This design comes from an exercise in tuning for small area on the open sky130 flow, not from production work.
At most, simulation tests tie the RTL to the original design; equivalence was not proved.
Some runs may be left out. An edit can pass the tests and still lose a function that they never use.
No functional check of the RTL was part of runs 2, 7 and 10.
In runs 7 to 11 the design's own scripts or RTL, not TritonCTS, make the clock network.
The clock port is modelled as an ideal driver, which makes a skipped or thinned clock tree look cheaper than it is; a real chip needs a root buffer or a tree.

[flow/run.sh]
#!/bin/bash
# synth_recipe.tcl (not shown) runs the flow's synth.tcl, then flattens the netlist and writes it again
# the make line also repeats each setting of config.mk as NAME=value (left out here)
make -C /OpenROAD-flow-scripts/flow DESIGN_CONFIG=/design/flow/config.mk WORK_HOME=/design/flow/orfs CLKGATE_MAP_FILE= SYNTH_SCRIPT=/design/flow/synth_recipe.tcl finish
[flow/config.mk]
export PLATFORM = sky130hd
export DESIGN_NAME = ClockTest
export DESIGN_NICKNAME = ClockTest
export VERILOG_FILES = /design/flow/design.v
export SDC_FILE = /design/flow/constraint.sdc
export NUM_CORES = 4
export LEC_CHECK = 0
export CAP_MARGIN = 20
export CORE_MARGIN = 2
export CORE_UTILIZATION = 40
export SLEW_MARGIN = 20
[flow/constraint.sdc]
create_clock -name core_clock -period 50.0 [get_ports {clk}]
set_input_delay 10.0000 -clock core_clock [delete_from_list [all_inputs] [get_ports {clk}]]
set_output_delay 10.0000 -clock core_clock [all_outputs]
set_load 0.01 [all_outputs]
[flow/design.v]
`timescale 1ns / 1ps
module button_debounce (
    input clk,        
    input rst,        
    input button_in,  
    output reg button_out  
);
    parameter integer DEBOUNCE_TIME = 200; 
    reg [19:0] counter;
    reg button_state;
    always @(posedge clk or posedge rst) begin
        if (rst) begin
            counter <= 0;
            button_state <= 0;
            button_out <= 0;
        end else begin
            if (button_in != button_state) begin
                counter <= counter + 1;
                if (counter >= DEBOUNCE_TIME) begin
                    button_state <= button_in;
                    button_out <= button_in;
                    counter <= 0;
                end
            end else begin
                counter <= 0;
            end
        end
    end
endmodule
`timescale 1ns / 1ps
module operatorremainder(
    input [35:0] n,
    output reg is_multiple
);
	parameter DIVISOR = 20000;
	reg [35:0] temp;
	reg [35:0] quotient;
	reg [35:0] remainder;
	integer i;
	always @(*) begin
        temp = n;
        quotient = 0;
        remainder = 0;
        for (i = 35; i >= 0; i = i - 1) begin
            quotient = (quotient << 1) | (temp[i] ? 1'b1 : 1'b0);
            if (quotient >= DIVISOR) begin
                quotient = quotient - DIVISOR;
                remainder = (remainder << 1) | 1'b1;
            end else begin
                remainder = (remainder << 1);
            end
        end
        is_multiple = (quotient == 0);
    end
endmodule
`timescale 1ns / 1ps
module ClockTest(
	input clk,
	input rst,
	input btn,
	output reg [6:0] seg,  
	output reg [3:0] an,
	output reg buttons_pressed, 
	output reg buttons_released 
);
	wire is_divisible;  
   reg [7:0] counter;  
   reg [35:0] cnt;	 
   wire buttons_out;
	reg buttons_out_prev;
   wire [6:0] segments [15:0];  
	reg [3:0] ones;  
   reg [3:0] tens;  
	reg [3:0] s_ones;  
	reg [3:0] s_tens;  
   reg [6:0] refresh_counter;  
   reg refresh_flag;	 
   reg [7:0] clk_display;  
      assign segments[0] = 7'b1000000;   
      assign segments[1] = 7'b1111001;   
      assign segments[2] = 7'b0100100;   
      assign segments[3] = 7'b0110000;   
      assign segments[4] = 7'b0011001;   
      assign segments[5] = 7'b0010010;   
      assign segments[6] = 7'b0000010;   
      assign segments[7] = 7'b1111000;   
      assign segments[8] = 7'b0000000;   
      assign segments[9] = 7'b0010000;   
      assign segments[10] = 7'b0001000;  
      assign segments[11] = 7'b0000011;  
      assign segments[12] = 7'b1000110;  
      assign segments[13] = 7'b0100001;  
      assign segments[14] = 7'b0000110;  
      assign segments[15] = 7'b0001110;  
   button_debounce debounce (
		.clk(clk),
		.rst(rst),
		.button_in(btn),
		.button_out(buttons_out)
   );
   operatorremainder remainder (
        .n(cnt),
        .is_multiple(is_divisible)
    );
   always @ (posedge clk or posedge rst) begin
      if (rst) begin  
         cnt <= 0;
         counter <= 0;
			ones <= 0;
			tens <= 0;
			s_ones <= 0;
			s_tens <= 0;
			clk_display <= 0;
			buttons_out_prev <= 0;
			buttons_pressed <= 0;
			buttons_released <= 0;
      end else begin
			if(cnt == 1_200_000 -1) begin 
				cnt <= 0;
				ones <= 0;
				tens <= 0;
				s_ones <= 0;
				s_tens <= 0;
				clk_display <= 0;
			end else begin
			if (is_divisible) begin 
				if(clk_display == 60) begin
					s_ones <= 0;
					s_tens <= 0;
				end else begin
					clk_display <= clk_display+1;
					if(s_ones == 9) begin
						s_ones <= 0;
						s_tens <= s_tens + 1;
					end else begin
						s_ones <= s_ones + 1;
					end
				end
			end
			buttons_out_prev <= buttons_out;
			buttons_pressed <= (buttons_out & ~buttons_out_prev);	  
			buttons_released <= (~buttons_out & buttons_out_prev);  
			if (buttons_pressed) begin
				if (ones == 9) begin
					ones <= 0;
					if (tens == 9) begin
						tens <= 0;
					end else begin
						tens <= tens + 1;
					end
				end else begin
				ones <= ones + 1;
				end
			end
			cnt <= cnt + 1;
         end   
      end
   end
	always @(posedge clk or posedge rst) begin
		if (rst) begin
			refresh_counter <= 0;
			refresh_flag <= 0;
		end else begin
		refresh_counter <= refresh_counter + 1;
		if (refresh_counter == 250) begin   
			refresh_counter <= 0;
			refresh_flag <= ~refresh_flag;
		end
		end
	end
	always @(posedge clk or posedge rst) begin
		if (rst) begin
			seg <= 7'b1111111;
			an <= 4'b1111;
		end else
		case (refresh_counter[6:5])
			2'b00: begin
				seg <= segments[ones];
				an <= 4'b1110; 
			end
			2'b01: begin
				seg <= segments[tens];
				an <= 4'b1101; 
			end
				2'b10: begin
				seg <= segments[s_ones];
				an <= 4'b1011; 
			end
				2'b11: begin
				seg <= segments[s_tens];
				an <= 4'b0111; 
			end
		endcase
end
endmodule
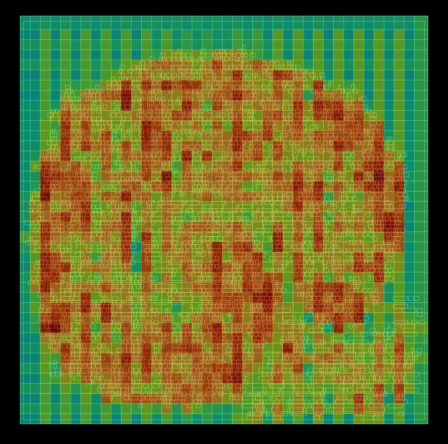
run_1/congestion.png
M3 GR Usage: 2.38%
Final Util: 41.7%
Routed WL per cell: 20.8 um
GR Layer Usage met1: 37.1%
grt peak-use layer: met2

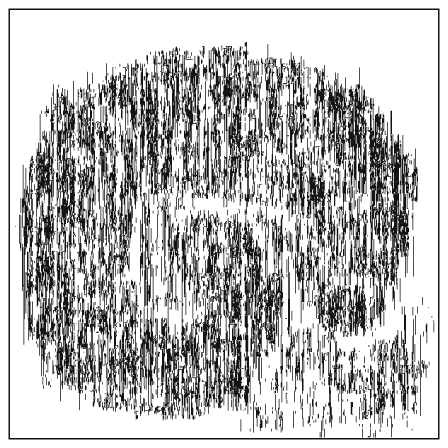
run_1/layer_met2.png
- share of all routed wire: 45%
- nets with wire on the layer: 3551
- main direction: vertical
- longest straight run: 94.7 um
- wire length on this layer: 47.2 mm

==> impl_metrics.ini, run 1 <==
[finish]
drive_above_1_share_pct = 7.30
finalNonFillerCells = 5079
diodes = 0
fin_area_um2 = 31000
area_delta_synth_final_pct = 2.99
layout_commonest_cell = nand2_1

[timing]
fin_crit_sh_pct = 89.7
finClkSkew_ns = 0.0117
report.final.slew_viol_count = 0
rsz0062_at_grt = false
maxSlewHeadroom_pct = 27.2
holdWs_ns = 0.477
tightest_slew_ns = 1.08
min_period_ns = 44.83
worst_slack_ns = 5.17

[placed_design]
dp_slack_ns = 6.21
place_hpwl_um = 82500
dp.cells = 5063

[synth]
synth-seq-cells = 102
ys_top_cells_by_area = xnor2_1, dfrtp_1, nand2_1, nor2_1, a21oi_1
async_reset_ff_share_pct = 100
synth_largest_area_cell = xnor2_1
synth_top_area_share_pct = 8.99
syn-cell-area_um2 = 30100
synth-seq-area-share_pct = 8.52
synth_edf_count = 0

[run_status]
outcome = complete, no violations

[worst_setup_path]
crit_type = register to register
worst_setup_path_start_kind = register
cpPeakStageDelay_ns = 0.92
crit_required_ns = 50.29

[clocking]
htreeDepth = 3
numCtsBuffers = 9
cts_hold_buf = 0
clkTransAtPathRegs_ns = 0.08
cts_max_path_buffers = 2
postCtsResizedCells = 0
clkLatencyLatePin_ns = 0.37

[detailed_routing]
viasPerCell = 6.71
routed_wl_um = 105000
first_iter_violations = 3745
firstDrtPassIters = 8
ant_nets = 0

[floorplanning]
die_y_um = 278
start_util_pct = 40.4
rows = 100

[global_route]
grt_max_degree = 73
grt_overflow_total = 0

[job]
drv_cap = 0

[pwr]
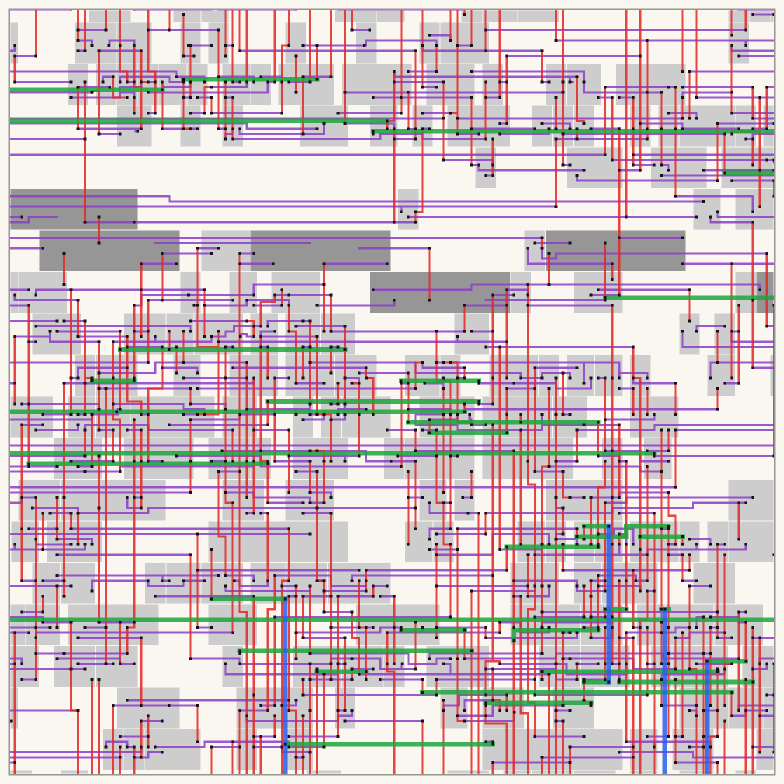
run_1/detail.png
Window x 114 to 164, y 114 to 164 um. Cells in gray, sequential cells in the stronger gray; small squares are vias.
- metal 2: red
- metal 1: purple
- metal 4: blue
- metal 3: green
- netlist names of flops here include: cnt (5)
- cells with their middle in the window: 178
- sequential cells in the window: 5
- most frequent: nand2_1 (29), nor2_1 (19), nand3_1 (11)

[run 1: final cells by class]
type | count | area (um^2)
Clock buffer | 9 | 225
Clock inverter | 7 | 86.3
Fill cell | 7829 | 43400
Inverter | 108 | 408
Multi-Input combinational cell | 3829 | 26100
Sequential cell | 102 | 2570
Tap cell | 969 | 1210
Timing Repair Buffer | 55 | 450
[run 1: kinds of logic (layout without fill, tap and decap cells)]
family                   count (synthesis)  count (layout)  synth area share (%)
AND/OR/NAND/NOR                       1822            1822                  32.5
flip-flops                             102             102                  8.52
other                                    1              12                0.0125
AO/OA/AOI/OAI                         1394            1394                  34.8
adder cells (fa/ha/maj)                 37              37                  1.53
buffers and inverters                  349             179                  5.19
multiplexers                           136             136                  4.76
XOR/XNOR                               428             428                  12.7
[run 1: flip-flops by register name, summed over array words and instances (netlist names)]
signal	flops
an	4
cnt	36
debounce.counter	20
s_tens	4
buttons_released	1
seg	7
buttons_out_prev	1
debounce.button_out	1
refresh_counter	7
buttons_pressed	1
tens	4
clk_display	8
ones	4
s_ones	4
[run 1: worst max-delay path: cells and delay by family, from the launching register on]
family	cells	cell delay (ns)
adder cells (fa/ha/maj)	9	2.67
XOR/XNOR	11	2.78
AND/OR/NAND/NOR	40	17.79
AO/OA/AOI/OAI	51	19.25
multiplexers	1	0.63
buffers and inverters	5	0.98
flip-flops	1	0.51
[run 1: cells in the mapped netlist, types with 90 or more instances]
cell      count
a21oi_1     228
a31oi_1     112
clkbuf_1    120
dfrtp_1      91
inv_1        96
mux2i_1      93
nand2_1     389
nand3_1     200
nand4_1      90
nor2_1      348
nor3_1      149
nor4_1       92
o21ai_0     149
xnor2_1     309
xor2_1      111
[run 1: final timing paths]
check                                        start                 end
worst min register to register  refresh_counter[4]  refresh_counter[4]
worst max-delay path                       cnt[28]           s_tens[3]
worst max register to register             cnt[28]           s_tens[3]
min in group asynchronous                      rst             cnt[14]
worst min-delay path            refresh_counter[4]  refresh_counter[4]
max in group asynchronous                      rst             ones[0]
[run 1: per-layer routing]
layer / up-vias / wire length (um)
met5: - / 0
met3: 171 / 6780
met4: 0 / 2050
met1: 16100 / 49400
met2: 1489 / 47200
li1: 16300 / -
run_1/cell_density.png
28 x 28 tiles, from dark blue (low) to red (high), 0 to 100% covered.
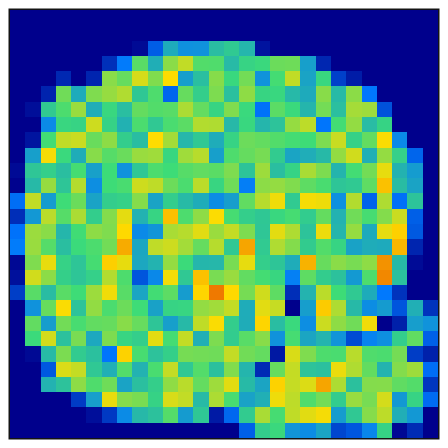

==> run 1 -> run 2 <==
==> flow/design.v (replaced) <==
`timescale 1ns / 1ps
module button_debounce (
    input clk,
    input rst,
    input button_in,
    output reg button_out
);
    localparam [7:0] D0 = 8'd4;
    reg [7:0] counter;
    wire differ = button_in ^ button_out;
    wire full = ~|(counter & 8'hf5);
    always @(posedge clk or posedge rst) begin
        if (rst) begin
            counter <= D0;
            button_out <= 0;
        end else begin
            if (differ & full)
                button_out <= button_in;
            if (differ & ~full)
                counter <= {counter[6:0], counter[7] ^ counter[2]};
            else
                counter <= D0;
        end
    end
endmodule
`timescale 1ns / 1ps
module ClockTest(
	input clk,
	input rst,
	input btn,
	output [6:0] seg,
	output [3:0] an,
	output buttons_pressed,
	output buttons_released
);
	localparam [9:0] J0 = 10'd638;          
	reg [6:0] rl;
	reg [9:0] j;
	reg       tick;                         
	reg [3:0] s_ones;
	reg [2:0] s_tens;
	reg [3:0] ones;
	reg [3:0] tens;
	reg       prev;                         
	reg       pulse;                        
	reg [3:0] dg;                           
	wire btn_lvl;
	button_debounce debounce (
		.clk(clk),
		.rst(rst),
		.button_in(btn),
		.button_out(btn_lvl)
	);
	wire [6:0] rc = {rl[6] ^ (&rl[5:0]), rl[5] ^ (&rl[4:0]), rl[4] ^ (&rl[3:0]),
	                 rl[3] ^ (&rl[2:0]), rl[2] ^ (&rl[1:0]), rl[1] ^ rl[0], ~rl[0]};
	function [3:0] bcd_inc;
		input [3:0] d;
		bcd_inc = {(d[3] & ~d[0]) | (d[2] & d[1] & d[0]),
		           d[2] ^ (d[1] & d[0]),
		           d[1] ^ (d[0] & ~d[3]),
		           ~d[0]};
	endfunction
	wire j_last = (j & 10'b1100011111) == 10'b0100011101;
	wire sec_last = j_last & (rl[4:0] == 5'd30);
	wire min_last = sec_last & s_tens[2] & s_tens[1];
	assign buttons_pressed  = pulse & prev;
	assign buttons_released = pulse & ~prev;
	always @(posedge clk or posedge rst) begin
		if (rst) begin
			rl <= 7'h7f;
			j <= J0;
			tick <= 1'b1;
		end else begin
			rl <= rc;
			j <= {j[8:2], j[1] | j_last, j[0], j[9] ^ j[6]};
			tick <= sec_last;
		end
	end
	always @(posedge clk or posedge rst) begin
		if (rst) begin
			s_ones <= 0;
			s_tens <= 0;
			ones <= 0;
			tens <= 0;
			prev <= 0;
			pulse <= 0;
		end else if (min_last) begin
			s_ones <= 0;
			s_tens <= 0;
			ones <= 0;
			tens <= 0;
		end else begin
			if (tick) begin
				s_ones <= bcd_inc(s_ones);
				if (s_ones[3] & s_ones[0])
					s_tens <= {s_tens[2] ^ (s_tens[1] & s_tens[0]), s_tens[1] ^ s_tens[0], ~s_tens[0]};
			end
			if (buttons_pressed) begin
				ones <= bcd_inc(ones);
				if (ones[3] & ones[0])
					tens <= bcd_inc(tens);
			end
			prev <= btn_lvl;
			pulse <= btn_lvl ^ prev;
		end
	end
	always @(posedge clk or posedge rst) begin
		if (rst)
			dg <= 4'b1111;
		else
			case (rc[6:5])
				2'b00: dg <= ones;
				2'b01: dg <= tens;
				2'b10: dg <= s_ones;
				2'b11: dg <= {1'b0, s_tens};
			endcase
	end
	wire blank = dg[3] & dg[2];
	assign an = blank ? 4'b1111 : ~(4'b0001 << rl[6:5]);
	reg [6:0] pat;
	always @(*) begin
		case (dg)
			4'd0: pat = 7'b1000000;
			4'd1: pat = 7'b1111001;
			4'd2: pat = 7'b0100100;
			4'd3: pat = 7'b0110000;
			4'd4: pat = 7'b0011001;
			4'd5: pat = 7'b0010010;
			4'd6: pat = 7'b0000010;
			4'd7: pat = 7'b1111000;
			4'd8: pat = 7'b0000000;
			4'd9: pat = 7'b0010000;
			default: pat = 7'b1111111;
		endcase
	end
	assign seg = pat;
endmodule
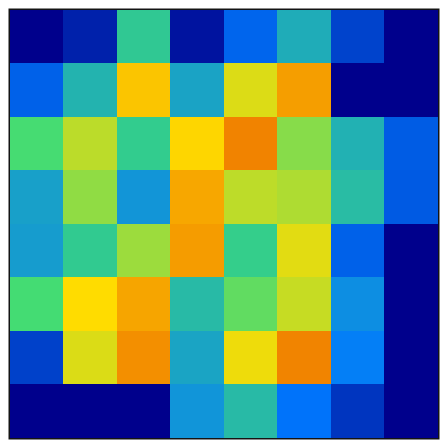
run_2/cell_density.png
8 x 8 tiles, from dark blue (low) to red (high), 0 to 100% covered.
- fullest tile: 85%
- nearly empty tiles: 17%
- densest ninth of the die: center
- tiles over 75% full: 16%
- mean over tiles: 40%

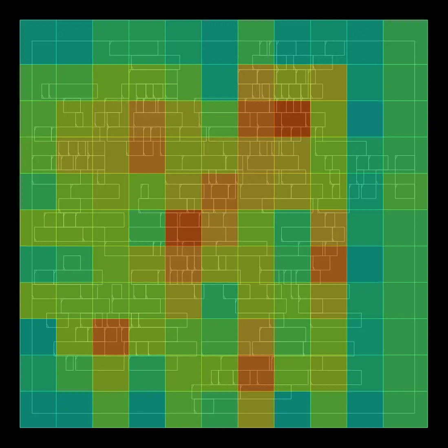
run_2/congestion.png
Routed WL per cell: 12.8 um
M3 GR Usage: 3.14%
met2 Use GR: 21.5%

==> run 2 against run 1 <==
Against the previous run:
- clock skew shrank 0.0036 ns
- largest cell class is now registers
- synthesized area shrank 93%
- synthesized cell count fell by 96%
- final cell count shrank 95%
- sequential share of layout area increased by 41 points
==> impl_metrics.ini, run 2 <==
[run_status]
outcome = complete, no violations

[synth]
synth-seq-cells = 48
yosysMostFrequentCell = dfrtp_1
synth_largest_area_cell = dfrtp_1
synth-seq-area-share_pct = 56.8
async_reset_ff_share_pct = 100
syn-cell-area_um2 = 2160
ys_top_cells_by_area = dfrtp_1, dfstp_2, ha_1, nor2_1, xor2_1
synth_edf_count = 0
synth_top_area_share_pct = 32.5
synthTopCellsByCount = dfrtp_1, nor2_1, dfstp_2

[detailed_routing]
ant_nets = 0
routed_wl_um = 3490
viasPerCell = 4.92
firstDrtPassIters = 4
first_iter_violations = 69

[timing]
holdWs_ns = 0.362
tightest_slew_ns = 0.612
finClkSkew_ns = 0.00804
rsz0062_at_grt = false
fin_crit_sh_pct = 24.4
min_period_ns = 12.22
report.final.slew_viol_count = 0

[worst_setup_path]
arrival_ns = 2.22
worst_setup_path_start_kind = register
crit_family = buffers and inverters
cpPeakStageDelay_ns = 0.56
crit_required_ns = 40.00

[floorplanning]
rows = 26
start_util_pct = 42.0

[finish]
drive_above_1_share_pct = 19.3
largest_reg_flops = 10
area_delta_synth_final_pct = 15.2
layout_commonest_cell = dfrtp_1

[clocking]
clkTransAtPathRegs_ns = 0.09
htreeDepth = 2
cts_max_path_buffers = 2
postCtsResizedCells = 0
numCtsBuffers = 5
cts_hold_buf = 0
clkLatencyLatePin_ns = 0.30

[global_route]
grt_max_degree = 49
grt_pass1_wl_um = 6270
grt_overflow_total = 0

[job]
drv_cap = 0

[placed_design]
place_hpwl_um = 2570
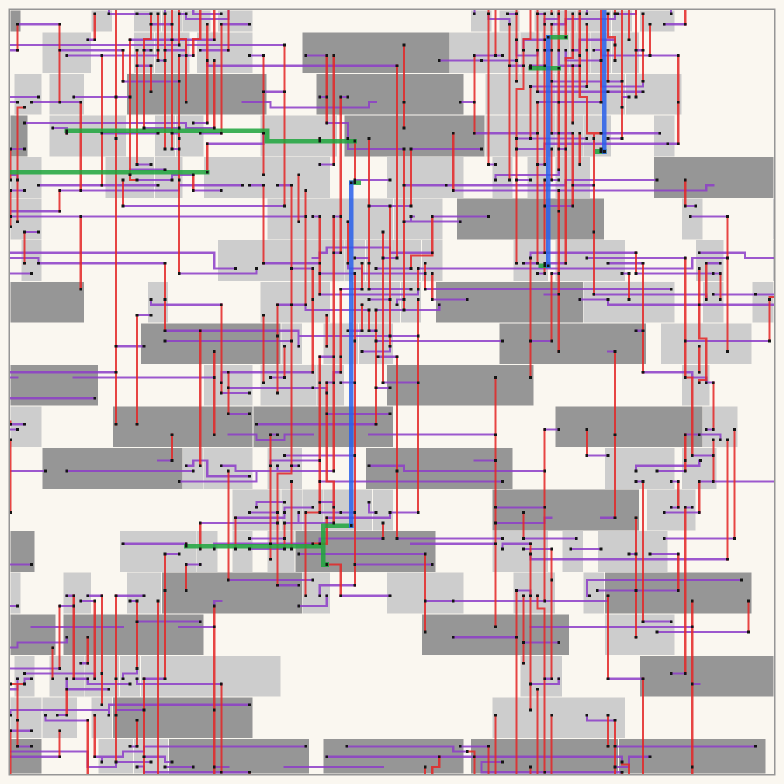
run_2/detail.png
Window x 14 to 64, y 14 to 64 um. Cells in gray, sequential cells in the stronger gray; small squares are vias.
- metal 1: purple
- metal 4: blue
- metal 3: green
- metal 2: red
- cells with their middle in the window: 138
- netlist names of flops here include: rl (7), dg (4), j (4)
- sequential cells in the window: 29
- most frequent: nor2_1 (18), dfstp_2 (15), dfrtp_1 (14)

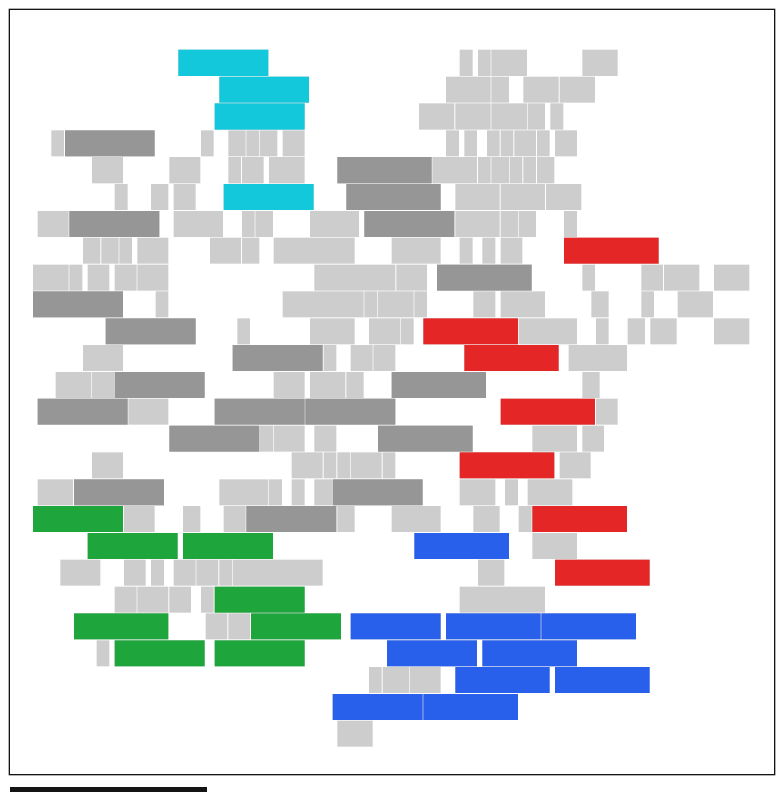
run_2/flops_by_reg.png
Scale bar: 20 um.
- debounce.counter: green (placed flops 8; where south-west)
- j: blue (placed flops 10)
- tens: cyan (placed flops 4)
- rl: red (placed flops 7)
- not colored: 19

[run 2: cell count changes after synthesis, moves of 146 or more]
cell	before	now
nor2_1	348	23
nand3_1	200	8
o21ai_0	149	3
nor3_1	149	0
xnor2_1	309	7
nand2_1	389	12
a21oi_1	228	9
[run 2: through the flow]
step | utilization (%) | setup slack (ns) | area, um^2 | cells
2_1_floorplan | - | 38.69 | 2160 | 183
5_1_grt | 48.3 | 37.67 | 2480 | 272
6_report | 48.3 | 37.78 | 2480 | 272
4_1_cts | 48.3 | 37.78 | 2480 | 272
3_3_place_gp | 46.2 | 38.23 | 2380 | 264
3_5_place_dp | 46.2 | 38.11 | 2380 | 264
[run 2: metal layers]
metal  track usage, %  share of wire, %  routed length, um  up-vias
met3             3.14               2.3                 82        6
met4             4.29               1.5                 51        0
met2             21.5                49               1720       20
met5                0                 0                  0        -
met1             16.9                47               1630      664
li1                 -                 -                  -      648
[run 2: final cells by class]
type | count | area, um^2
Multi-Input combinational cell | 121 | 871
Inverter | 9 | 33.8
Fill cell | 482 | 2660
Tap cell | 70 | 87.6
Clock buffer | 6 | 93.8
Clock inverter | 2 | 15.0
Sequential cell | 48 | 1230
Timing Repair Buffer | 16 | 158
[run 2: cells by family after synthesis]
| group | after synthesis | synth area share [%] |
|---|---|---|
| simple gates | 67 | 16.1 |
| flops | 48 | 56.8 |
| compound gates | 17 | 4.29 |
| xor+xnor | 17 | 7.60 |
| buf+inv | 14 | 2.78 |
| mux | 10 | 6.55 |
| fa+ha+maj | 10 | 5.80 |
[run 2: worst paths after layout]
| kind | start | end | slack, ns | cells past startpoint |
|---|---|---|---|---|
| max | dg[1] | seg[3] | 37.78 | 6 |
| min | j[5] | j[6] | 0.36 | 0 |
| max reg2reg | rl[1] | pulse | 47.96 | 5 |
| min reg2reg | j[5] | j[6] | 0.36 | 0 |
| max in group asynchronous | rst | dg[0] | 39.46 | 3 |
| min in group asynchronous | rst | j[8] | 10.13 | 3 |
run_2/layer_met2.png
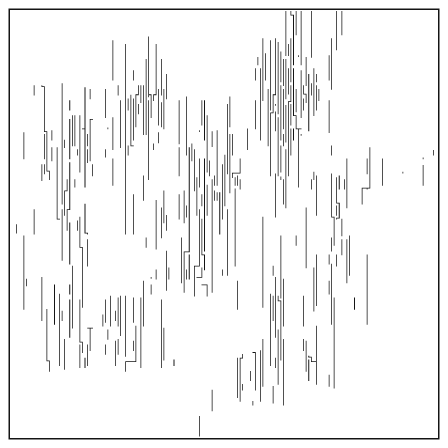

==> run 2 -> run 3 <==
--- a/flow/design.v
+++ b/flow/design.v
@@ -33,17 +33,17 @@
 	output buttons_pressed,
 	output buttons_released
 );
-	localparam [9:0] J0 = 10'd638;          
+	localparam [9:0] J624 = 10'd317;        
 	reg [6:0] rl;
 	reg [9:0] j;
-	reg       tick;                         
+	reg       tick_d;                       
+	reg       press_d;                      
 	reg [3:0] s_ones;
 	reg [2:0] s_tens;
 	reg [3:0] ones;
 	reg [3:0] tens;
 	reg       prev;                         
 	reg       pulse;                        
-	reg [3:0] dg;                           
 	wire btn_lvl;
 	button_debounce debounce (
 		.clk(clk),
@@ -53,6 +53,15 @@
 	);
 	wire [6:0] rc = {rl[6] ^ (&rl[5:0]), rl[5] ^ (&rl[4:0]), rl[4] ^ (&rl[3:0]),
 	                 rl[3] ^ (&rl[2:0]), rl[2] ^ (&rl[1:0]), rl[1] ^ rl[0], ~rl[0]};
+	wire j_624 = (j & 10'b1100011111) == 10'b0100011101;
+	wire j_623 = (j & 10'b0110111111) == 10'b0010011110;
+	wire sec_first = j_624 & (&rl[4:0]);
+	wire sec_last = j_623 & (rl[4:0] == 5'd30);
+	wire sec60 = s_tens[2] & s_tens[1];
+	wire min_last = sec_last & sec60;
+	wire min_last_d = sec_first & sec60;
+	assign buttons_pressed  = pulse & prev;
+	assign buttons_released = pulse & ~prev;
 	function [3:0] bcd_inc;
 		input [3:0] d;
 		bcd_inc = {(d[3] & ~d[0]) | (d[2] & d[1] & d[0]),
@@ -60,63 +69,63 @@
 		           d[1] ^ (d[0] & ~d[3]),
 		           ~d[0]};
 	endfunction
-	wire j_last = (j & 10'b1100011111) == 10'b0100011101;
-	wire sec_last = j_last & (rl[4:0] == 5'd30);
-	wire min_last = sec_last & s_tens[2] & s_tens[1];
-	assign buttons_pressed  = pulse & prev;
-	assign buttons_released = pulse & ~prev;
 	always @(posedge clk or posedge rst) begin
 		if (rst) begin
 			rl <= 7'h7f;
-			j <= J0;
-			tick <= 1'b1;
+			j <= J624;
+			tick_d <= 1'b0;
+			press_d <= 1'b0;
 		end else begin
 			rl <= rc;
-			j <= {j[8:2], j[1] | j_last, j[0], j[9] ^ j[6]};
-			tick <= sec_last;
+			j <= {j[8:2], j[1] | j_624, j[0], j[9] ^ j[6]};
+			tick_d <= sec_first;
+			press_d <= buttons_pressed;
 		end
 	end
 	always @(posedge clk or posedge rst) begin
 		if (rst) begin
 			s_ones <= 0;
-			s_tens <= 0;
+			s_tens <= 3'd7;
 			ones <= 0;
 			tens <= 0;
-			prev <= 0;
-			pulse <= 0;
-		end else if (min_last) begin
+		end else if (min_last_d) begin
 			s_ones <= 0;
 			s_tens <= 0;
 			ones <= 0;
 			tens <= 0;
 		end else begin
-			if (tick) begin
+			if (tick_d) begin
 				s_ones <= bcd_inc(s_ones);
 				if (s_ones[3] & s_ones[0])
 					s_tens <= {s_tens[2] ^ (s_tens[1] & s_tens[0]), s_tens[1] ^ s_tens[0], ~s_tens[0]};
 			end
-			if (buttons_pressed) begin
+			if (press_d) begin
 				ones <= bcd_inc(ones);
 				if (ones[3] & ones[0])
 					tens <= bcd_inc(tens);
 			end
+		end
+	end
+	always @(posedge clk or posedge rst) begin
+		if (rst) begin
+			prev <= 0;
+			pulse <= 0;
+		end else if (!min_last) begin
 			prev <= btn_lvl;
 			pulse <= btn_lvl ^ prev;
 		end
 	end
-	always @(posedge clk or posedge rst) begin
-		if (rst)
-			dg <= 4'b1111;
-		else
-			case (rc[6:5])
-				2'b00: dg <= ones;
-				2'b01: dg <= tens;
-				2'b10: dg <= s_ones;
-				2'b11: dg <= {1'b0, s_tens};
-			endcase
+	reg [3:0] dg;
+	always @(*) begin
+		case (rl[6:5])
+			2'b00: dg = ones;
+			2'b01: dg = tens;
+			2'b10: dg = s_ones;
+			2'b11: dg = {&s_tens, s_tens};
+		endcase
 	end
-	wire blank = dg[3] & dg[2];
-	assign an = blank ? 4'b1111 : ~(4'b0001 << rl[6:5]);
+	wire blank = &s_tens;
+	assign an = {~(rl[6] & rl[5] & ~blank), ~(rl[6] & ~rl[5]), ~(~rl[6] & rl[5]), ~(~rl[6] & ~rl[5])};
 	reg [6:0] pat;
 	always @(*) begin
 		case (dg)
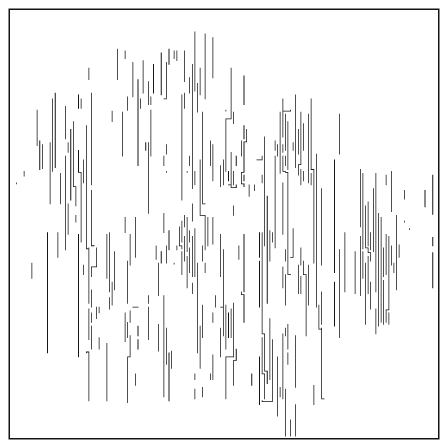
run_3/layer_met2.png
- nets with wire on the layer: 170
- share of all routed wire: 49%
- wire length on this layer: 1770 um

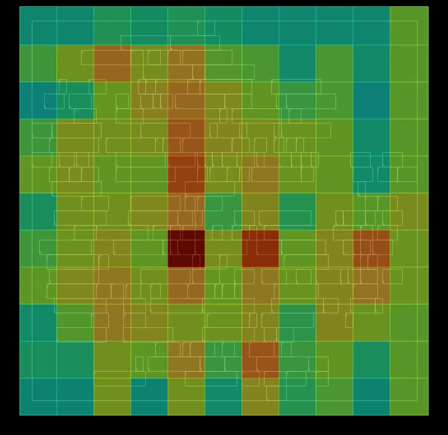
run_3/congestion.png
Routed WL per cell: 13.7 um
M3 GR Usage: 3.55%
met2 Use GR: 22.3%
Final Util: 47.7%

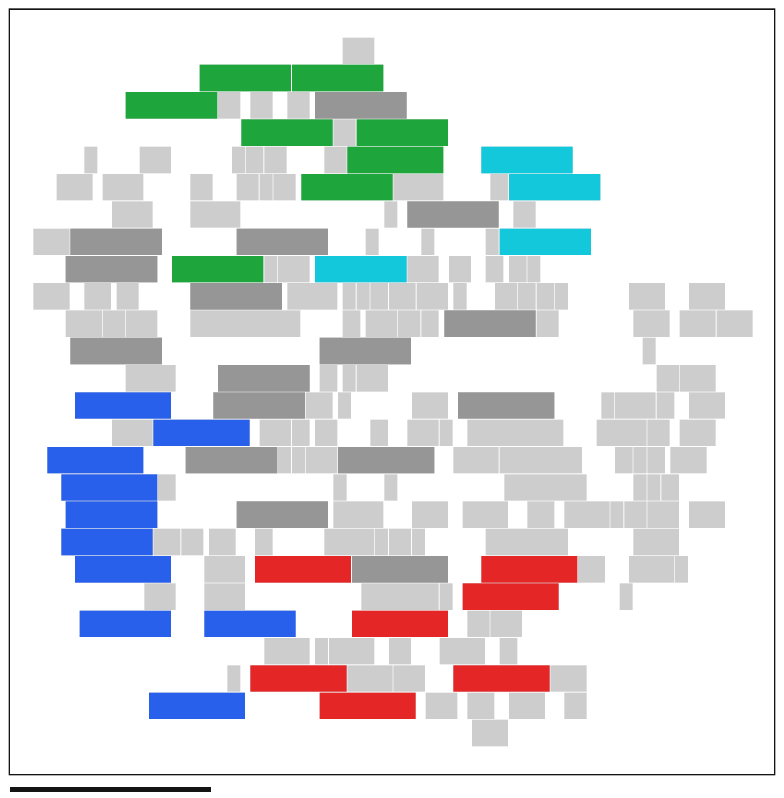
run_3/flops_by_reg.png
Scale bar: 20 um.
- rl: red (placed flops 7; where south)
- tens: cyan (placed flops 4)
- debounce.counter: green (placed flops 8; where north)
- j: blue (placed flops 10)
- not colored: 16

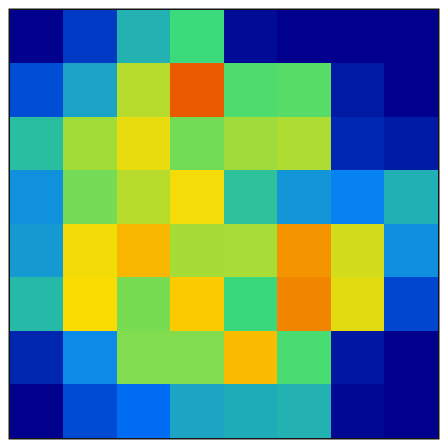
run_3/cell_density.png
8 x 8 tiles, from dark blue (low) to red (high), 0 to 100% covered.
- mean over tiles: 40%
- tiles over 75% full: 9.4%
- fullest tile: 90%
- emptiest ninth of the die: north-east
- nearly empty tiles: 14%

==> run 3 against run 2 <==
Against the previous run:
- die area decreased by 3.3%
- first-iteration DRC count fell by 20%
==> impl_metrics.ini, run 3 <==
[run_status]
outcome = complete, no violations

[finish]
area_delta_synth_final_pct = 16.3
layout_commonest_cell = dfrtp_1
largest_reg_flops = 10
largestRegisters = j: 10 flops, debounce.counter: 8 flops, rl: 7 flops
drive_above_1_share_pct = 18.7
largest_register = j

[timing]
maxSlewHeadroom_pct = 48.4
worst_slack_ns = 37.25
rsz0062_at_grt = false
report.final.slew_viol_count = 0
tightest_slew_ns = 0.768
finClkSkew_ns = 0.00631
fin_crit_sh_pct = 25.5

[clocking]
htreeDepth = 2
cts_hold_buf = 0
clkLatencyLatePin_ns = 0.29
cts_max_path_buffers = 2
postCtsResizedCells = 0
numCtsBuffers = 5

[detailed_routing]
ant_nets = 0
firstDrtPassIters = 4
first_iter_violations = 55
routed_wl_um = 3610

[worst_setup_path]
reg2reg_depth = 6
crit_required_ns = 40.00
crit_type = register to primary output
arrival_ns = 2.75
worst_setup_path_start_kind = register

[job]
drv_cap = 0

[synth]
yosysMostFrequentCell = dfrtp_1
syn-cell-area_um2 = 2080
async_reset_ff_share_pct = 100
synth_edf_count = 0
synthTopCellsByCount = dfrtp_1, dfstp_2, nor2_1
synth-seq-cells = 45
ys_top_cells_by_area = dfrtp_1, dfstp_2, ha_1, xor2_1, mux4_2

[global_route]
grt_pass1_wl_um = 6240
grt_max_degree = 46

[floorplanning]
rows = 26

[hold_path]
whs_path_depth = 0

[placed_design]
dp_slack_ns = 37.56

[pwr]
run 3: changes by cell type after synthesis, sizes merged, moves of 2 or more:
cell / delta
nor4: +3
a21oi: -3
nand2: -2
dfstp: -3
a31oi: -3
nand4bb: +2
nand2b: +2
nand3b: +2
xor2: +2
xnor2: -4
nor2: -11
run 3: worst paths after layout:
path                       start        end  slack, ns
setup / recovery           rl[5]     seg[3]      37.25
hold / removal              j[4]       j[5]       0.37
setup reg to reg           rl[0]  s_ones[1]      47.85
hold reg to reg             j[4]       j[5]       0.37
max in group asynchronous    rst       j[5]      39.44
min in group asynchronous    rst       prev      10.18
run 3: area by class of cell:
cell class / instances / area (um^2)
Fill cell: 483 / 2650
Sequential cell: 45 / 1150
Timing Repair Buffer: 16 / 158
Inverter: 10 / 37.5
Clock buffer: 7 / 86.3
Clock inverter: 1 / 30.0
Multi-Input combinational cell: 114 / 876
Tap cell: 70 / 87.6
run 3: per-stage QoR:
stage	instance area [um^2]	cells
after floorplan	2080	176
after global placement	2300	255
after detailed placement	2310	255
after CTS	2420	263
after global routing	2420	263
final	2420	263
run 3: kinds of logic after synthesis:
group,count (synthesis),share of synthesized area (%)
xor+xnor,15,6.31
buf+inv,17,3.55
fa+ha+maj,9,5.41
compound gates,14,3.85
mux,12,8.59
simple gates,64,17.2
flops,45,55.1
run 3: layer usage:
metal	track usage, %	wire [um]
met1	17.9	1670
met5	0	0
met4	4.36	47
met2	22.3	1770
met3	3.55	125
run 3: worst max-delay path, cell delays in order (launching register included):
cell,delay (ns)
dfstp_2,0.65
mux4_2,0.62
or4b_4,0.57
nand3_1,0.09
clkdlybuf4s50_1,0.54
==> run 3 -> run 4 <==
==> flow/flow/run.sh (new file) <==
#!/bin/bash
# The standard layout (standard.sh, which runs the standard synthesis
# unchanged), with two changes to how the layout is built:
#  - port buffers are the smallest buffer cell, buf_1, instead of the flow's
#    default pick (every input and output port still gets its own buffer);
#  - clock tree synthesis inserts no dummy loads.
set -euo pipefail
export BUFFER_PORTS_ARGS="-buffer_cell sky130_fd_sc_hd__buf_1"
export CTS_ARGS="-sink_clustering_enable -repair_clock_nets -dont_use_dummy_load"
bash standard.sh finish > orfs_make.log 2>&1
==> flow/standard.sh (new file) <==
#!/bin/bash
# synth_recipe.tcl (not shown) runs the flow's synth.tcl, then flattens the netlist and writes it again
# the make line also repeats each setting of config.mk as NAME=value (left out here)
make -C /OpenROAD-flow-scripts/flow DESIGN_CONFIG=/design/flow/config.mk WORK_HOME=/design/flow/orfs CLKGATE_MAP_FILE= SYNTH_SCRIPT=/design/flow/synth_recipe.tcl "${@:-finish}"
removed: flow/run.sh
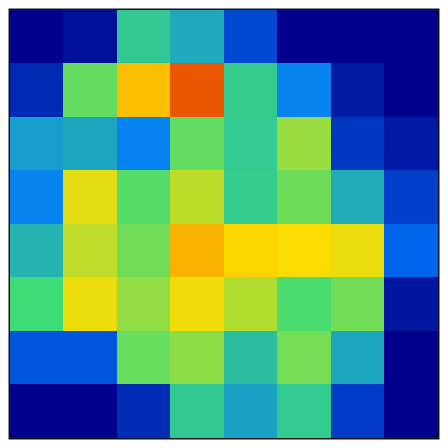
run_4/cell_density.png
8 x 8 tiles, from dark blue (low) to red (high), 0 to 100% covered.
- tiles over 75% full: 6.2%
- densest ninth of the die: center
- emptiest ninth of the die: north-east
- nearly empty tiles: 14%
- mean over tiles: 38%
- fullest tile: 90%

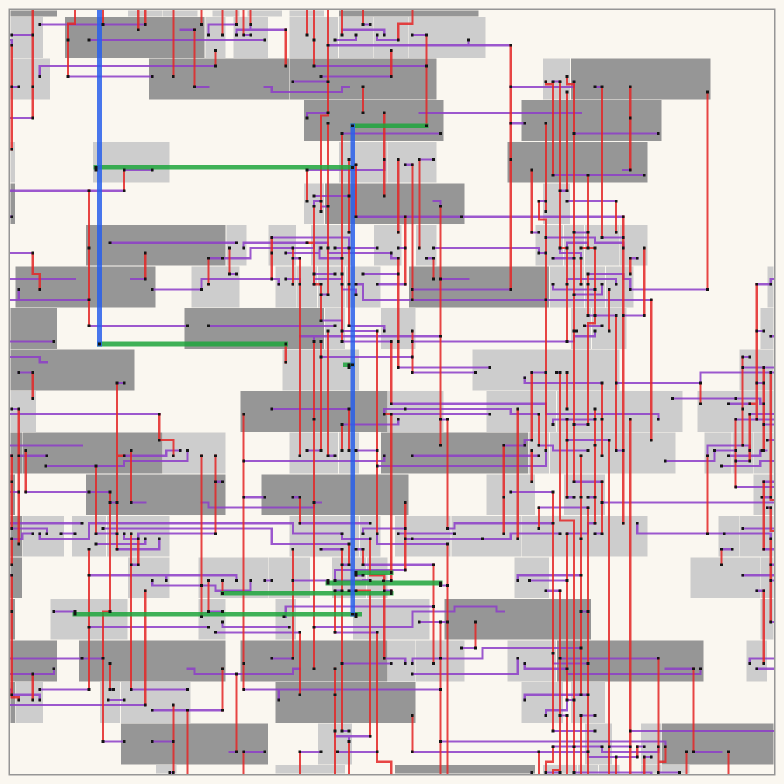
run_4/detail.png
Window x 13 to 63, y 13 to 63 um. Cells in gray, sequential cells in the stronger gray; small squares are vias.
- metal 1: purple
- metal 4: blue
- metal 3: green
- metal 2: red
- cells with their middle in the window: 111
- most frequent: dfrtp_1 (15), dfstp_2 (10)
- netlist names of flops here include: rl (5), ones (4), tens (4)
- sequential cells in the window: 25

==> run 4 against run 3 <==
Against the previous run:
- register-to-register slack better by 0.32 ns
- final cell count decreased by 0.76%
- sequential share of layout area up 3.0 points
- global-route usage decreased by 0.50 points
- design area down 5.9%
- critical path depth is the same
- non-clock buffer count rose by 1
- synthesized area is the same
- maximum frequency rose by 3.2%
- largest cell class unchanged
==> impl_metrics.ini, run 4 <==
[worst_setup_path]
crit_type = register to primary output
crit_required_ns = 40.00
critPathLaunch = rl[5]
cpPeakStageDelay_ns = 0.65
worstPathCellList = mux4_2 -> or4b_4 -> nand3_1 -> buf_1
worst_setup_path_start_kind = register
arrival_ns = 2.36

[timing]
worst_slack_ns = 37.64
finClkSkew_ns = 0.0159
tightest_slew_ns = 0.533
rsz0062_at_grt = false
holdWs_ns = 0.367
maxSlewHeadroom_pct = 64.5
fin_crit_sh_pct = 24.7

[placed_design]
gp_congestion = 0.753
dp.cells = 256
place_hpwl_um = 2550
dp_slack_ns = 37.96

[synth]
synth_edf_count = 0
synth_largest_area_cell = dfrtp_1
synth-seq-cells = 45
synth_top_area_share_pct = 33.7
syn-cell-area_um2 = 2080
synthTopCellsByCount = dfrtp_1, dfstp_2, nor2_1
ys_top_cells_by_area = dfrtp_1, dfstp_2, ha_1, xor2_1, mux4_2
synth-seq-area-share_pct = 55.1

[detailed_routing]
first_iter_violations = 39
routed_wl_um = 3420
wl_per_cell_um = 13.1
route.detailed.drc = 0
viasPerCell = 4.95
ant_nets = 0
firstDrtPassIters = 4

[clocking]
htreeDepth = 2
postCtsResizedCells = 0
numCtsBuffers = 5
clkTransAtPathRegs_ns = 0.08
cts_hold_buf = 0
clkLatencyLatePin_ns = 0.29
cts_max_path_buffers = 2

[finish]
largest_register = j
area_delta_synth_final_pct = 9.50
layout_commonest_cell = dfrtp_1
fillCellCount = 503
diodes = 0
largestRegisters = j: 10 flops, debounce.counter: 8 flops, rl: 7 flops

[global_route]
grt_overflow_total = 0
grt_max_degree = 46
grt_pass1_wl_um = 5980

[floorplanning]
start_util_pct = 41.0
rows = 26

[job]
drv_cap = 0

[hold_path]
hp-start = j[2]

[run_status]
outcome = complete, no violations
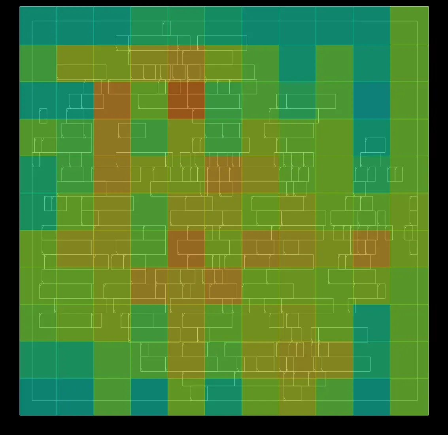
run_4/congestion.png
M3 GR Usage: 3.67%
Final Util: 44.9%
GR Layer Usage met1: 16.8%

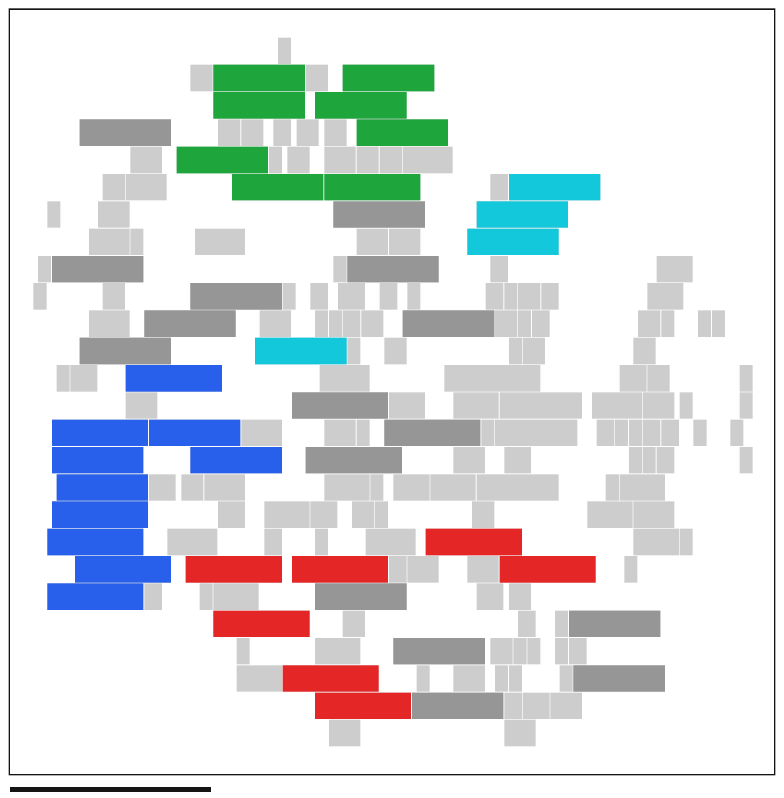
run_4/flops_by_reg.png
Scale bar: 20 um.
- j: blue (placed flops 10; where west)
- tens: cyan (placed flops 4)
- debounce.counter: green (placed flops 8; where north)
- rl: red (placed flops 7; where south)
- not colored: 16

## run 4: routing by layer
metal | vias to the layer above | part of all wire [%] | global-route usage [%]
met2 | 28 | 48 | 21.4
met1 | 631 | 46 | 16.8
met4 | 0 | 1.6 | 4.91
li1 | 626 | - | -
met3 | 6 | 4.1 | 3.67
met5 | - | 0 | 0
## run 4: area by class of cell
type / instances / area [um^2] / area share, %
Sequential cell: 45 / 1150 / 50.3
Multi-Input combinational cell: 114 / 867 / 38.0
Tap cell: 70 / 87.6 / 3.84
Timing Repair Buffer: 17 / 71.3 / 3.13
Clock buffer: 5 / 68.8 / 3.02
Inverter: 10 / 37.5 / 1.65
## run 4: worst paths after layout
path | end | slack (ns) | cells after the start
hold reg to reg | j[3] | 0.37 | 0
hold / removal | j[3] | 0.37 | 0
min in group asynchronous | tick_d | 9.82 | 3
setup / recovery | seg[0] | 37.64 | 4
setup reg to reg | tens[2] | 48.17 | 7
max in group asynchronous | debounce.counter[2] | 39.80 | 3
## run 4: cells by family (layout without fill, tap and decap cells)
kind of cell	after synthesis	in the layout	share of synthesized area, %
and+or+nand+nor	64	64	17.2
DFF	45	45	55.1
muxes	12	12	8.59
AOI/OAI and AO/OA	14	14	3.85
buffers and inverters	17	32	3.55
xor gates and xnor gates	15	15	6.31
adders and majority gates	9	9	5.41
## run 4: worst reg2reg max path, cell delays in order (launching register included)
cell and delay (ns):
dfstp_2 0.53, ha_1 0.16, and3_1 0.18, ha_1 0.21, inv_1 0.08, nor4_2 0.25, buf_4 0.24, a21oi_1 0.07
## run 4: stage by stage
step	instance area (um^2)
global route	2280
global placement	2210
CTS	2280
finish	2280
detailed placement	2210
floorplan	2080
==> run 4 -> run 5 <==
==> flow/flow/run.sh (replaced) <==
#!/bin/bash
# The standard layout (standard.sh, which runs the standard synthesis
# unchanged), with these changes to how the layout is built:
#  - after the standard synthesis, its combinational logic is mapped again
#    with Yosys/ABC for area (resynth.tcl); every flip-flop is kept as the
#    standard synthesis made it (same instance, name and cell type);
#  - port buffers are the smallest buffer cell, buf_1 (every input and output
#    port still gets its own buffer);
#  - clock tree synthesis inserts no dummy loads.
# Each tool's full output goes to a log file of its own in this folder.
set -euo pipefail
here=$(pwd)
res=$here/orfs/results/$FLOW_PLATFORM/ClockTest/base
lib=$FLOW_HOME/platforms/$FLOW_PLATFORM/lib/sky130_fd_sc_hd__tt_025C_1v80.lib
export BUFFER_PORTS_ARGS="-buffer_cell sky130_fd_sc_hd__buf_1"
export CTS_ARGS="-sink_clustering_enable -repair_clock_nets -dont_use_dummy_load"

bash standard.sh synth > log_1_standard_synth.log 2>&1

cp $res/1_2_yosys.v $here/standard_synth.v
python3 flow/mkmodels.py $lib $here/cell_models.v > log_2_mkmodels.log 2>&1
# the platform's DONT_USE_CELLS
args=""
for c in $(cat flow/dont_use.txt); do args="$args -dont_use $c"; done
yosys=$FLOW_HOME/../tools/install/yosys/bin/yosys
LIB_FILE=$lib MODELS_V=$here/cell_models.v IN_V=$here/standard_synth.v OUT_V=$here/resynth.v \
  TOP=$FLOW_TOP ABC_SCRIPT=$here/flow/resynth.abc DONT_USE_ARGS="$args" \
  $yosys -c flow/resynth.tcl > log_3_resynth.log 2>&1

cp $here/resynth.v $res/1_2_yosys.v
rm -f $res/1_synth.odb $res/1_synth.sdc
bash standard.sh finish > log_4_standard_finish.log 2>&1
==> flow/flow/dont_use.txt (new file) <==
sky130_fd_sc_hd__probe_p_8
sky130_fd_sc_hd__probec_p_8
sky130_fd_sc_hd__lpflow_bleeder_1
sky130_fd_sc_hd__lpflow_clkbufkapwr_1
sky130_fd_sc_hd__lpflow_clkbufkapwr_16
sky130_fd_sc_hd__lpflow_clkbufkapwr_2
sky130_fd_sc_hd__lpflow_clkbufkapwr_4
sky130_fd_sc_hd__lpflow_clkbufkapwr_8
sky130_fd_sc_hd__lpflow_clkinvkapwr_1
sky130_fd_sc_hd__lpflow_clkinvkapwr_16
sky130_fd_sc_hd__lpflow_clkinvkapwr_2
sky130_fd_sc_hd__lpflow_clkinvkapwr_4
sky130_fd_sc_hd__lpflow_clkinvkapwr_8
sky130_fd_sc_hd__lpflow_decapkapwr_12
sky130_fd_sc_hd__lpflow_decapkapwr_3
sky130_fd_sc_hd__lpflow_decapkapwr_4
sky130_fd_sc_hd__lpflow_decapkapwr_6
sky130_fd_sc_hd__lpflow_decapkapwr_8
sky130_fd_sc_hd__lpflow_inputiso0n_1
sky130_fd_sc_hd__lpflow_inputiso0p_1
sky130_fd_sc_hd__lpflow_inputiso1n_1
sky130_fd_sc_hd__lpflow_inputiso1p_1
sky130_fd_sc_hd__lpflow_inputisolatch_1
sky130_fd_sc_hd__lpflow_isobufsrc_1
sky130_fd_sc_hd__lpflow_isobufsrc_16
sky130_fd_sc_hd__lpflow_isobufsrc_2
sky130_fd_sc_hd__lpflow_isobufsrc_4
sky130_fd_sc_hd__lpflow_isobufsrc_8
sky130_fd_sc_hd__lpflow_isobufsrckapwr_16
sky130_fd_sc_hd__lpflow_lsbuf_lh_hl_isowell_tap_1
sky130_fd_sc_hd__lpflow_lsbuf_lh_hl_isowell_tap_2
sky130_fd_sc_hd__lpflow_lsbuf_lh_hl_isowell_tap_4
sky130_fd_sc_hd__lpflow_lsbuf_lh_isowell_4
sky130_fd_sc_hd__lpflow_lsbuf_lh_isowell_tap_1
sky130_fd_sc_hd__lpflow_lsbuf_lh_isowell_tap_2
sky130_fd_sc_hd__lpflow_lsbuf_lh_isowell_tap_4
==> flow/flow/mkmodels.py (new file) <==
# Write Verilog models of the combinational cells of a liberty file (one assign per output pin).
import re, sys
lib = open(sys.argv[1]).read()
out = []
cells = [(m.group(1), m.end()) for m in re.finditer(r'\n\s*cell\s*\(\s*"?([A-Za-z0-9_]+)"?\s*\)\s*\{', lib)]
for i, (name, start) in enumerate(cells):
    end = cells[i + 1][1] if i + 1 < len(cells) else len(lib)
    body = lib[start:end]
    if re.search(r'\b(ff|latch|statetable)\s*\(', body):
        continue
    pins = []
    for pm in re.finditer(r'\n\s*pin\s*\(\s*"?([A-Za-z0-9_]+)"?\s*\)\s*\{', body):
        seg = body[pm.end():pm.end() + 3000]
        d = re.search(r'direction\s*:\s*"?(\w+)"?', seg)
        f = re.search(r'\bfunction\s*:\s*"([^"]*)"', seg.split('timing')[0].split('internal_power')[0])
        pins.append((pm.group(1), d.group(1) if d else None, f.group(1) if f else None))
    outs = [p for p in pins if p[1] == 'output']
    ins = [p for p in pins if p[1] == 'input']
    if not outs or any(p[2] is None for p in outs):
        continue
    ports = [p[0] for p in ins] + [p[0] for p in outs]
    out.append(f"module {name}({', '.join(ports)});")
    for p in ins: out.append(f"  input {p[0]};")
    for p in outs:
        expr = p[2].replace('!', '~').replace('+', '|').replace('*', '&')
        out.append(f"  output {p[0]};\n  assign {p[0]} = {expr};")
    out.append("endmodule")
open(sys.argv[2], 'w').write("\n".join(out) + "\n")
==> flow/flow/resynth.abc (new file) <==
&get -n
&deepsyn -T 30
&st
&dch -f
&nf -a -R 1000
&put
==> flow/flow/resynth.tcl (new file) <==
# Re-map the combinational logic of the standard synthesis's netlist for area.
# Flip-flops stay as they are: the same instances, names and cell types.
set lib $::env(LIB_FILE)
yosys read_liberty -lib $lib
yosys read_verilog -overwrite $::env(MODELS_V)
yosys read_verilog $::env(IN_V)
yosys hierarchy -top $::env(TOP)
yosys setattr -set keep 1 t:sky130_fd_sc_hd__df*
yosys flatten
yosys read_liberty -lib -overwrite $lib
yosys opt
yosys techmap
yosys opt
yosys stat
yosys abc -script $::env(ABC_SCRIPT) -liberty $lib {*}$::env(DONT_USE_ARGS)
yosys opt_clean -purge
yosys hilomap -singleton -hicell sky130_fd_sc_hd__conb_1 HI -locell sky130_fd_sc_hd__conb_1 LO
yosys insbuf -buf sky130_fd_sc_hd__buf_4 A X
yosys check
yosys stat -liberty $lib
yosys write_verilog -noattr -nohex -nodec $::env(OUT_V)
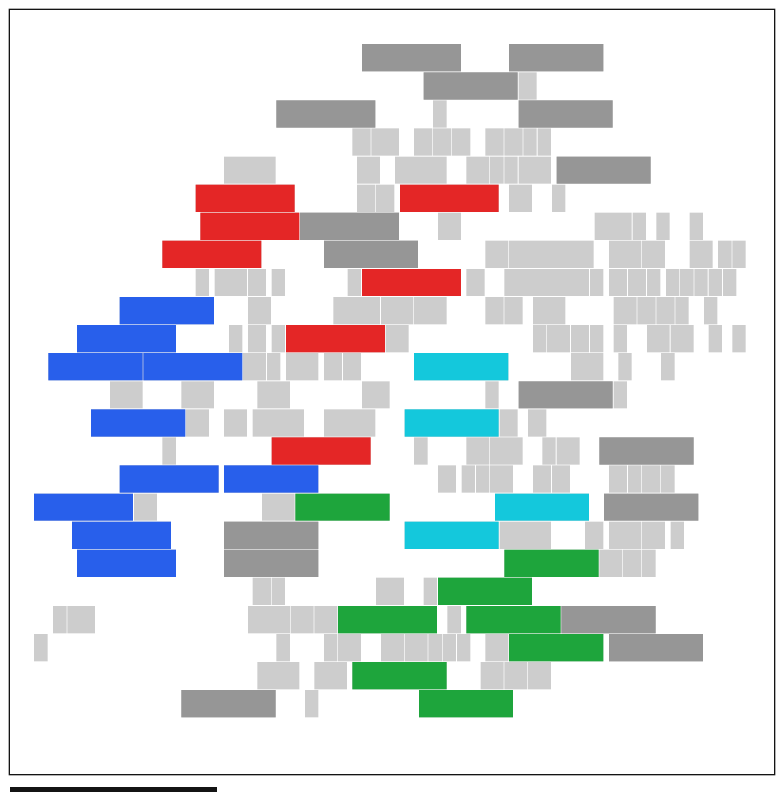
run_5/flops_by_reg.png
Scale bar: 20 um.
- rl: red (placed flops 7)
- j: blue (placed flops 10; where west)
- tens: cyan (placed flops 4; where center)
- debounce.counter: green (placed flops 8; where south)
- not colored: 16

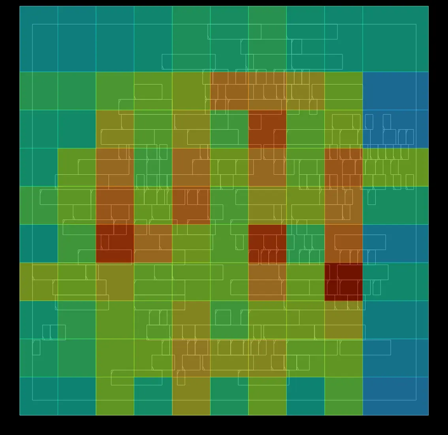
run_5/congestion.png
Final Util: 44.6%
M3 GR Usage: 4.20%
Routed WL per cell: 12.8 um
GRT Overall Usage: 14.0%
met2 Use GR: 21.7%

==> run 5 against run 4 <==
Against the previous run:
- still clean on timing, DRC and antenna
- clock-buffer cell count stayed put
- core utilization is 0.31 points lower
- register-to-register slack better by 0.03 ns
- synthesized cell count is 2.8% higher
- maximum frequency hardly changed
- clock skew is 0.0063 ns higher
- final cell count is 0.77% lower
- wire length is 2.6% lower
- synthesized area is 5.9% lower
- design area is 7.6% lower
- critical path type unchanged
- largest cell class unchanged
- highest routed layer unchanged
==> impl_metrics.ini, run 5 <==
[clocking]
numCtsBuffers = 5
postCtsResizedCells = 0
clkTransAtPathRegs_ns = 0.08
clkLatencyLatePin_ns = 0.30
htreeDepth = 2
cts_max_path_buffers = 2

[global_route]
grt_pass1_wl_um = 5830
antenna_found_initial = 0
grt_overflow_total = 0

[finish]
largest_reg_flops = 10
finalNonFillerCells = 259
final_cell_mix = dfrtp_1, nor2_1, dfstp_2
largest_register = j
layout_commonest_cell = dfrtp_1
area_delta_synth_final_pct = 7.54
diodes = 0
drive_above_1_share_pct = 14.1
largestRegisters = j: 10 flops, debounce.counter: 8 flops, rl: 7 flops

[timing]
finClkSkew_ns = 0.0222
maxSlewHeadroom_pct = 63.0
min_period_ns = 12.36
report.final.slew_viol_count = 0
tightest_slew_ns = 0.555
rsz0062_at_grt = false
fin_crit_sh_pct = 24.7

[detailed_routing]
route.detailed.drc = 0
ant_nets = 0
firstDrtPassIters = 4
routed_wl_um = 3330
viasPerCell = 4.90
first_iter_violations = 96

[floorplanning]
start_util_pct = 41.5
rows = 25
die_y_um = 74.0

[placed_design]
dp.cells = 254
placed_cell_area_um2 = 2040
gp_congestion = 0.857
place_hpwl_um = 2370

[worst_setup_path]
crit_fanout = 9
reg2reg_depth = 6
r2r-start = rl[0]
worst_setup_path_start_kind = register
crit_required_ns = 40.00
rr_endpoint = tens[2]
r2r_slack_ns = 48.20

[run_status]
outcome = complete, no violations

[hold_path]
whs_path_depth = 0
hp-start = j[4]
holdPathEnd = j[5]

[synth]
netlist_instances = 181
syn-cell-area_um2 = 1960
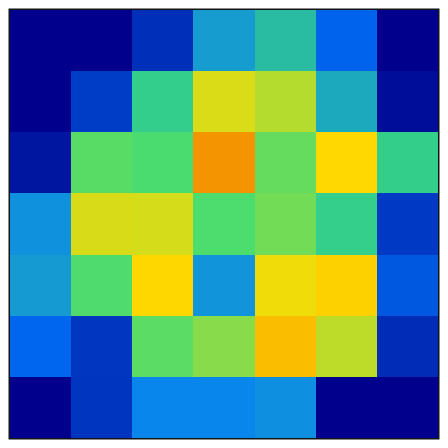
run_5/cell_density.png
7 x 7 tiles, from dark blue (low) to red (high), 0 to 100% covered.
- tiles over 75% full: 10%
- nearly empty tiles: 14%
- fullest tile: 83%

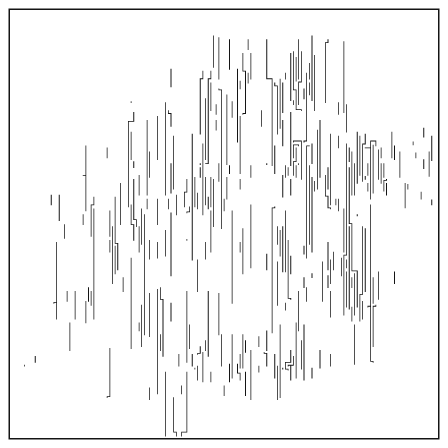
run_5/layer_met2.png
- main direction: vertical
- share of all routed wire: 47%
- wire length on this layer: 1570 um
- longest straight run: 27.0 um
- nets with wire on the layer: 169

[run 5: area by class of cell]
class                   count  area [um^2]
clock buffers               5         68.8
fillers                   438         2620
inverters                   9         33.8
multi-input cells         116          702
flip-flops and latches     45         1150
well taps                  67         83.8
repair buffers             17         71.3
[run 5: how the worst max path moves through the flow]
stage	from	to	slack, ns
after floorplan	rl[5]	seg[0]	38.08
after global placement	rl[5]	seg[0]	38.06
after detailed placement	rl[5]	seg[0]	37.96
after CTS	rl[5]	seg[0]	37.64
after global routing	rl[5]	seg[0]	37.47
final	rl[5]	seg[0]	37.64
[run 5: critical path, stage by stage (launching register included)]
cell and delay (ns):
dfstp_2 0.63, mux4_2 0.55, nor2_1 0.22, xor2_1 0.11
o21ai_0 0.30, clkinv_1 0.11, buf_1 0.14
[run 5: metrics by stage]
step	hold slack, ns	setup WS, ns
final	0.367	37.64
after detailed placement	0.356	37.96
after floorplan	0.351	38.08
after global routing	0.375	37.47
after CTS	0.369	37.64
after global placement	0.356	38.06
[run 5: per-layer routing]
metal	part of all wire (%)	track usage, %
met3	4.8	4.20
met2	47	21.7
met1	46	18.5
met5	0	0
met4	1.8	6.06
==> run 5 -> run 6 <==
==> flow/flow/run.sh (replaced) <==
#!/bin/bash
# The standard layout (standard.sh), with these changes to how the layout
# is built:
#  - the standard synthesis runs unchanged first; then the design is
#    synthesized again for area (rtlsynth.tcl: same passes skipped, flattened
#    and renamed the same way, but its own ABC scripts and no adder cells),
#    and the smallest of a few ABC scripts' netlists replaces the standard
#    one, once regnames.py has checked that its flip-flops are the standard
#    synthesis's (same registers, same cell types) and given them the standard
#    names.  If that check fails, the standard netlist is kept;
#  - port buffers are the smallest buffer cell, buf_1 (every input and output
#    port still gets its own buffer);
#  - clock tree synthesis inserts no dummy loads.
# Each tool's full output goes to a log file of its own in this folder.
set -euo pipefail
here=$(pwd)
res=$here/orfs/results/$FLOW_PLATFORM/ClockTest/base
lib=$FLOW_HOME/platforms/$FLOW_PLATFORM/lib/sky130_fd_sc_hd__tt_025C_1v80.lib
yosys=$FLOW_HOME/../tools/install/yosys/bin/yosys
export BUFFER_PORTS_ARGS="-buffer_cell sky130_fd_sc_hd__buf_1"
export CTS_ARGS="-sink_clustering_enable -repair_clock_nets -dont_use_dummy_load"

bash standard.sh synth > log_1_standard_synth.log 2>&1
cp $res/1_2_yosys.v $here/standard_synth.v

# the platform's DONT_USE_CELLS
args=""
for c in $(cat flow/dont_use.txt); do args="$args -dont_use $c"; done
for k in 1 2 3; do
  LIB_FILE=$lib DESIGN_V=$FLOW_DESIGN OUT_V=$here/synth_$k.v TOP=$FLOW_TOP \
    ABC_SCRIPT=$here/flow/abc_$k.abc DONT_USE_ARGS="$args" \
    $yosys -c flow/rtlsynth.tcl > log_2_synth_$k.log 2>&1 &
done
wait || true

best=""
best_area=""
for k in 1 2 3; do
  if python3 flow/regnames.py $here/standard_synth.v $here/synth_$k.v $here/synth_${k}_named.v > log_3_regnames_$k.log 2>&1; then
    a=$(sed -n "s/.*Chip area for module.*: //p" $here/synth_$k.v.stat | tail -1)
    echo "script $k: area $a" >> log_3_choice.log
    if [[ -n "$a" ]] && { [[ -z "$best_area" ]] || python3 -c "import sys; sys.exit(0 if $a < $best_area else 1)"; }; then
      best=$k; best_area=$a
    fi
  fi
done
if [[ -n "$best" ]]; then
  echo "using script $best" >> log_3_choice.log
  cp $here/synth_${best}_named.v $res/1_2_yosys.v
  rm -f $res/1_synth.odb $res/1_synth.sdc
else
  echo "keeping the standard netlist" >> log_3_choice.log
fi
bash standard.sh finish > log_4_standard_finish.log 2>&1
==> flow/flow/abc_1.abc (new file) <==
&get -n
&deepsyn -T 30
&st
&dch -f
&nf -a -R 1000
&put
==> flow/flow/abc_2.abc (new file) <==
&get -n
&st
&synch2
&dc2
&deepsyn -T 30
&st
&dch -f
&nf -a -R 1000
&put
==> flow/flow/abc_3.abc (new file) <==
&get -n
&deepsyn -T 120
&st
&dch -f
&nf -a -R 1000
&put
==> flow/flow/regnames.py (new file) <==
# Give the flip-flops of a netlist the instance names the standard synthesis gave the
# same registers, pairing them by the net on their Q pin, and check that both netlists
# have the same registers in the same cell types.
# usage: regnames.py standard.v mine.v out.v ; exits 1 if they cannot be paired.
import re, sys

INST = re.compile(r'^\s*(sky130_fd_sc_hd__df\w+)\s+(\\\S+|\S+)\s*\((.*?)\);', re.M | re.S)
PIN = re.compile(r'\.(\w+)\s*\(\s*(\\\S+\s|[^()\s]+(?:\s*\[\s*\d+\s*\])?)\s*\)')

def flops(text):
    out = {}
    for m in INST.finditer(text):
        pins = {p: re.sub(r'[\\\s]', '', n) for p, n in PIN.findall(m.group(3))}
        out[m.group(2)] = (m.group(1), pins.get('Q'), m.start(2), m.end(2))
    return out

std = open(sys.argv[1]).read()
mine = open(sys.argv[2]).read()
fs, fm = flops(std), flops(mine)
by_q = {}
for name, (cell, q, _, _) in fs.items():
    if q is None or q in by_q:
        sys.exit(f"standard netlist: flip-flop {name} has no unique Q net")
    by_q[q] = (name, cell)
if len(fs) != len(fm):
    sys.exit(f"{len(fs)} flip-flops in the standard netlist, {len(fm)} in the new one")
edits = []
used = set()
for name, (cell, q, a, b) in fm.items():
    if q not in by_q:
        sys.exit(f"new netlist: flip-flop {name} drives {q}, which no standard flip-flop drives")
    sname, scell = by_q[q]
    if scell != cell:
        sys.exit(f"register {q}: cell {cell}, standard synthesis has {scell}")
    used.add(sname)
    edits.append((a, b, sname))
if len(used) != len(fs):
    sys.exit("registers do not pair one to one")
existing = set(re.findall(r'^\s*\w+\s+(\\\S+|\S+)\s*\(', mine, re.M))
for a, b, sname in sorted(edits, reverse=True):
    mine = mine[:a] + sname + ' ' + mine[b:]
open(sys.argv[3], 'w').write(mine)
print(f"paired {len(edits)} flip-flops")
==> flow/flow/rtlsynth.tcl (new file) <==
# Synthesis of the design for area: like the standard synthesis (no fsm or share
# passes, design flattened, function-call nets renamed) but with its own ABC
# script and no extraction of half/full adder cells.  regnames.py then checks
# that the flip-flops match the standard synthesis's and gives them its names.
set lib $::env(LIB_FILE)
yosys read_liberty -lib $lib
yosys read_verilog -sv $::env(DESIGN_V)
yosys synth -top $::env(TOP) -flatten -nofsm -noshare
yosys opt -purge
yosys dfflibmap -liberty $lib {*}$::env(DONT_USE_ARGS)
yosys opt
yosys setundef -zero
yosys abc -script $::env(ABC_SCRIPT) -liberty $lib {*}$::env(DONT_USE_ARGS)
yosys splitnets
yosys opt_clean -purge
yosys hilomap -singleton -hicell sky130_fd_sc_hd__conb_1 HI -locell sky130_fd_sc_hd__conb_1 LO
yosys insbuf -buf sky130_fd_sc_hd__buf_4 A X
# left out here: hide names made inside functions
yosys check
yosys tee -o $::env(OUT_V).stat stat -liberty $lib
yosys write_verilog -noattr -nohex -nodec $::env(OUT_V)
removed: flow/flow/mkmodels.py
removed: flow/flow/resynth.abc
removed: flow/flow/resynth.tcl
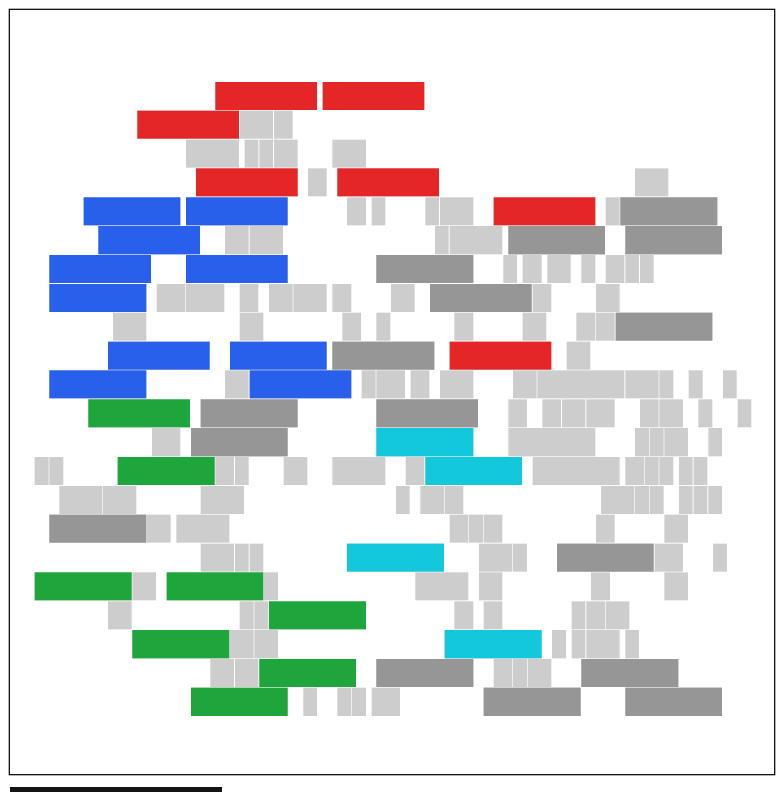
run_6/flops_by_reg.png
Scale bar: 20 um.
- j: blue (placed flops 10)
- debounce.counter: green (placed flops 8; where south-west)
- rl: red (placed flops 7; where north)
- tens: cyan (placed flops 4)

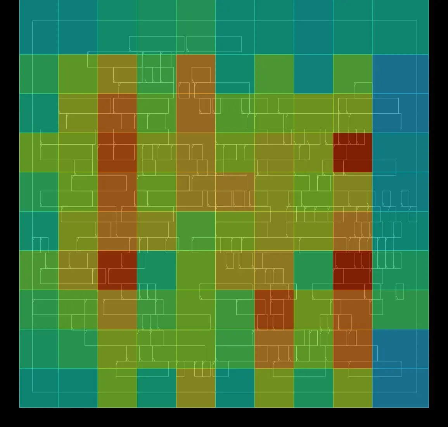
run_6/congestion.png
met2 Use GR: 20.7%
Final Util: 46.4%
M3 GR Usage: 3.33%
Routed WL per cell: 13.6 um

==> run 6 against run 5 <==
Against the previous run:
- final cell count shrank 10%
- clock skew decreased by 0.011 ns
- die area down 5.3%
- sequential cell count is the same
- highest routed layer unchanged
- largest cell class unchanged
- critical path depth is 1 higher
- still clean on timing, DRC and antenna
- design area decreased by 2.8%
- maximum frequency down 1.9%
- core utilization is 1.8 points higher
- clock-buffer cell count unchanged
- synthesized cell count down 12%
==> impl_metrics.ini, run 6 <==
[run_status]
outcome = complete, no violations

[clocking]
cts_max_path_buffers = 2
clkLatencyLatePin_ns = 0.29
cts_hold_buf = 0
clkTransAtPathRegs_ns = 0.08

[detailed_routing]
route.detailed.drc = 0
ant_nets = 0
wl_met3_um = 144
top_layer_used = met4
wl_met1_um = 1530
met2WireLength_um = 1420
routed_wl_um = 3170

[job]
drv_cap = 0

[finish]
diodes = 0
final_cell_mix = dfrtp_1, nor2_1, dfstp_2
drive_above_1_share_pct = 14.4
area_delta_synth_final_pct = 10.7
largest_register = j

[timing]
maxSlewHeadroom_pct = 63.3
rsz0062_at_grt = false
report.final.slew_viol_count = 0
tightest_slew_ns = 0.550

[worst_setup_path]
crit_type = register to primary output
worst_setup_path_start_kind = register
crit_required_ns = 40.00
critPathLaunch = rl[6]

[global_route]
antenna_found_initial = 0

[synth]
netlist_instances = 160
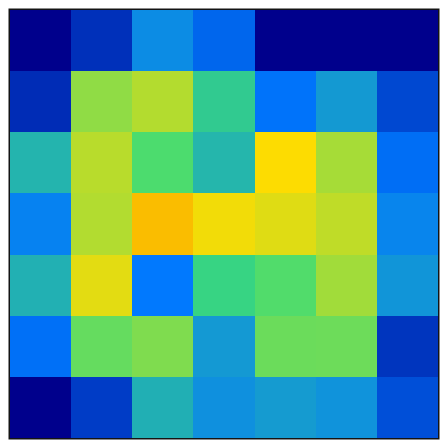
run_6/cell_density.png
7 x 7 tiles, from dark blue (low) to red (high), 0 to 100% covered.
- fullest tile: 79%
- nearly empty tiles: 10%
- densest ninth of the die: center

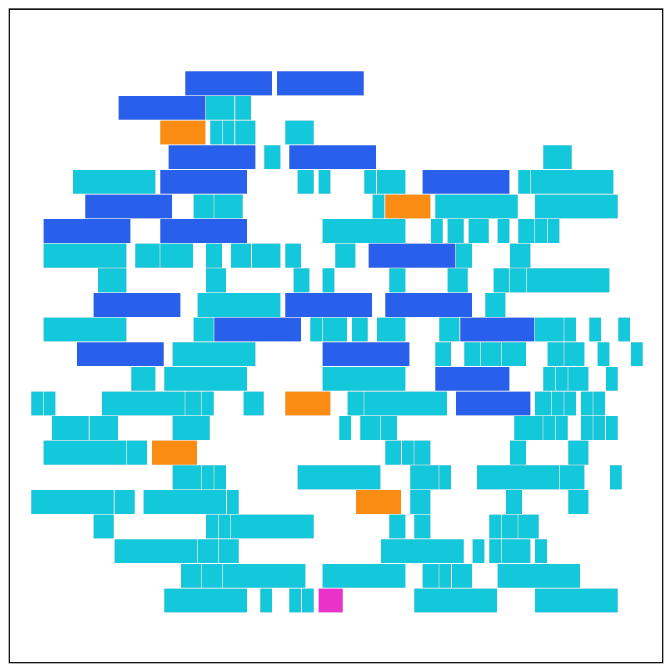
run_6/sizes.png
- _3 and _4 cells: magenta (cells 1; share 0.55%)
- _2 cells: blue (cells 20; share 11%)
- _0 and _1 cells: cyan (cells 155; share 86%)
- _6 and larger: orange (cells 5; share 2.8%)

run 6: layer usage:
layer	vias to the layer above	GRT usage (%)
li1	596	-
met5	-	0
met4	0	9.64
met3	7	3.33
met2	25	20.7
met1	602	18.1
run 6: layout make-up:
type | count | area [um^2]
sequential | 45 | 1150
tap | 52 | 65.1
inverter | 5 | 18.8
clock buffer | 5 | 68.8
fill | 418 | 2370
multi-input combinational | 110 | 684
timing repair buffer | 16 | 63.8
run 6: worst paths after layout:
check / end / cells after the start
hold reg to reg: j[4] / 0
min in group asynchronous: ones[0] / 3
setup reg to reg: s_tens[2] / 7
setup / recovery: seg[1] / 7
max in group asynchronous: debounce.counter[2] / 3
hold / removal: j[4] / 0
run 6: critical path, stage by stage, from the launching register on:
cell,delay [ns]
dfstp_2,0.63
mux4_2,0.55
nor2_1,0.24
xnor2_1,0.12
o21ai_0,0.34
nand2_1,0.13
o22ai_1,0.14
buf_1,0.17
run 6: stage by stage:
| stage | cell area [um^2] | std cells | util [%] | setup slack, ns |
|---|---|---|---|---|
| 5_1_grt | 2050 | 233 | 46.4 | 37.21 |
| 6_report | 2050 | 233 | 46.4 | 37.40 |
| 4_1_cts | 2050 | 233 | 46.4 | 37.40 |
| 2_1_floorplan | 1850 | 160 | - | 37.90 |
| 3_3_place_gp | 1980 | 228 | 44.8 | 37.88 |
| 3_5_place_dp | 1980 | 228 | 44.8 | 37.74 |
==> run 6 -> run 7 <==
--- a/flow/design.v
+++ b/flow/design.v
@@ -73,32 +73,29 @@
 		if (rst) begin
 			rl <= 7'h7f;
 			j <= J624;
-			tick_d <= 1'b0;
-			press_d <= 1'b0;
 		end else begin
 			rl <= rc;
 			j <= {j[8:2], j[1] | j_624, j[0], j[9] ^ j[6]};
-			tick_d <= sec_first;
-			press_d <= buttons_pressed;
 		end
 	end
 	always @(posedge clk or posedge rst) begin
-		if (rst) begin
+		if (rst)
+			s_tens <= 3'd7;
+		else if (min_last_d)
+			s_tens <= 0;
+		else if (tick_d & s_ones[3] & s_ones[0])
+			s_tens <= {s_tens[2] ^ (s_tens[1] & s_tens[0]), s_tens[1] ^ s_tens[0], ~s_tens[0]};
+	end
+	always @(posedge clk) begin
+		tick_d <= sec_first;
+		press_d <= buttons_pressed;
+		if (min_last_d) begin
 			s_ones <= 0;
-			s_tens <= 3'd7;
-			ones <= 0;
-			tens <= 0;
-		end else if (min_last_d) begin
-			s_ones <= 0;
-			s_tens <= 0;
 			ones <= 0;
 			tens <= 0;
 		end else begin
-			if (tick_d) begin
+			if (tick_d)
 				s_ones <= bcd_inc(s_ones);
-				if (s_ones[3] & s_ones[0])
-					s_tens <= {s_tens[2] ^ (s_tens[1] & s_tens[0]), s_tens[1] ^ s_tens[0], ~s_tens[0]};
-			end
 			if (press_d) begin
 				ones <= bcd_inc(ones);
 				if (ones[3] & ones[0])
--- a/flow/flow/run.sh
+++ b/flow/flow/run.sh
@@ -10,7 +10,9 @@
 #    names.  If that check fails, the standard netlist is kept;
 #  - port buffers are the smallest buffer cell, buf_1 (every input and output
 #    port still gets its own buffer);
-#  - clock tree synthesis inserts no dummy loads.
+#  - the clock tree is a small two-level tree built by clock_tree.tcl (a root
+#    buffer driving three leaf buffers, each driving a third of the
+#    flip-flops) in place of clock_tree_synthesis.
 # Each tool's full output goes to a log file of its own in this folder.
 set -euo pipefail
 here=$(pwd)
@@ -18,7 +20,7 @@
 lib=$FLOW_HOME/platforms/$FLOW_PLATFORM/lib/sky130_fd_sc_hd__tt_025C_1v80.lib
 yosys=$FLOW_HOME/../tools/install/yosys/bin/yosys
 export BUFFER_PORTS_ARGS="-buffer_cell sky130_fd_sc_hd__buf_1"
-export CTS_ARGS="-sink_clustering_enable -repair_clock_nets -dont_use_dummy_load"
+export PRE_CTS_TCL=$here/flow/clock_tree.tcl
 
 bash standard.sh synth > log_1_standard_synth.log 2>&1
 cp $res/1_2_yosys.v $here/standard_synth.v
==> flow/flow/clock_tree.tcl (new file) <==
# PRE_CTS_TCL hook: build a small two-level clock tree by hand in place of
# clock_tree_synthesis.  The clock's flip-flops are split by position into
# NLEAF groups of about equal size; each group gets a leaf clock buffer at its
# centre, and one root buffer at the centre of all flip-flops drives the leaf
# buffers, so the clock port drives a single cell.  Every flip-flop is two
# buffers from the clock port.
set leaf_cell sky130_fd_sc_hd__clkbuf_8
set root_cell sky130_fd_sc_hd__clkbuf_2
set nleaf 3
set block [ord::get_db_block]
set clk_net [$block findNet clk]
set sinks {}
foreach it [$clk_net getITerms] {
  if { [$it isInputSignal] } {
    set inst [$it getInst]
    set bb [$inst getBBox]
    set x [expr {([$bb xMin] + [$bb xMax]) / 2}]
    set y [expr {([$bb yMin] + [$bb yMax]) / 2}]
    lappend sinks [list $x $y "[$inst getName]/[[$it getMTerm] getName]"]
  }
}
set n [llength $sinks]
set dbu [$block getDbUnitsPerMicron]
# split into vertical strips of about equal count
set sinks [lsort -integer -index 0 $sinks]
set ax 0; set ay 0
foreach s $sinks { set ax [expr {$ax + [lindex $s 0]}]; set ay [expr {$ay + [lindex $s 1]}] }
set ax [expr {double($ax) / $n / $dbu}]; set ay [expr {double($ay) / $n / $dbu}]
for {set k 0} {$k < $nleaf} {incr k} {
  set lo [expr {($k * $n) / $nleaf}]
  set hi [expr {(($k + 1) * $n) / $nleaf - 1}]
  set grp [lrange $sinks $lo $hi]
  set sx 0; set sy 0; set pins {}
  foreach s $grp {
    set sx [expr {$sx + [lindex $s 0]}]; set sy [expr {$sy + [lindex $s 1]}]
    lappend pins [get_pins [lindex $s 2]]
  }
  set m [llength $grp]
  set cx [expr {double($sx) / $m / $dbu}]; set cy [expr {double($sy) / $m / $dbu}]
  insert_buffer -buffer_cell $leaf_cell -net clk -load_pins $pins \
    -location [list $cx $cy] -buffer_name clkbuf_leaf_$k -net_name clknet_leaf_$k
  puts "clock tree: leaf $k, $m flip-flops, buffer at ($cx, $cy)"
}
insert_buffer -buffer_cell $root_cell -net clk -location [list $ax $ay] \
  -buffer_name clkbuf_root -net_name clknet_root
puts "clock tree: root buffer at ($ax, $ay)"
foreach net [list clknet_root clknet_leaf_0 clknet_leaf_1 clknet_leaf_2] {
  set dn [$block findNet $net]
  if { $dn != "NULL" } { $dn setSigType CLOCK }
}
# the tree is built; nothing is left for clock_tree_synthesis to do
proc clock_tree_synthesis { args } {
  puts "clock_tree_synthesis skipped: the clock tree was built by clock_tree.tcl"
}
==> run 7 against run 6 <==
Against the previous run:
- critical endpoint unchanged
- first-iteration DRC count rose to 3.2 times the previous value
- sequential cell count did not move
- sequential share of layout area fell by 1.3 points
- worst setup slack got worse by 0.029 ns
- design area fell by 3.8%
- clock skew rose by 0.00085 ns
- via count rose by 4.4%
- synthesized area fell by 3.2%
- still clean on timing, DRC and antenna
- wire length rose by 4.9%
- core utilization fell by 0.86 points
==> impl_metrics.ini, run 7 <==
[clocking]
clkLatencyLatePin_ns = 0.33
clkTransAtPathRegs_ns = 0.10
cts_hold_buf = 0

[global_route]
grt_overflow_total = 0
track_usage_pct = 13.5
antenna_found_initial = 0
grt_pass1_wl_um = 5680

[job]
drv_cap = 0

[synth]
netlist_instances = 169
syn-cell-area_um2 = 1790

[detailed_routing]
ant_nets = 0
viasPerCell = 5.33
first_iter_violations = 112
firstDrtPassIters = 4

[finish]
largest_reg_flops = 10
area_delta_synth_final_pct = 9.99
largestRegisters = j: 10 flops, debounce.counter: 8 flops, rl: 7 flops
final_cell_mix = nor2_1, dfstp_2, buf_1
layout_commonest_cell = nor2_1

[timing]
report.final.slew_viol_count = 0
min_period_ns = 12.63
maxSlewHeadroom_pct = 53.1
worst_slack_ns = 37.37
tightest_slew_ns = 0.697

[floorplanning]
rows = 24

[worst_setup_path]
crit_required_ns = 40.00
worst_setup_path_start_kind = register
crit_type = register to primary output
worst_path_max_delay_cell = dfstp_2

[placed_design]
place_hpwl_um = 2490
gp_congestion = 0.876

[run_status]
outcome = complete, no violations
## run 7: cell types whose count changed in the layout (fill, tap and decap cells not counted), sizes merged, moves of 2 or more
cell / previous run / this run
o21ai: 3 / 5
and3: 8 / 6
nand4b: 2 / 0
dfrtp: 28 / 14
nand3: 6 / 4
dfxtp: 0 / 14
mux4: 3 / 1
nor2: 17 / 21
o22ai: 1 / 3
or2: 1 / 3
nor2b: 1 / 4
## run 7: through the flow
step / hold slack [ns] / instance area, um^2 / util (%) / cells
after floorplan: 0.355 / 1790 / - / 169
after global placement: 0.365 / 1920 / 44.4 / 236
after detailed placement: 0.367 / 1920 / 44.5 / 237
after CTS: 0.365 / 1970 / 45.5 / 241
after global routing: 0.382 / 1970 / 45.5 / 241
final: 0.372 / 1970 / 45.5 / 241
## run 7: final timing paths
path	startpoint	end	slack [ns]	cells after the start
worst max-delay path	rl[5]	seg[1]	37.37	9
worst min-delay path	j[3]	j[4]	0.37	0
worst max register to register	rl[1]	tens[2]	47.81	6
worst min register to register	j[3]	j[4]	0.37	0
max in group asynchronous	rst	j[6]	39.89	2
min in group asynchronous	rst	debounce.button_out	9.72	2
## run 7: area by class of cell, clock buffers not listed
type                            instances  area (um^2)
Fill cell                             417         2350
Tap cell                               52         65.1
Sequential cell                        45         1080
Timing Repair Buffer                   16         61.3
Multi-Input combinational cell        119          701
Inverter                                5         18.8
## run 7: worst max-delay path: cells and delay by family, from the launching register on
| family | cells | cell delay (ns) |
|---|---|---|
| and+or+nand+nor | 6 | 1.28 |
| buffers and inverters | 1 | 0.12 |
| AOI/OAI and AO/OA | 2 | 0.29 |
| DFF | 1 | 0.60 |
## run 7: routing by layer
| metal | vias up | global-route usage (%) | share of wire [%] |
|---|---|---|---|
| met3 | 2 | 1.42 | 4.8 |
| met4 | 0 | 1.05 | 0.60 |
| li1 | 623 | - | - |
| met5 | - | 0 | 0 |
| met2 | 34 | 25.1 | 51 |
| met1 | 625 | 17.7 | 44 |
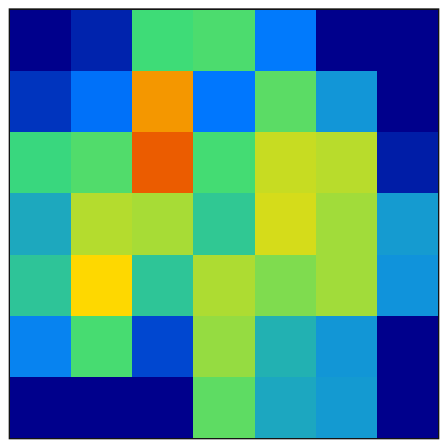
run_7/cell_density.png
7 x 7 tiles, from dark blue (low) to red (high), 0 to 100% covered.
- emptiest ninth of the die: north-east
- mean over tiles: 38%
- nearly empty tiles: 18%

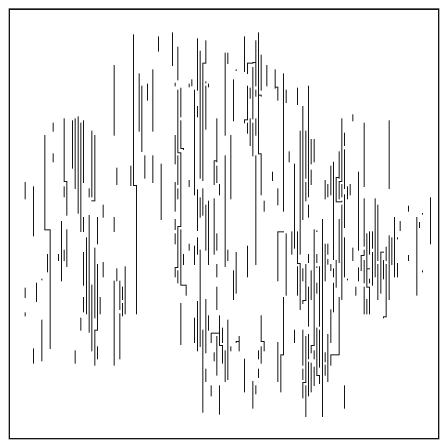
run_7/layer_met2.png
- longest straight run: 32.6 um
- wire length on this layer: 1690 um
- nets with wire on the layer: 167
- main direction: vertical
- share of all routed wire: 51%

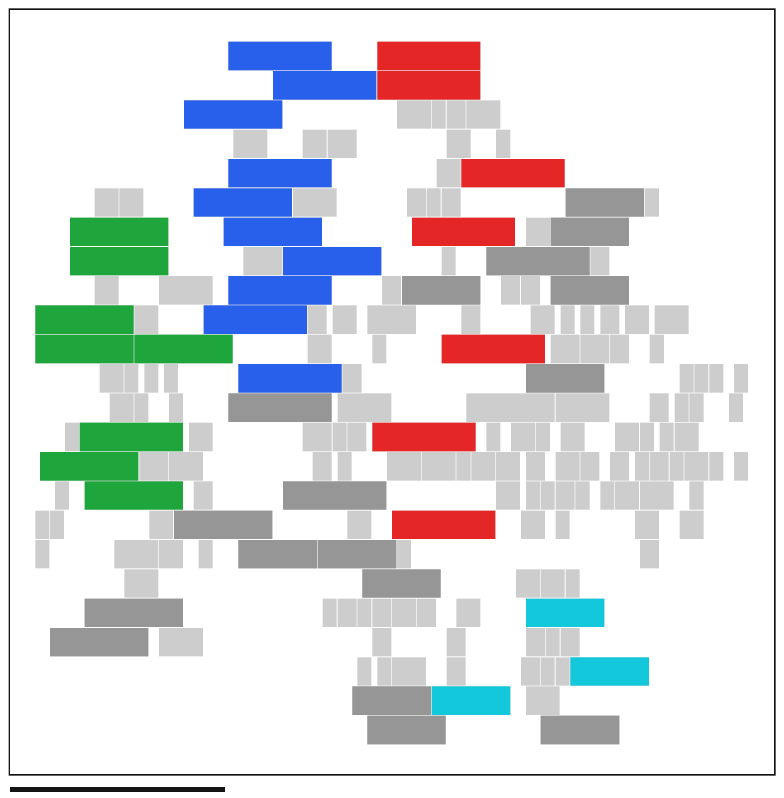
run_7/flops_by_reg.png
Scale bar: 20 um.
- tens: cyan (placed flops 3)
- debounce.counter: green (placed flops 8; where west)
- j: blue (placed flops 10)
- rl: red (placed flops 7)

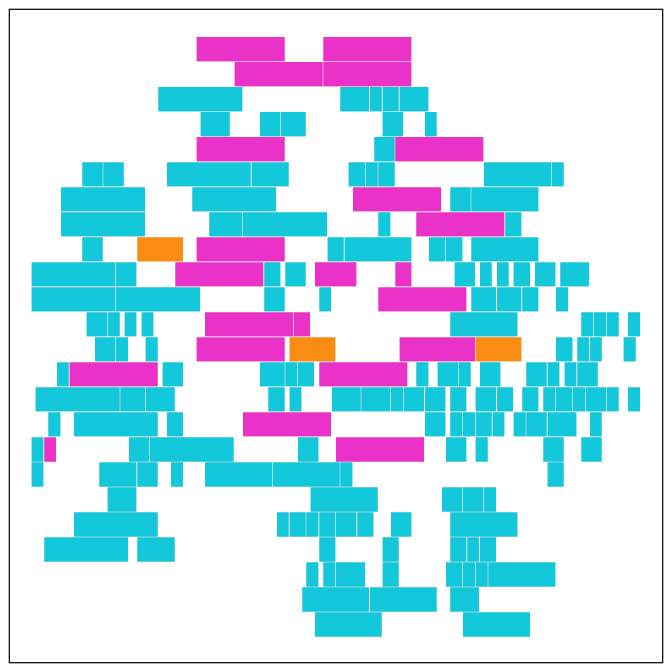
run_7/sizes.png
- _6 and larger: orange (cells 3; share 1.6%)
- _0 and _1 cells: cyan (cells 164; share 87%)
- _2 cells: magenta (cells 22; share 12%)

==> run 7 -> run 8 <==
--- a/flow/design.v
+++ b/flow/design.v
@@ -34,7 +34,8 @@
 	output buttons_released
 );
 	localparam [9:0] J624 = 10'd317;        
-	reg [6:0] rl;
+	reg [4:0] u;
+	reg [1:0] g;
 	reg [9:0] j;
 	reg       tick_d;                       
 	reg       press_d;                      
@@ -51,12 +52,14 @@
 		.button_in(btn),
 		.button_out(btn_lvl)
 	);
-	wire [6:0] rc = {rl[6] ^ (&rl[5:0]), rl[5] ^ (&rl[4:0]), rl[4] ^ (&rl[3:0]),
-	                 rl[3] ^ (&rl[2:0]), rl[2] ^ (&rl[1:0]), rl[1] ^ rl[0], ~rl[0]};
+	wire u_low0 = ~|u[3:0];
+	wire u_31 = u_low0 & ~u[4];             
+	wire u_30 = u_low0 & u[4];              
+	wire [1:0] sel = {g[1], g[1] ^ g[0]};   
 	wire j_624 = (j & 10'b1100011111) == 10'b0100011101;
 	wire j_623 = (j & 10'b0110111111) == 10'b0010011110;
-	wire sec_first = j_624 & (&rl[4:0]);
-	wire sec_last = j_623 & (rl[4:0] == 5'd30);
+	wire sec_first = j_624 & u_31;
+	wire sec_last = j_623 & u_30;
 	wire sec60 = s_tens[2] & s_tens[1];
 	wire min_last = sec_last & sec60;
 	wire min_last_d = sec_first & sec60;
@@ -71,10 +74,13 @@
 	endfunction
 	always @(posedge clk or posedge rst) begin
 		if (rst) begin
-			rl <= 7'h7f;
+			u <= 5'b00000;
+			g <= 2'b10;
 			j <= J624;
 		end else begin
-			rl <= rc;
+			u <= {u[3:0], u[4] ^ u[2] ^ u_low0};
+			if (u_31)
+				g <= {g[0], ~g[1]};
 			j <= {j[8:2], j[1] | j_624, j[0], j[9] ^ j[6]};
 		end
 	end
@@ -114,7 +120,7 @@
 	end
 	reg [3:0] dg;
 	always @(*) begin
-		case (rl[6:5])
+		case (sel)
 			2'b00: dg = ones;
 			2'b01: dg = tens;
 			2'b10: dg = s_ones;
@@ -122,7 +128,7 @@
 		endcase
 	end
 	wire blank = &s_tens;
-	assign an = {~(rl[6] & rl[5] & ~blank), ~(rl[6] & ~rl[5]), ~(~rl[6] & rl[5]), ~(~rl[6] & ~rl[5])};
+	assign an = {~(sel[1] & sel[0] & ~blank), ~(sel[1] & ~sel[0]), ~(~sel[1] & sel[0]), ~(~sel[1] & ~sel[0])};
 	reg [6:0] pat;
 	always @(*) begin
 		case (dg)
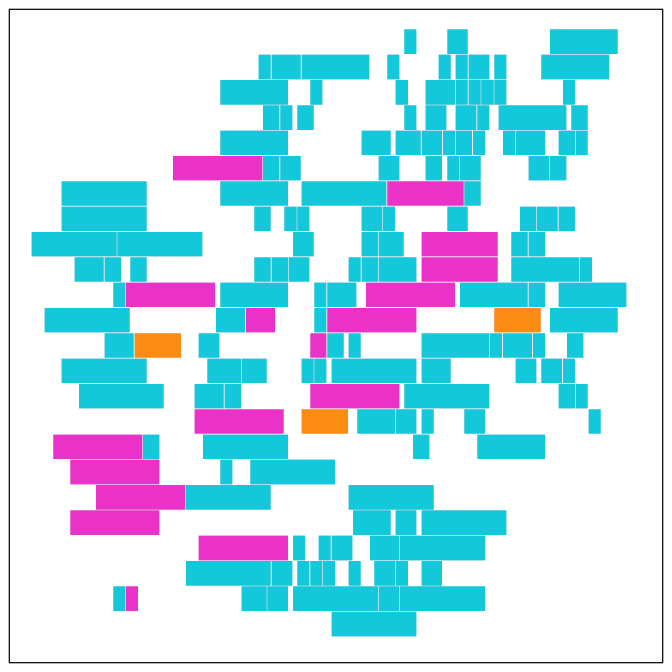
run_8/sizes.png
- _6 and larger: orange (cells 3; share 1.7%)
- _0 and _1 cells: cyan (cells 154; share 89%)
- _2 cells: magenta (cells 17; share 9.8%)

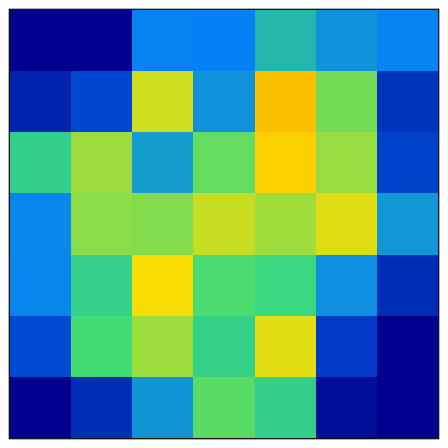
run_8/cell_density.png
7 x 7 tiles, from dark blue (low) to red (high), 0 to 100% covered.
- densest ninth of the die: center
- nearly empty tiles: 10%
- emptiest ninth of the die: south-east

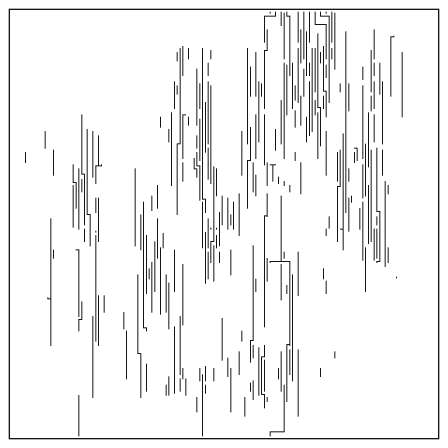
run_8/layer_met2.png
- main direction: vertical
- share of all routed wire: 50%

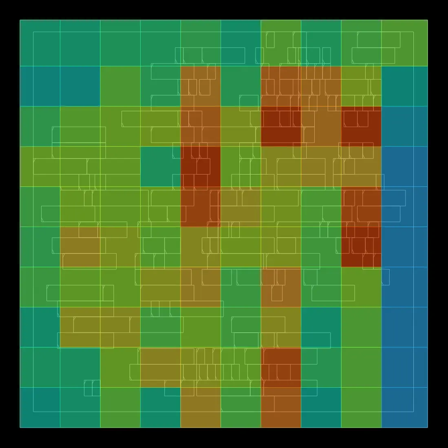
run_8/congestion.png
GRT Overall Usage: 13.2%
M3 GR Usage: 1.44%
GR Layer Usage met1: 17.2%
Final Util: 44.9%
met2 Use GR: 24.6%

==> run 8 against run 7 <==
Against the previous run:
- synthesized cell count is 8.3% lower
- worst setup slack better by 0.27 ns
- highest routed layer unchanged
- critical path depth is 3 lower
- die area is 2.4% lower
- wire length is 8.4% lower
- clock skew is 0.0013 ns lower
- synthesized area is 2.6% lower
- still clean
- worst hold slack worse by 0.0021 ns
==> impl_metrics.ini, run 8 <==
[run_status]
outcome = complete, no violations

[worst_setup_path]
r2r-start = u[1]
worstPathCellList = mux4_2 -> nor2_1 -> xnor2_1 -> o21ai_0 -> clkinv_1 -> buf_1
crit_required_ns = 40.00
arrival_ns = 2.36
crit_type = register to primary output
r2r_slack_ns = 47.77
worst_path_max_delay_cell = mux4_2
crit_fanout = 9

[timing]
tightest_slew_ns = 0.627
maxSlewHeadroom_pct = 58.0
rsz0062_at_grt = false
fin_crit_sh_pct = 24.7
report.final.slew_viol_count = 0
finClkSkew_ns = 0.0105
min_period_ns = 12.36

[finish]
final_cell_mix = nor2_1, dfrtp_1, buf_1
multi_input_area_um2 = 669
area_delta_synth_final_pct = 9.76
fillCellCount = 408
largest_reg_flops = 10
area.sequential_um2 = 1070
fin_area_um2 = 1910
layout_commonest_cell = nor2_1
diodes = 0
largest_register = j
largestRegisters = j: 10 flops, debounce.counter: 8 flops, u: 5 flops

[detailed_routing]
ant_nets = 0
wl_per_cell_um = 13.5
met2WireLength_um = 1530
wl_met3_um = 77
routed_wl_um = 3050
route.detailed.drc = 0
wl_met1_um = 1420
first_iter_violations = 66

[synth]
syn-cell-area_um2 = 1740
netlist_instances = 155

[placed_design]
gp_congestion = 0.800
placed_cell_area_um2 = 1870
place_hpwl_um = 2230

[clocking]
postCtsResizedCells = 0
cts_hold_buf = 0

[floorplanning]
start_util_pct = 40.9
rows = 24
die_y_um = 70.0

[job]
drv_cap = 0

[hold_path]
holdPathEnd = j[3]
## run 8: cell types whose count changed in the layout (fill, tap and decap cells not counted), sizes merged, moves of 3 or more
cell and delta:
clkinv -3, dfrtp +6, dfstp -6, nand2 -3, o21ai -4
## run 8: per-layer routing
| metal | up-vias | track usage, % |
|---|---|---|
| met2 | 6 | 24.6 |
| li1 | 576 | - |
| met1 | 579 | 17.2 |
| met4 | 0 | 1.28 |
| met3 | 2 | 1.44 |
| met5 | - | 0 |
## run 8: how the worst max path moves through the flow
| stage | startpoint | to | slack [ns] | cells after the start |
|---|---|---|---|---|
| CTS | g[0] | seg[0] | 38.02 | 6 |
| global route | g[0] | seg[0] | 37.40 | 6 |
| detailed placement | g[0] | seg[0] | 38.01 | 6 |
| global placement | g[0] | seg[0] | 38.12 | 6 |
| floorplan | g[0] | seg[2] | 38.17 | 6 |
| finish | g[0] | seg[0] | 37.64 | 6 |
## run 8: per-stage QoR
stage | hold slack, ns | utilization (%) | instances
3_5_place_dp | 0.358 | 43.8 | 222
6_report | 0.370 | 44.9 | 226
4_1_cts | 0.359 | 44.8 | 226
2_1_floorplan | 0.354 | - | 155
3_3_place_gp | 0.358 | 43.8 | 222
5_1_grt | 0.378 | 44.9 | 226
## run 8: critical path, delay by kind of cell, from the launching register on
kind,cells,cell delay (ns)
and+or+nand+nor,1,0.23
muxes,1,0.58
buffers and inverters,2,0.25
DFF,1,0.53
xor gates and xnor gates,1,0.11
AOI/OAI and AO/OA,1,0.32
## run 8: area by class of cell, clock buffers not listed
cell class / count / share of cell area, %
Timing Repair Buffer: 15 / 2.94
Sequential cell: 45 / 55.9
Inverter: 2 / 0.392
Tap cell: 52 / 3.40
Multi-Input combinational cell: 108 / 35.0
==> run 8 -> run 9 <==
--- a/flow/flow/run.sh
+++ b/flow/flow/run.sh
@@ -11,7 +11,7 @@
 #  - port buffers are the smallest buffer cell, buf_1 (every input and output
 #    port still gets its own buffer);
 #  - the clock tree is a small two-level tree built by clock_tree.tcl (a root
-#    buffer driving three leaf buffers, each driving a third of the
+#    buffer driving four leaf buffers, each driving a quarter of the
 #    flip-flops) in place of clock_tree_synthesis.
 # Each tool's full output goes to a log file of its own in this folder.
 set -euo pipefail
--- a/flow/flow/clock_tree.tcl
+++ b/flow/flow/clock_tree.tcl
@@ -4,9 +4,9 @@
 # centre, and one root buffer at the centre of all flip-flops drives the leaf
 # buffers, so the clock port drives a single cell.  Every flip-flop is two
 # buffers from the clock port.
-set leaf_cell sky130_fd_sc_hd__clkbuf_8
+set leaf_cell sky130_fd_sc_hd__clkbuf_4
 set root_cell sky130_fd_sc_hd__clkbuf_2
-set nleaf 3
+set nleaf 4
 set block [ord::get_db_block]
 set clk_net [$block findNet clk]
 set sinks {}
@@ -44,7 +44,7 @@
 insert_buffer -buffer_cell $root_cell -net clk -location [list $ax $ay] \
   -buffer_name clkbuf_root -net_name clknet_root
 puts "clock tree: root buffer at ($ax, $ay)"
-foreach net [list clknet_root clknet_leaf_0 clknet_leaf_1 clknet_leaf_2] {
+foreach net [list clknet_root clknet_leaf_0 clknet_leaf_1 clknet_leaf_2 clknet_leaf_3 clknet_leaf_4 clknet_leaf_5] {
   set dn [$block findNet $net]
   if { $dn != "NULL" } { $dn setSigType CLOCK }
 }
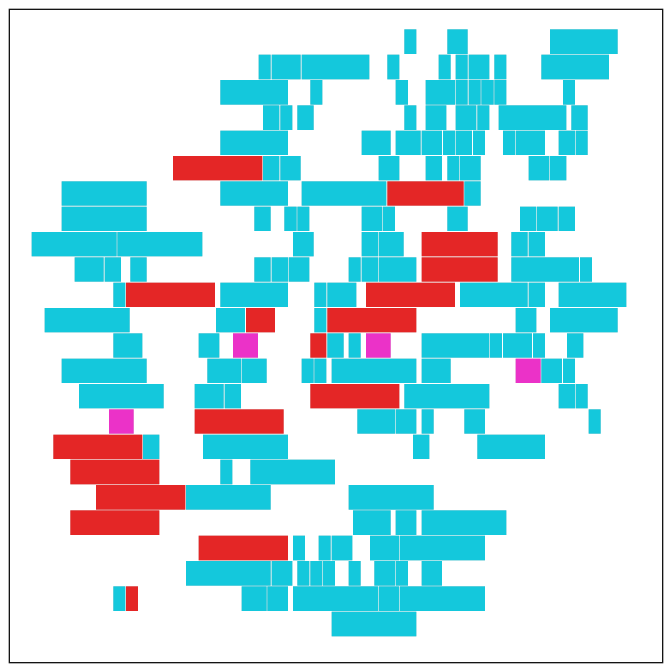
run_9/sizes.png
- _2 cells: red (cells 17; share 9.7%)
- _3 and _4 cells: magenta (cells 4; share 2.3%)
- _0 and _1 cells: cyan (cells 154; share 88%)

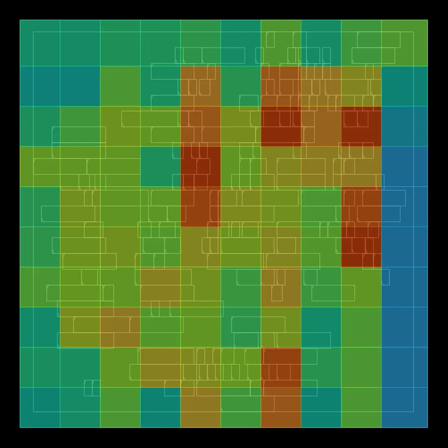
run_9/congestion.png
Routed WL per cell: 13.5 um
GRT Overall Usage: 13.2%
Final Util: 44.6%
met2 Use GR: 25.2%

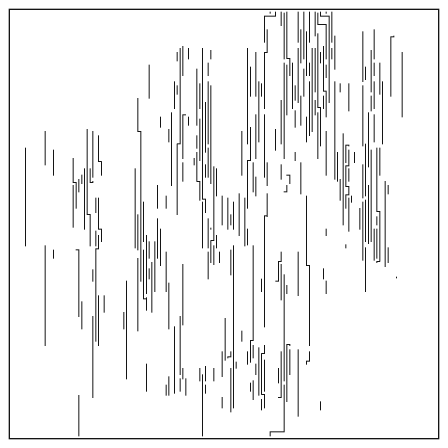
run_9/layer_met2.png
- longest straight run: 26.5 um
- wire length on this layer: 1560 um

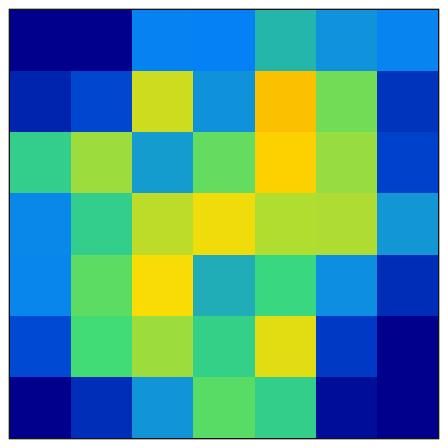
run_9/cell_density.png
7 x 7 tiles, from dark blue (low) to red (high), 0 to 100% covered.
- emptiest ninth of the die: south-east
- densest ninth of the die: center
- mean over tiles: 38%
- tiles over 75% full: 4.1%

==> run 9 against run 8 <==
Against the previous run:
- still clean
- first-iteration DRC count up 4.5%
- clock skew rose by 0.012 ns
- critical path depth did not move
- via count is 1.4% higher
- global-route usage down 0.061 points
- design area decreased by 0.59%
- worst hold slack better by 0.0015 ns
- critical endpoint unchanged
- highest routed layer unchanged
==> impl_metrics.ini, run 9 <==
[worst_setup_path]
critPathLaunch = g[0]
rr_endpoint = s_tens[2]
arrival_ns = 2.36
crit_fanout = 9
worst_path_max_delay_cell = mux4_2
crit_required_ns = 40.00
cpPeakStageDelay_ns = 0.58
reg2reg_depth = 8
crit_type = register to primary output

[hold_path]
holdPathEnd = j[3]
hp-start = j[2]

[timing]
rsz0062_at_grt = false
finClkSkew_ns = 0.0222
fin_crit_sh_pct = 24.7
min_period_ns = 12.36

[finish]
fin_area_um2 = 1900
largest_reg_flops = 10
area_delta_synth_final_pct = 9.11
largest_register = j
final_cell_mix = nor2_1, dfrtp_1, buf_1
drive_above_1_share_pct = 12.0

[global_route]
grt_pass1_wl_um = 5480
grt_overflow_total = 0

[synth]
netlist_instances = 155
syn-cell-area_um2 = 1740

[clocking]
clkLatencyLatePin_ns = 0.34
clkTransAtPathRegs_ns = 0.11
cts_hold_buf = 0

[job]
drv_cap = 0

[placed_design]
gp_congestion = 0.800

[detailed_routing]
firstDrtPassIters = 4

[run_status]
outcome = complete, no violations

[floorplanning]
die_y_um = 70.0
[run 9: how the worst max path moves through the flow]
| stage | endpoint | slack [ns] | cells after the start |
|---|---|---|---|
| 6_report | seg[0] | 37.64 | 6 |
| 5_1_grt | seg[0] | 37.40 | 6 |
| 4_1_cts | seg[0] | 38.02 | 6 |
| 3_5_place_dp | seg[0] | 38.01 | 6 |
| 3_3_place_gp | seg[0] | 38.12 | 6 |
| 2_1_floorplan | seg[2] | 38.17 | 6 |
[run 9: metrics by stage]
step,utilization [%],setup WS (ns),cells,hold WS (ns)
after global routing,44.6,37.40,227,0.381
after floorplan,-,38.17,155,0.354
after detailed placement,43.8,38.01,222,0.358
after global placement,43.8,38.12,222,0.358
final,44.6,37.64,227,0.371
after CTS,44.6,38.02,227,0.359
[run 9: cell type report, clock buffers not listed]
class | count | area [um^2] | share of cell area (%)
multi-input cells | 108 | 669 | 35.2
inverters | 2 | 7.51 | 0.394
well taps | 52 | 65.1 | 3.42
flip-flops and latches | 45 | 1070 | 56.2
repair buffers | 15 | 56.3 | 2.96
[run 9: per-layer routing]
metal,up-vias,part of all wire [%],GRT usage (%),wire (um)
met1,595,46,16.5,1400
li1,576,-,-,-
met2,6,51,25.2,1560
met4,0,0.82,1.07,25
met3,2,2.2,1.44,68
met5,-,0,0,0
==> run 9 -> run 10 <==
--- a/flow/design.v
+++ b/flow/design.v
@@ -6,20 +6,22 @@
     output reg button_out
 );
     localparam [7:0] D0 = 8'd4;
-    reg [7:0] counter;
+    localparam [7:0] P = 8'h55;
+    reg [7:0] cs;
+    wire [7:0] counter = cs ^ P;
     wire differ = button_in ^ button_out;
     wire full = ~|(counter & 8'hf5);
     always @(posedge clk or posedge rst) begin
         if (rst) begin
-            counter <= D0;
+            cs <= D0 ^ P;
             button_out <= 0;
         end else begin
             if (differ & full)
                 button_out <= button_in;
             if (differ & ~full)
-                counter <= {counter[6:0], counter[7] ^ counter[2]};
+                cs <= {counter[6:0], counter[7] ^ counter[2]} ^ P;
             else
-                counter <= D0;
+                cs <= D0 ^ P;
         end
     end
 endmodule
--- a/flow/flow/run.sh
+++ b/flow/flow/run.sh
@@ -11,7 +11,7 @@
 #  - port buffers are the smallest buffer cell, buf_1 (every input and output
 #    port still gets its own buffer);
 #  - the clock tree is a small two-level tree built by clock_tree.tcl (a root
-#    buffer driving four leaf buffers, each driving a quarter of the
+#    buffer driving three leaf buffers, each driving a third of the
 #    flip-flops) in place of clock_tree_synthesis.
 # Each tool's full output goes to a log file of its own in this folder.
 set -euo pipefail
--- a/flow/flow/clock_tree.tcl
+++ b/flow/flow/clock_tree.tcl
@@ -4,9 +4,9 @@
 # centre, and one root buffer at the centre of all flip-flops drives the leaf
 # buffers, so the clock port drives a single cell.  Every flip-flop is two
 # buffers from the clock port.
-set leaf_cell sky130_fd_sc_hd__clkbuf_4
+set leaf_cell sky130_fd_sc_hd__clkbuf_8
 set root_cell sky130_fd_sc_hd__clkbuf_2
-set nleaf 4
+set nleaf 3
 set block [ord::get_db_block]
 set clk_net [$block findNet clk]
 set sinks {}
@@ -44,7 +44,7 @@
 insert_buffer -buffer_cell $root_cell -net clk -location [list $ax $ay] \
   -buffer_name clkbuf_root -net_name clknet_root
 puts "clock tree: root buffer at ($ax, $ay)"
-foreach net [list clknet_root clknet_leaf_0 clknet_leaf_1 clknet_leaf_2 clknet_leaf_3 clknet_leaf_4 clknet_leaf_5] {
+foreach net [list clknet_root clknet_leaf_0 clknet_leaf_1 clknet_leaf_2] {
   set dn [$block findNet $net]
   if { $dn != "NULL" } { $dn setSigType CLOCK }
 }
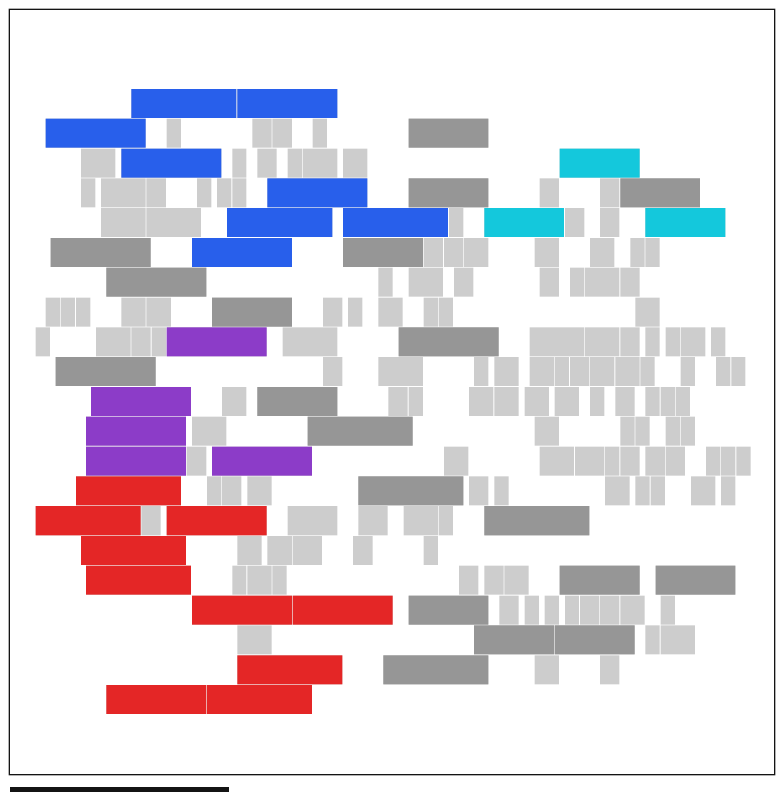
run_10/flops_by_reg.png
Scale bar: 20 um.
- j: red (placed flops 10; where south-west)
- u: purple (placed flops 5; where west)
- tens: cyan (placed flops 3)
- debounce.cs: blue (placed flops 8)
- not colored: 19

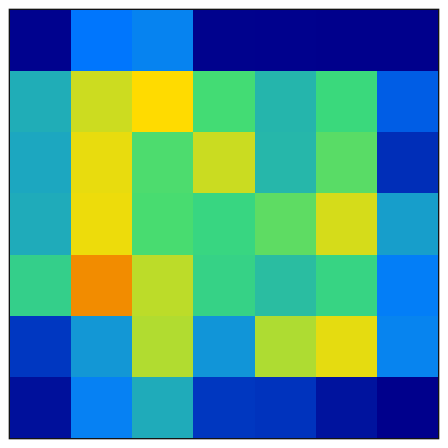
run_10/cell_density.png
7 x 7 tiles, from dark blue (low) to red (high), 0 to 100% covered.
- densest ninth of the die: west
- nearly empty tiles: 12%
- fullest tile: 84%

==> run 10 against run 9 <==
Against the previous run:
- core utilization grew 2.0 points
- worst hold slack lost 0.0016 ns
- design area grew 0.20%
- via count grew 3.4%
- synthesized cell count grew 7.1%
- critical path depth grew 7
- first-iteration DRC count grew 19%
- sequential share of layout area is essentially flat
- die area shrank 0.88%
==> impl_metrics.ini, run 10 <==
[finish]
largest_register = j
diodes = 0
largest_reg_flops = 10
drive_above_1_share_pct = 10.8
finalNonFillerCells = 236
final_core_util_pct = 46.7
fillCellCount = 388
layout_commonest_cell = nor2_1
largestRegisters = j: 10 flops, debounce.cs: 8 flops, u: 5 flops
fin_area_um2 = 1910
area_delta_synth_final_pct = 10.4

[placed_design]
dp.cells = 232
gp_congestion = 0.920
dp_slack_ns = 37.33
placed_cell_area_um2 = 1860
place_hpwl_um = 2240

[worst_setup_path]
crit_fanout = 6
worstPathCellList = or2_0 -> o22ai_1 -> nor2_1 -> nor2_1 -> or2_0 -> nand2_1 -> o21ai_0 -> and2_0 -> clkinv_1 -> nor3_1 -> o21ai_0 -> and2_0 -> buf_1
worst_setup_path_start_kind = register
arrival_ns = 3.13
cp_num_buf_inv = 2
crit_required_ns = 40.00
crit_type = register to primary output
cpPeakStageDelay_ns = 0.43
crit_family = simple AND/OR/NAND/NOR gates

[timing]
maxSlewHeadroom_pct = 58.8
min_period_ns = 13.13
worst_slack_ns = 36.87
rsz0062_at_grt = false
tightest_slew_ns = 0.618
report.final.slew_viol_count = 0
fin_crit_sh_pct = 26.3
holdWs_ns = 0.370
finClkSkew_ns = 0.0119

[synth]
netlist_instances = 166
syn-cell-area_um2 = 1730

[floorplanning]
start_util_pct = 42.3

[detailed_routing]
viasPerCell = 5.17
routed_wl_um = 3090
wl_per_cell_um = 13.1
ant_nets = 0

[global_route]
track_usage_pct = 12.8
grt_max_degree = 32
grt_pass1_wl_um = 5350
grt_overflow_total = 0

[clocking]
postCtsResizedCells = 0
cts_hold_buf = 0
clkLatencyLatePin_ns = 0.34
clkTransAtPathRegs_ns = 0.10

[run_status]
outcome = complete, no violations
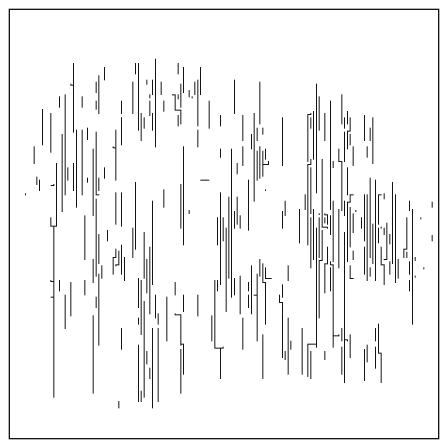
run_10/layer_met2.png
- wire length on this layer: 1380 um
- nets with wire on the layer: 153

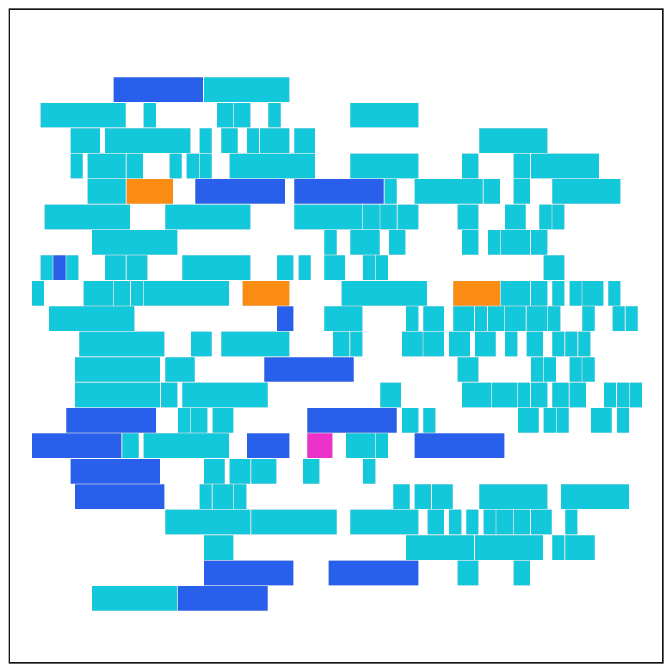
run_10/sizes.png
- _2 cells: blue (cells 16; share 8.6%)
- _6 and larger: orange (cells 3; share 1.6%)
- _0 and _1 cells: cyan (cells 166; share 89%)
- _3 and _4 cells: magenta (cells 1; share 0.54%)

-- run 10: changes by cell type in the layout (fill, tap and decap cells not counted), moves of 3 or more --
| cell | change |
|---|---|
| clkbuf_4 | -4 |
| o22ai_1 | +5 |
| and2_0 | -4 |
| clkbuf_8 | +3 |
| nand2_1 | +5 |
| o21ai_0 | +5 |
| mux4_2 | -3 |
| nor3_1 | +4 |
-- run 10: final cells by class, clock buffers not listed --
| cell class | count | area (um^2) | share of cell area [%] |
|---|---|---|---|
| timing repair buffer | 16 | 63.8 | 3.35 |
| multi-input combinational | 117 | 647 | 33.9 |
| inverter | 4 | 15.0 | 0.787 |
| sequential | 45 | 1070 | 56.2 |
| tap | 50 | 62.6 | 3.28 |
-- run 10: metal layers --
| layer | track usage [%] | vias to the layer above | part of all wire [%] |
|---|---|---|---|
| li1 | - | 617 | - |
| met1 | 17.6 | 571 | 50 |
| met2 | 22.5 | 27 | 45 |
| met3 | 1.74 | 4 | 4.9 |
| met4 | 1.07 | 0 | 0.88 |
| met5 | 0 | - | 0 |
-- run 10: final timing paths --
| check | cells after the start | start | slack (ns) | endpoint |
|---|---|---|---|---|
| worst min register to register | 0 | j[3] | 0.37 | j[4] |
| min in group asynchronous | 2 | rst | 9.71 | g[0] |
| worst min-delay path | 0 | j[3] | 0.37 | j[4] |
| worst max register to register | 7 | u[1] | 48.11 | s_tens[2] |
| worst max-delay path | 13 | g[0] | 36.87 | seg[2] |
| max in group asynchronous | 2 | rst | 39.88 | j[9] |
==> run 10 -> run 11 <==
--- a/flow/design.v
+++ b/flow/design.v
@@ -3,7 +3,8 @@
     input clk,
     input rst,
     input button_in,
-    output reg button_out
+    output reg button_out,
+    output toggle           
 );
     localparam [7:0] D0 = 8'd4;
     localparam [7:0] P = 8'h55;
@@ -11,12 +12,13 @@
     wire [7:0] counter = cs ^ P;
     wire differ = button_in ^ button_out;
     wire full = ~|(counter & 8'hf5);
+    assign toggle = differ & full;
     always @(posedge clk or posedge rst) begin
         if (rst) begin
             cs <= D0 ^ P;
             button_out <= 0;
         end else begin
-            if (differ & full)
+            if (toggle)
                 button_out <= button_in;
             if (differ & ~full)
                 cs <= {counter[6:0], counter[7] ^ counter[2]} ^ P;
@@ -45,14 +47,16 @@
 	reg [2:0] s_tens;
 	reg [3:0] ones;
 	reg [3:0] tens;
-	reg       prev;                         
+	reg       chg;                          
 	reg       pulse;                        
 	wire btn_lvl;
+	wire btn_toggle;
 	button_debounce debounce (
 		.clk(clk),
 		.rst(rst),
 		.button_in(btn),
-		.button_out(btn_lvl)
+		.button_out(btn_lvl),
+		.toggle(btn_toggle)
 	);
 	wire u_low0 = ~|u[3:0];
 	wire u_31 = u_low0 & ~u[4];             
@@ -65,8 +69,8 @@
 	wire sec60 = s_tens[2] & s_tens[1];
 	wire min_last = sec_last & sec60;
 	wire min_last_d = sec_first & sec60;
-	assign buttons_pressed  = pulse & prev;
-	assign buttons_released = pulse & ~prev;
+	assign buttons_pressed  = pulse & btn_lvl;
+	assign buttons_released = pulse & ~btn_lvl;
 	function [3:0] bcd_inc;
 		input [3:0] d;
 		bcd_inc = {(d[3] & ~d[0]) | (d[2] & d[1] & d[0]),
@@ -113,11 +117,12 @@
 	end
 	always @(posedge clk or posedge rst) begin
 		if (rst) begin
-			prev <= 0;
+			chg <= 0;
 			pulse <= 0;
-		end else if (!min_last) begin
-			prev <= btn_lvl;
-			pulse <= btn_lvl ^ prev;
+		end else begin
+			chg <= btn_toggle | (min_last & chg);
+			if (!min_last)
+				pulse <= chg;
 		end
 	end
 	reg [3:0] dg;
--- a/flow/flow/run.sh
+++ b/flow/flow/run.sh
@@ -28,7 +28,7 @@
 # the platform's DONT_USE_CELLS
 args=""
 for c in $(cat flow/dont_use.txt); do args="$args -dont_use $c"; done
-for k in 1 2 3; do
+for k in 1 2 3 4 5; do
   LIB_FILE=$lib DESIGN_V=$FLOW_DESIGN OUT_V=$here/synth_$k.v TOP=$FLOW_TOP \
     ABC_SCRIPT=$here/flow/abc_$k.abc DONT_USE_ARGS="$args" \
     $yosys -c flow/rtlsynth.tcl > log_2_synth_$k.log 2>&1 &
@@ -37,7 +37,7 @@
 
 best=""
 best_area=""
-for k in 1 2 3; do
+for k in 1 2 3 4 5; do
   if python3 flow/regnames.py $here/standard_synth.v $here/synth_$k.v $here/synth_${k}_named.v > log_3_regnames_$k.log 2>&1; then
     a=$(sed -n "s/.*Chip area for module.*: //p" $here/synth_$k.v.stat | tail -1)
     echo "script $k: area $a" >> log_3_choice.log
==> flow/flow/abc_4.abc (new file) <==
&get -n
&deepsyn -T 30 -S 2
&st
&dch -f
&nf -a -R 1000
&put
==> flow/flow/abc_5.abc (new file) <==
&get -n
&deepsyn -T 30 -S 3
&st
&dch -f
&nf -a -R 1000
&put
--- a/flow/config.mk
+++ b/flow/config.mk
@@ -7,5 +7,5 @@
 export LEC_CHECK = 0
 export CAP_MARGIN = 20
 export CORE_MARGIN = 2
-export CORE_UTILIZATION = 40
+export CORE_UTILIZATION = 65
 export SLEW_MARGIN = 20
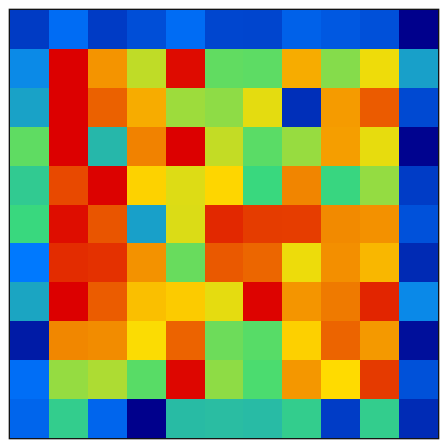
run_11/cell_density.png
11 x 11 tiles, from dark blue (low) to red (high), 0 to 100% covered.
- nearly empty tiles: 2.5%
- emptiest ninth of the die: north-east
- fullest tile: 100%
- tiles over 75% full: 41%

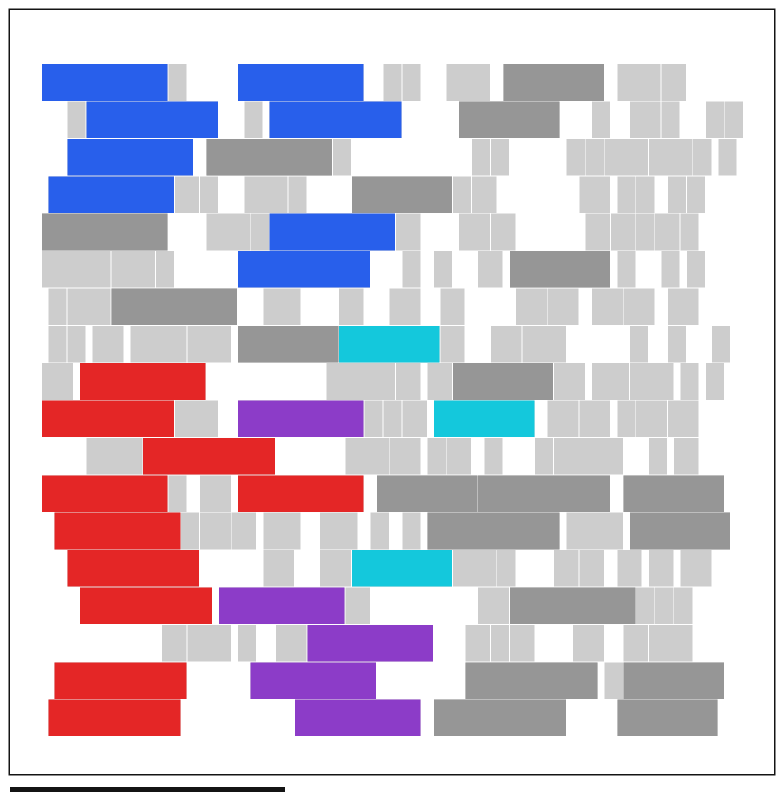
run_11/flops_by_reg.png
Scale bar: 20 um.
- j: red (placed flops 10)
- u: purple (placed flops 5; where south)
- tens: cyan (placed flops 3)
- debounce.cs: blue (placed flops 8)
- not colored: 19

==> run 11 against run 10 <==
Against the previous run:
- clock skew fell by 0.0013 ns
- wire length decreased by 5.7%
- still clean
- via count rose by 0.90%
- synthesized cell count shrank 1.8%
- critical endpoint is now seg[1]
- die area is 36% lower
- sequential cell count is the same
- critical path type unchanged
- critical path depth is 4 lower
- worst hold slack lost 0.0022 ns
- register-to-register slack got worse by 0.61 ns
==> impl_metrics.ini, run 11 <==
[timing]
finClkSkew_ns = 0.0106
report.final.slew_viol_count = 0
maxSlewHeadroom_pct = 38.3
rsz0062_at_grt = false

[global_route]
grt_overflow_total = 0
grt_max_degree = 32

[synth]
netlist_instances = 163

[finish]
layout_commonest_cell = nor2_1
drive_above_1_share_pct = 9.89
diodes = 0
finalNonFillerCells = 212

[detailed_routing]
first_iter_violations = 64
viasPerCell = 5.80
wl_per_cell_um = 13.7
route.detailed.drc = 0
routed_wl_um = 2910

[worst_setup_path]
path_depth = 9
worst_path_max_delay_cell = dfstp_2
cpPeakStageDelay_ns = 0.57
worstPathCellList = or2_0 -> o22ai_1 -> nor2_1 -> nor2_1 -> xnor2_1 -> o2bb2ai_1 -> nand3_1 -> o21ai_0 -> buf_1
crit_fanout = 6

[clocking]
clkTransAtPathRegs_ns = 0.09
postCtsResizedCells = 0

[placed_design]
dp.cells = 208
dp_slack_ns = 37.93

[hold_path]
hp-start = debounce.cs[3]

[run_status]
outcome = complete, no violations

[floorplanning]
rows = 18
die_y_um = 55.6
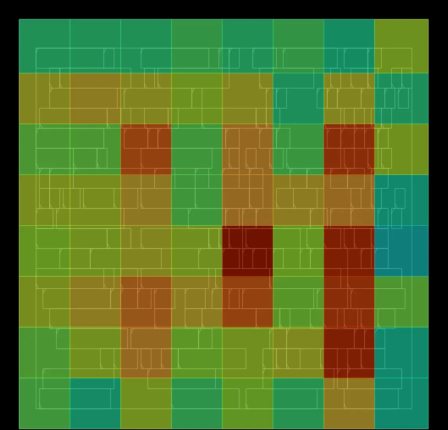
run_11/congestion.png
GR Layer Usage met1: 27.9%
M3 GR Usage: 2.33%
Final Util: 74.8%
met2 Use GR: 35.2%
GRT Overall Usage: 20.2%

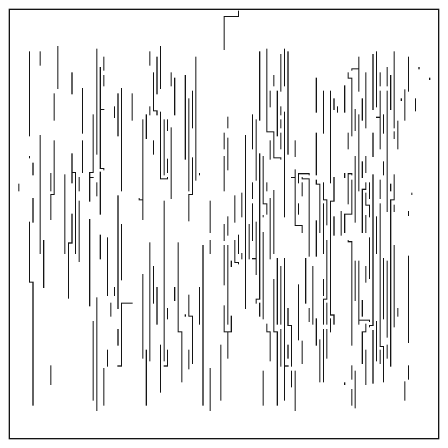
run_11/layer_met2.png
- wire length on this layer: 1440 um
- share of all routed wire: 50%
- nets with wire on the layer: 162
- longest straight run: 22.4 um
- main direction: vertical

==> run 11: worst max path at each step <==
| stage | from | to | slack [ns] |
|---|---|---|---|
| floorplan | g[1] | seg[1] | 38.13 |
| global placement | g[1] | seg[1] | 38.08 |
| CTS | g[1] | seg[1] | 37.92 |
| finish | g[1] | seg[1] | 37.55 |
| detailed placement | g[1] | seg[1] | 37.93 |
| global route | g[1] | seg[1] | 37.33 |
==> run 11: layout make-up, clock buffers not listed <==
class                           count  area, um^2
Tap cell                           30        37.5
Fill cell                         185         629
Inverter                            3        11.3
Sequential cell                    45        1070
Timing Repair Buffer               15        56.3
Multi-Input combinational cell    115         647
==> run 11: stage by stage <==
stage,instance area (um^2),hold WS [ns]
2_1_floorplan,1730,0.348
3_3_place_gp,1820,0.356
5_1_grt,1870,0.378
4_1_cts,1870,0.359
3_5_place_dp,1820,0.357
6_report,1870,0.368
==> run 11: layer usage <==
metal | vias up | wire, um | part of all wire, %
met5 | - | 0 | 0
met4 | 0 | 32 | 1.1
met3 | 6 | 147 | 5.1
met2 | 31 | 1440 | 50
met1 | 592 | 1290 | 44
li1 | 601 | - | -

static timing again, ports no longer ideal:
How much do the figures lean on ideal ports? The routed layouts below were timed once more, with nothing changed but the port constraints. Step 1 sets driving cells, clkbuf_16 on the clock port and buf_2 on the other inputs (assumed; they add their load-dependent delay and slew). Step 2 also shifts input and output timing later by t, the mid clock arrival at the registers, as if the neighbouring blocks saw the same clock. Three values: no drivers, after step 1, after step 2; two values: the first two.
| run | shift t [ns] | slack for setup (ns) | worst setup path at the end | slew at the worst register clock pin (ns) |
|---|---|---|---|---|
| run 1 | 0.417 | 5.169 / 5.169 / 5.169 | register to register | 0.09 / 0.09 |
| run 2 | 0.319 | 37.780 / 37.758 / 38.077 | register to output | 0.09 / 0.09 |
| run 3 | 0.312 | 37.245 / 37.222 / 37.534 | register to output | 0.08 / 0.08 |
| run 4 | 0.310 | 37.640 / 37.614 / 37.924 | register to output | 0.08 / 0.08 |
| run 5 | 0.312 | 37.639 / 37.613 / 37.925 | register to output | 0.08 / 0.08 |
| run 6 | 0.316 | 37.401 / 37.374 / 37.690 | register to output | 0.08 / 0.08 |
| run 7 | 0.348 | 37.373 / 37.351 / 37.699 | register to output | 0.10 / 0.10 |
| run 8 | 0.360 | 37.641 / 37.617 / 37.977 | register to output | 0.10 / 0.10 |
| run 9 | 0.356 | 37.642 / 37.620 / 37.976 | register to output | 0.12 / 0.12 |
| run 10 | 0.357 | 36.875 / 36.850 / 37.208 | register to output | 0.10 / 0.10 |
| run 11 | 0.349 | 37.551 / 37.530 / 37.879 | register to output | 0.09 / 0.09 |
After both steps setup and hold are still met in every run listed.
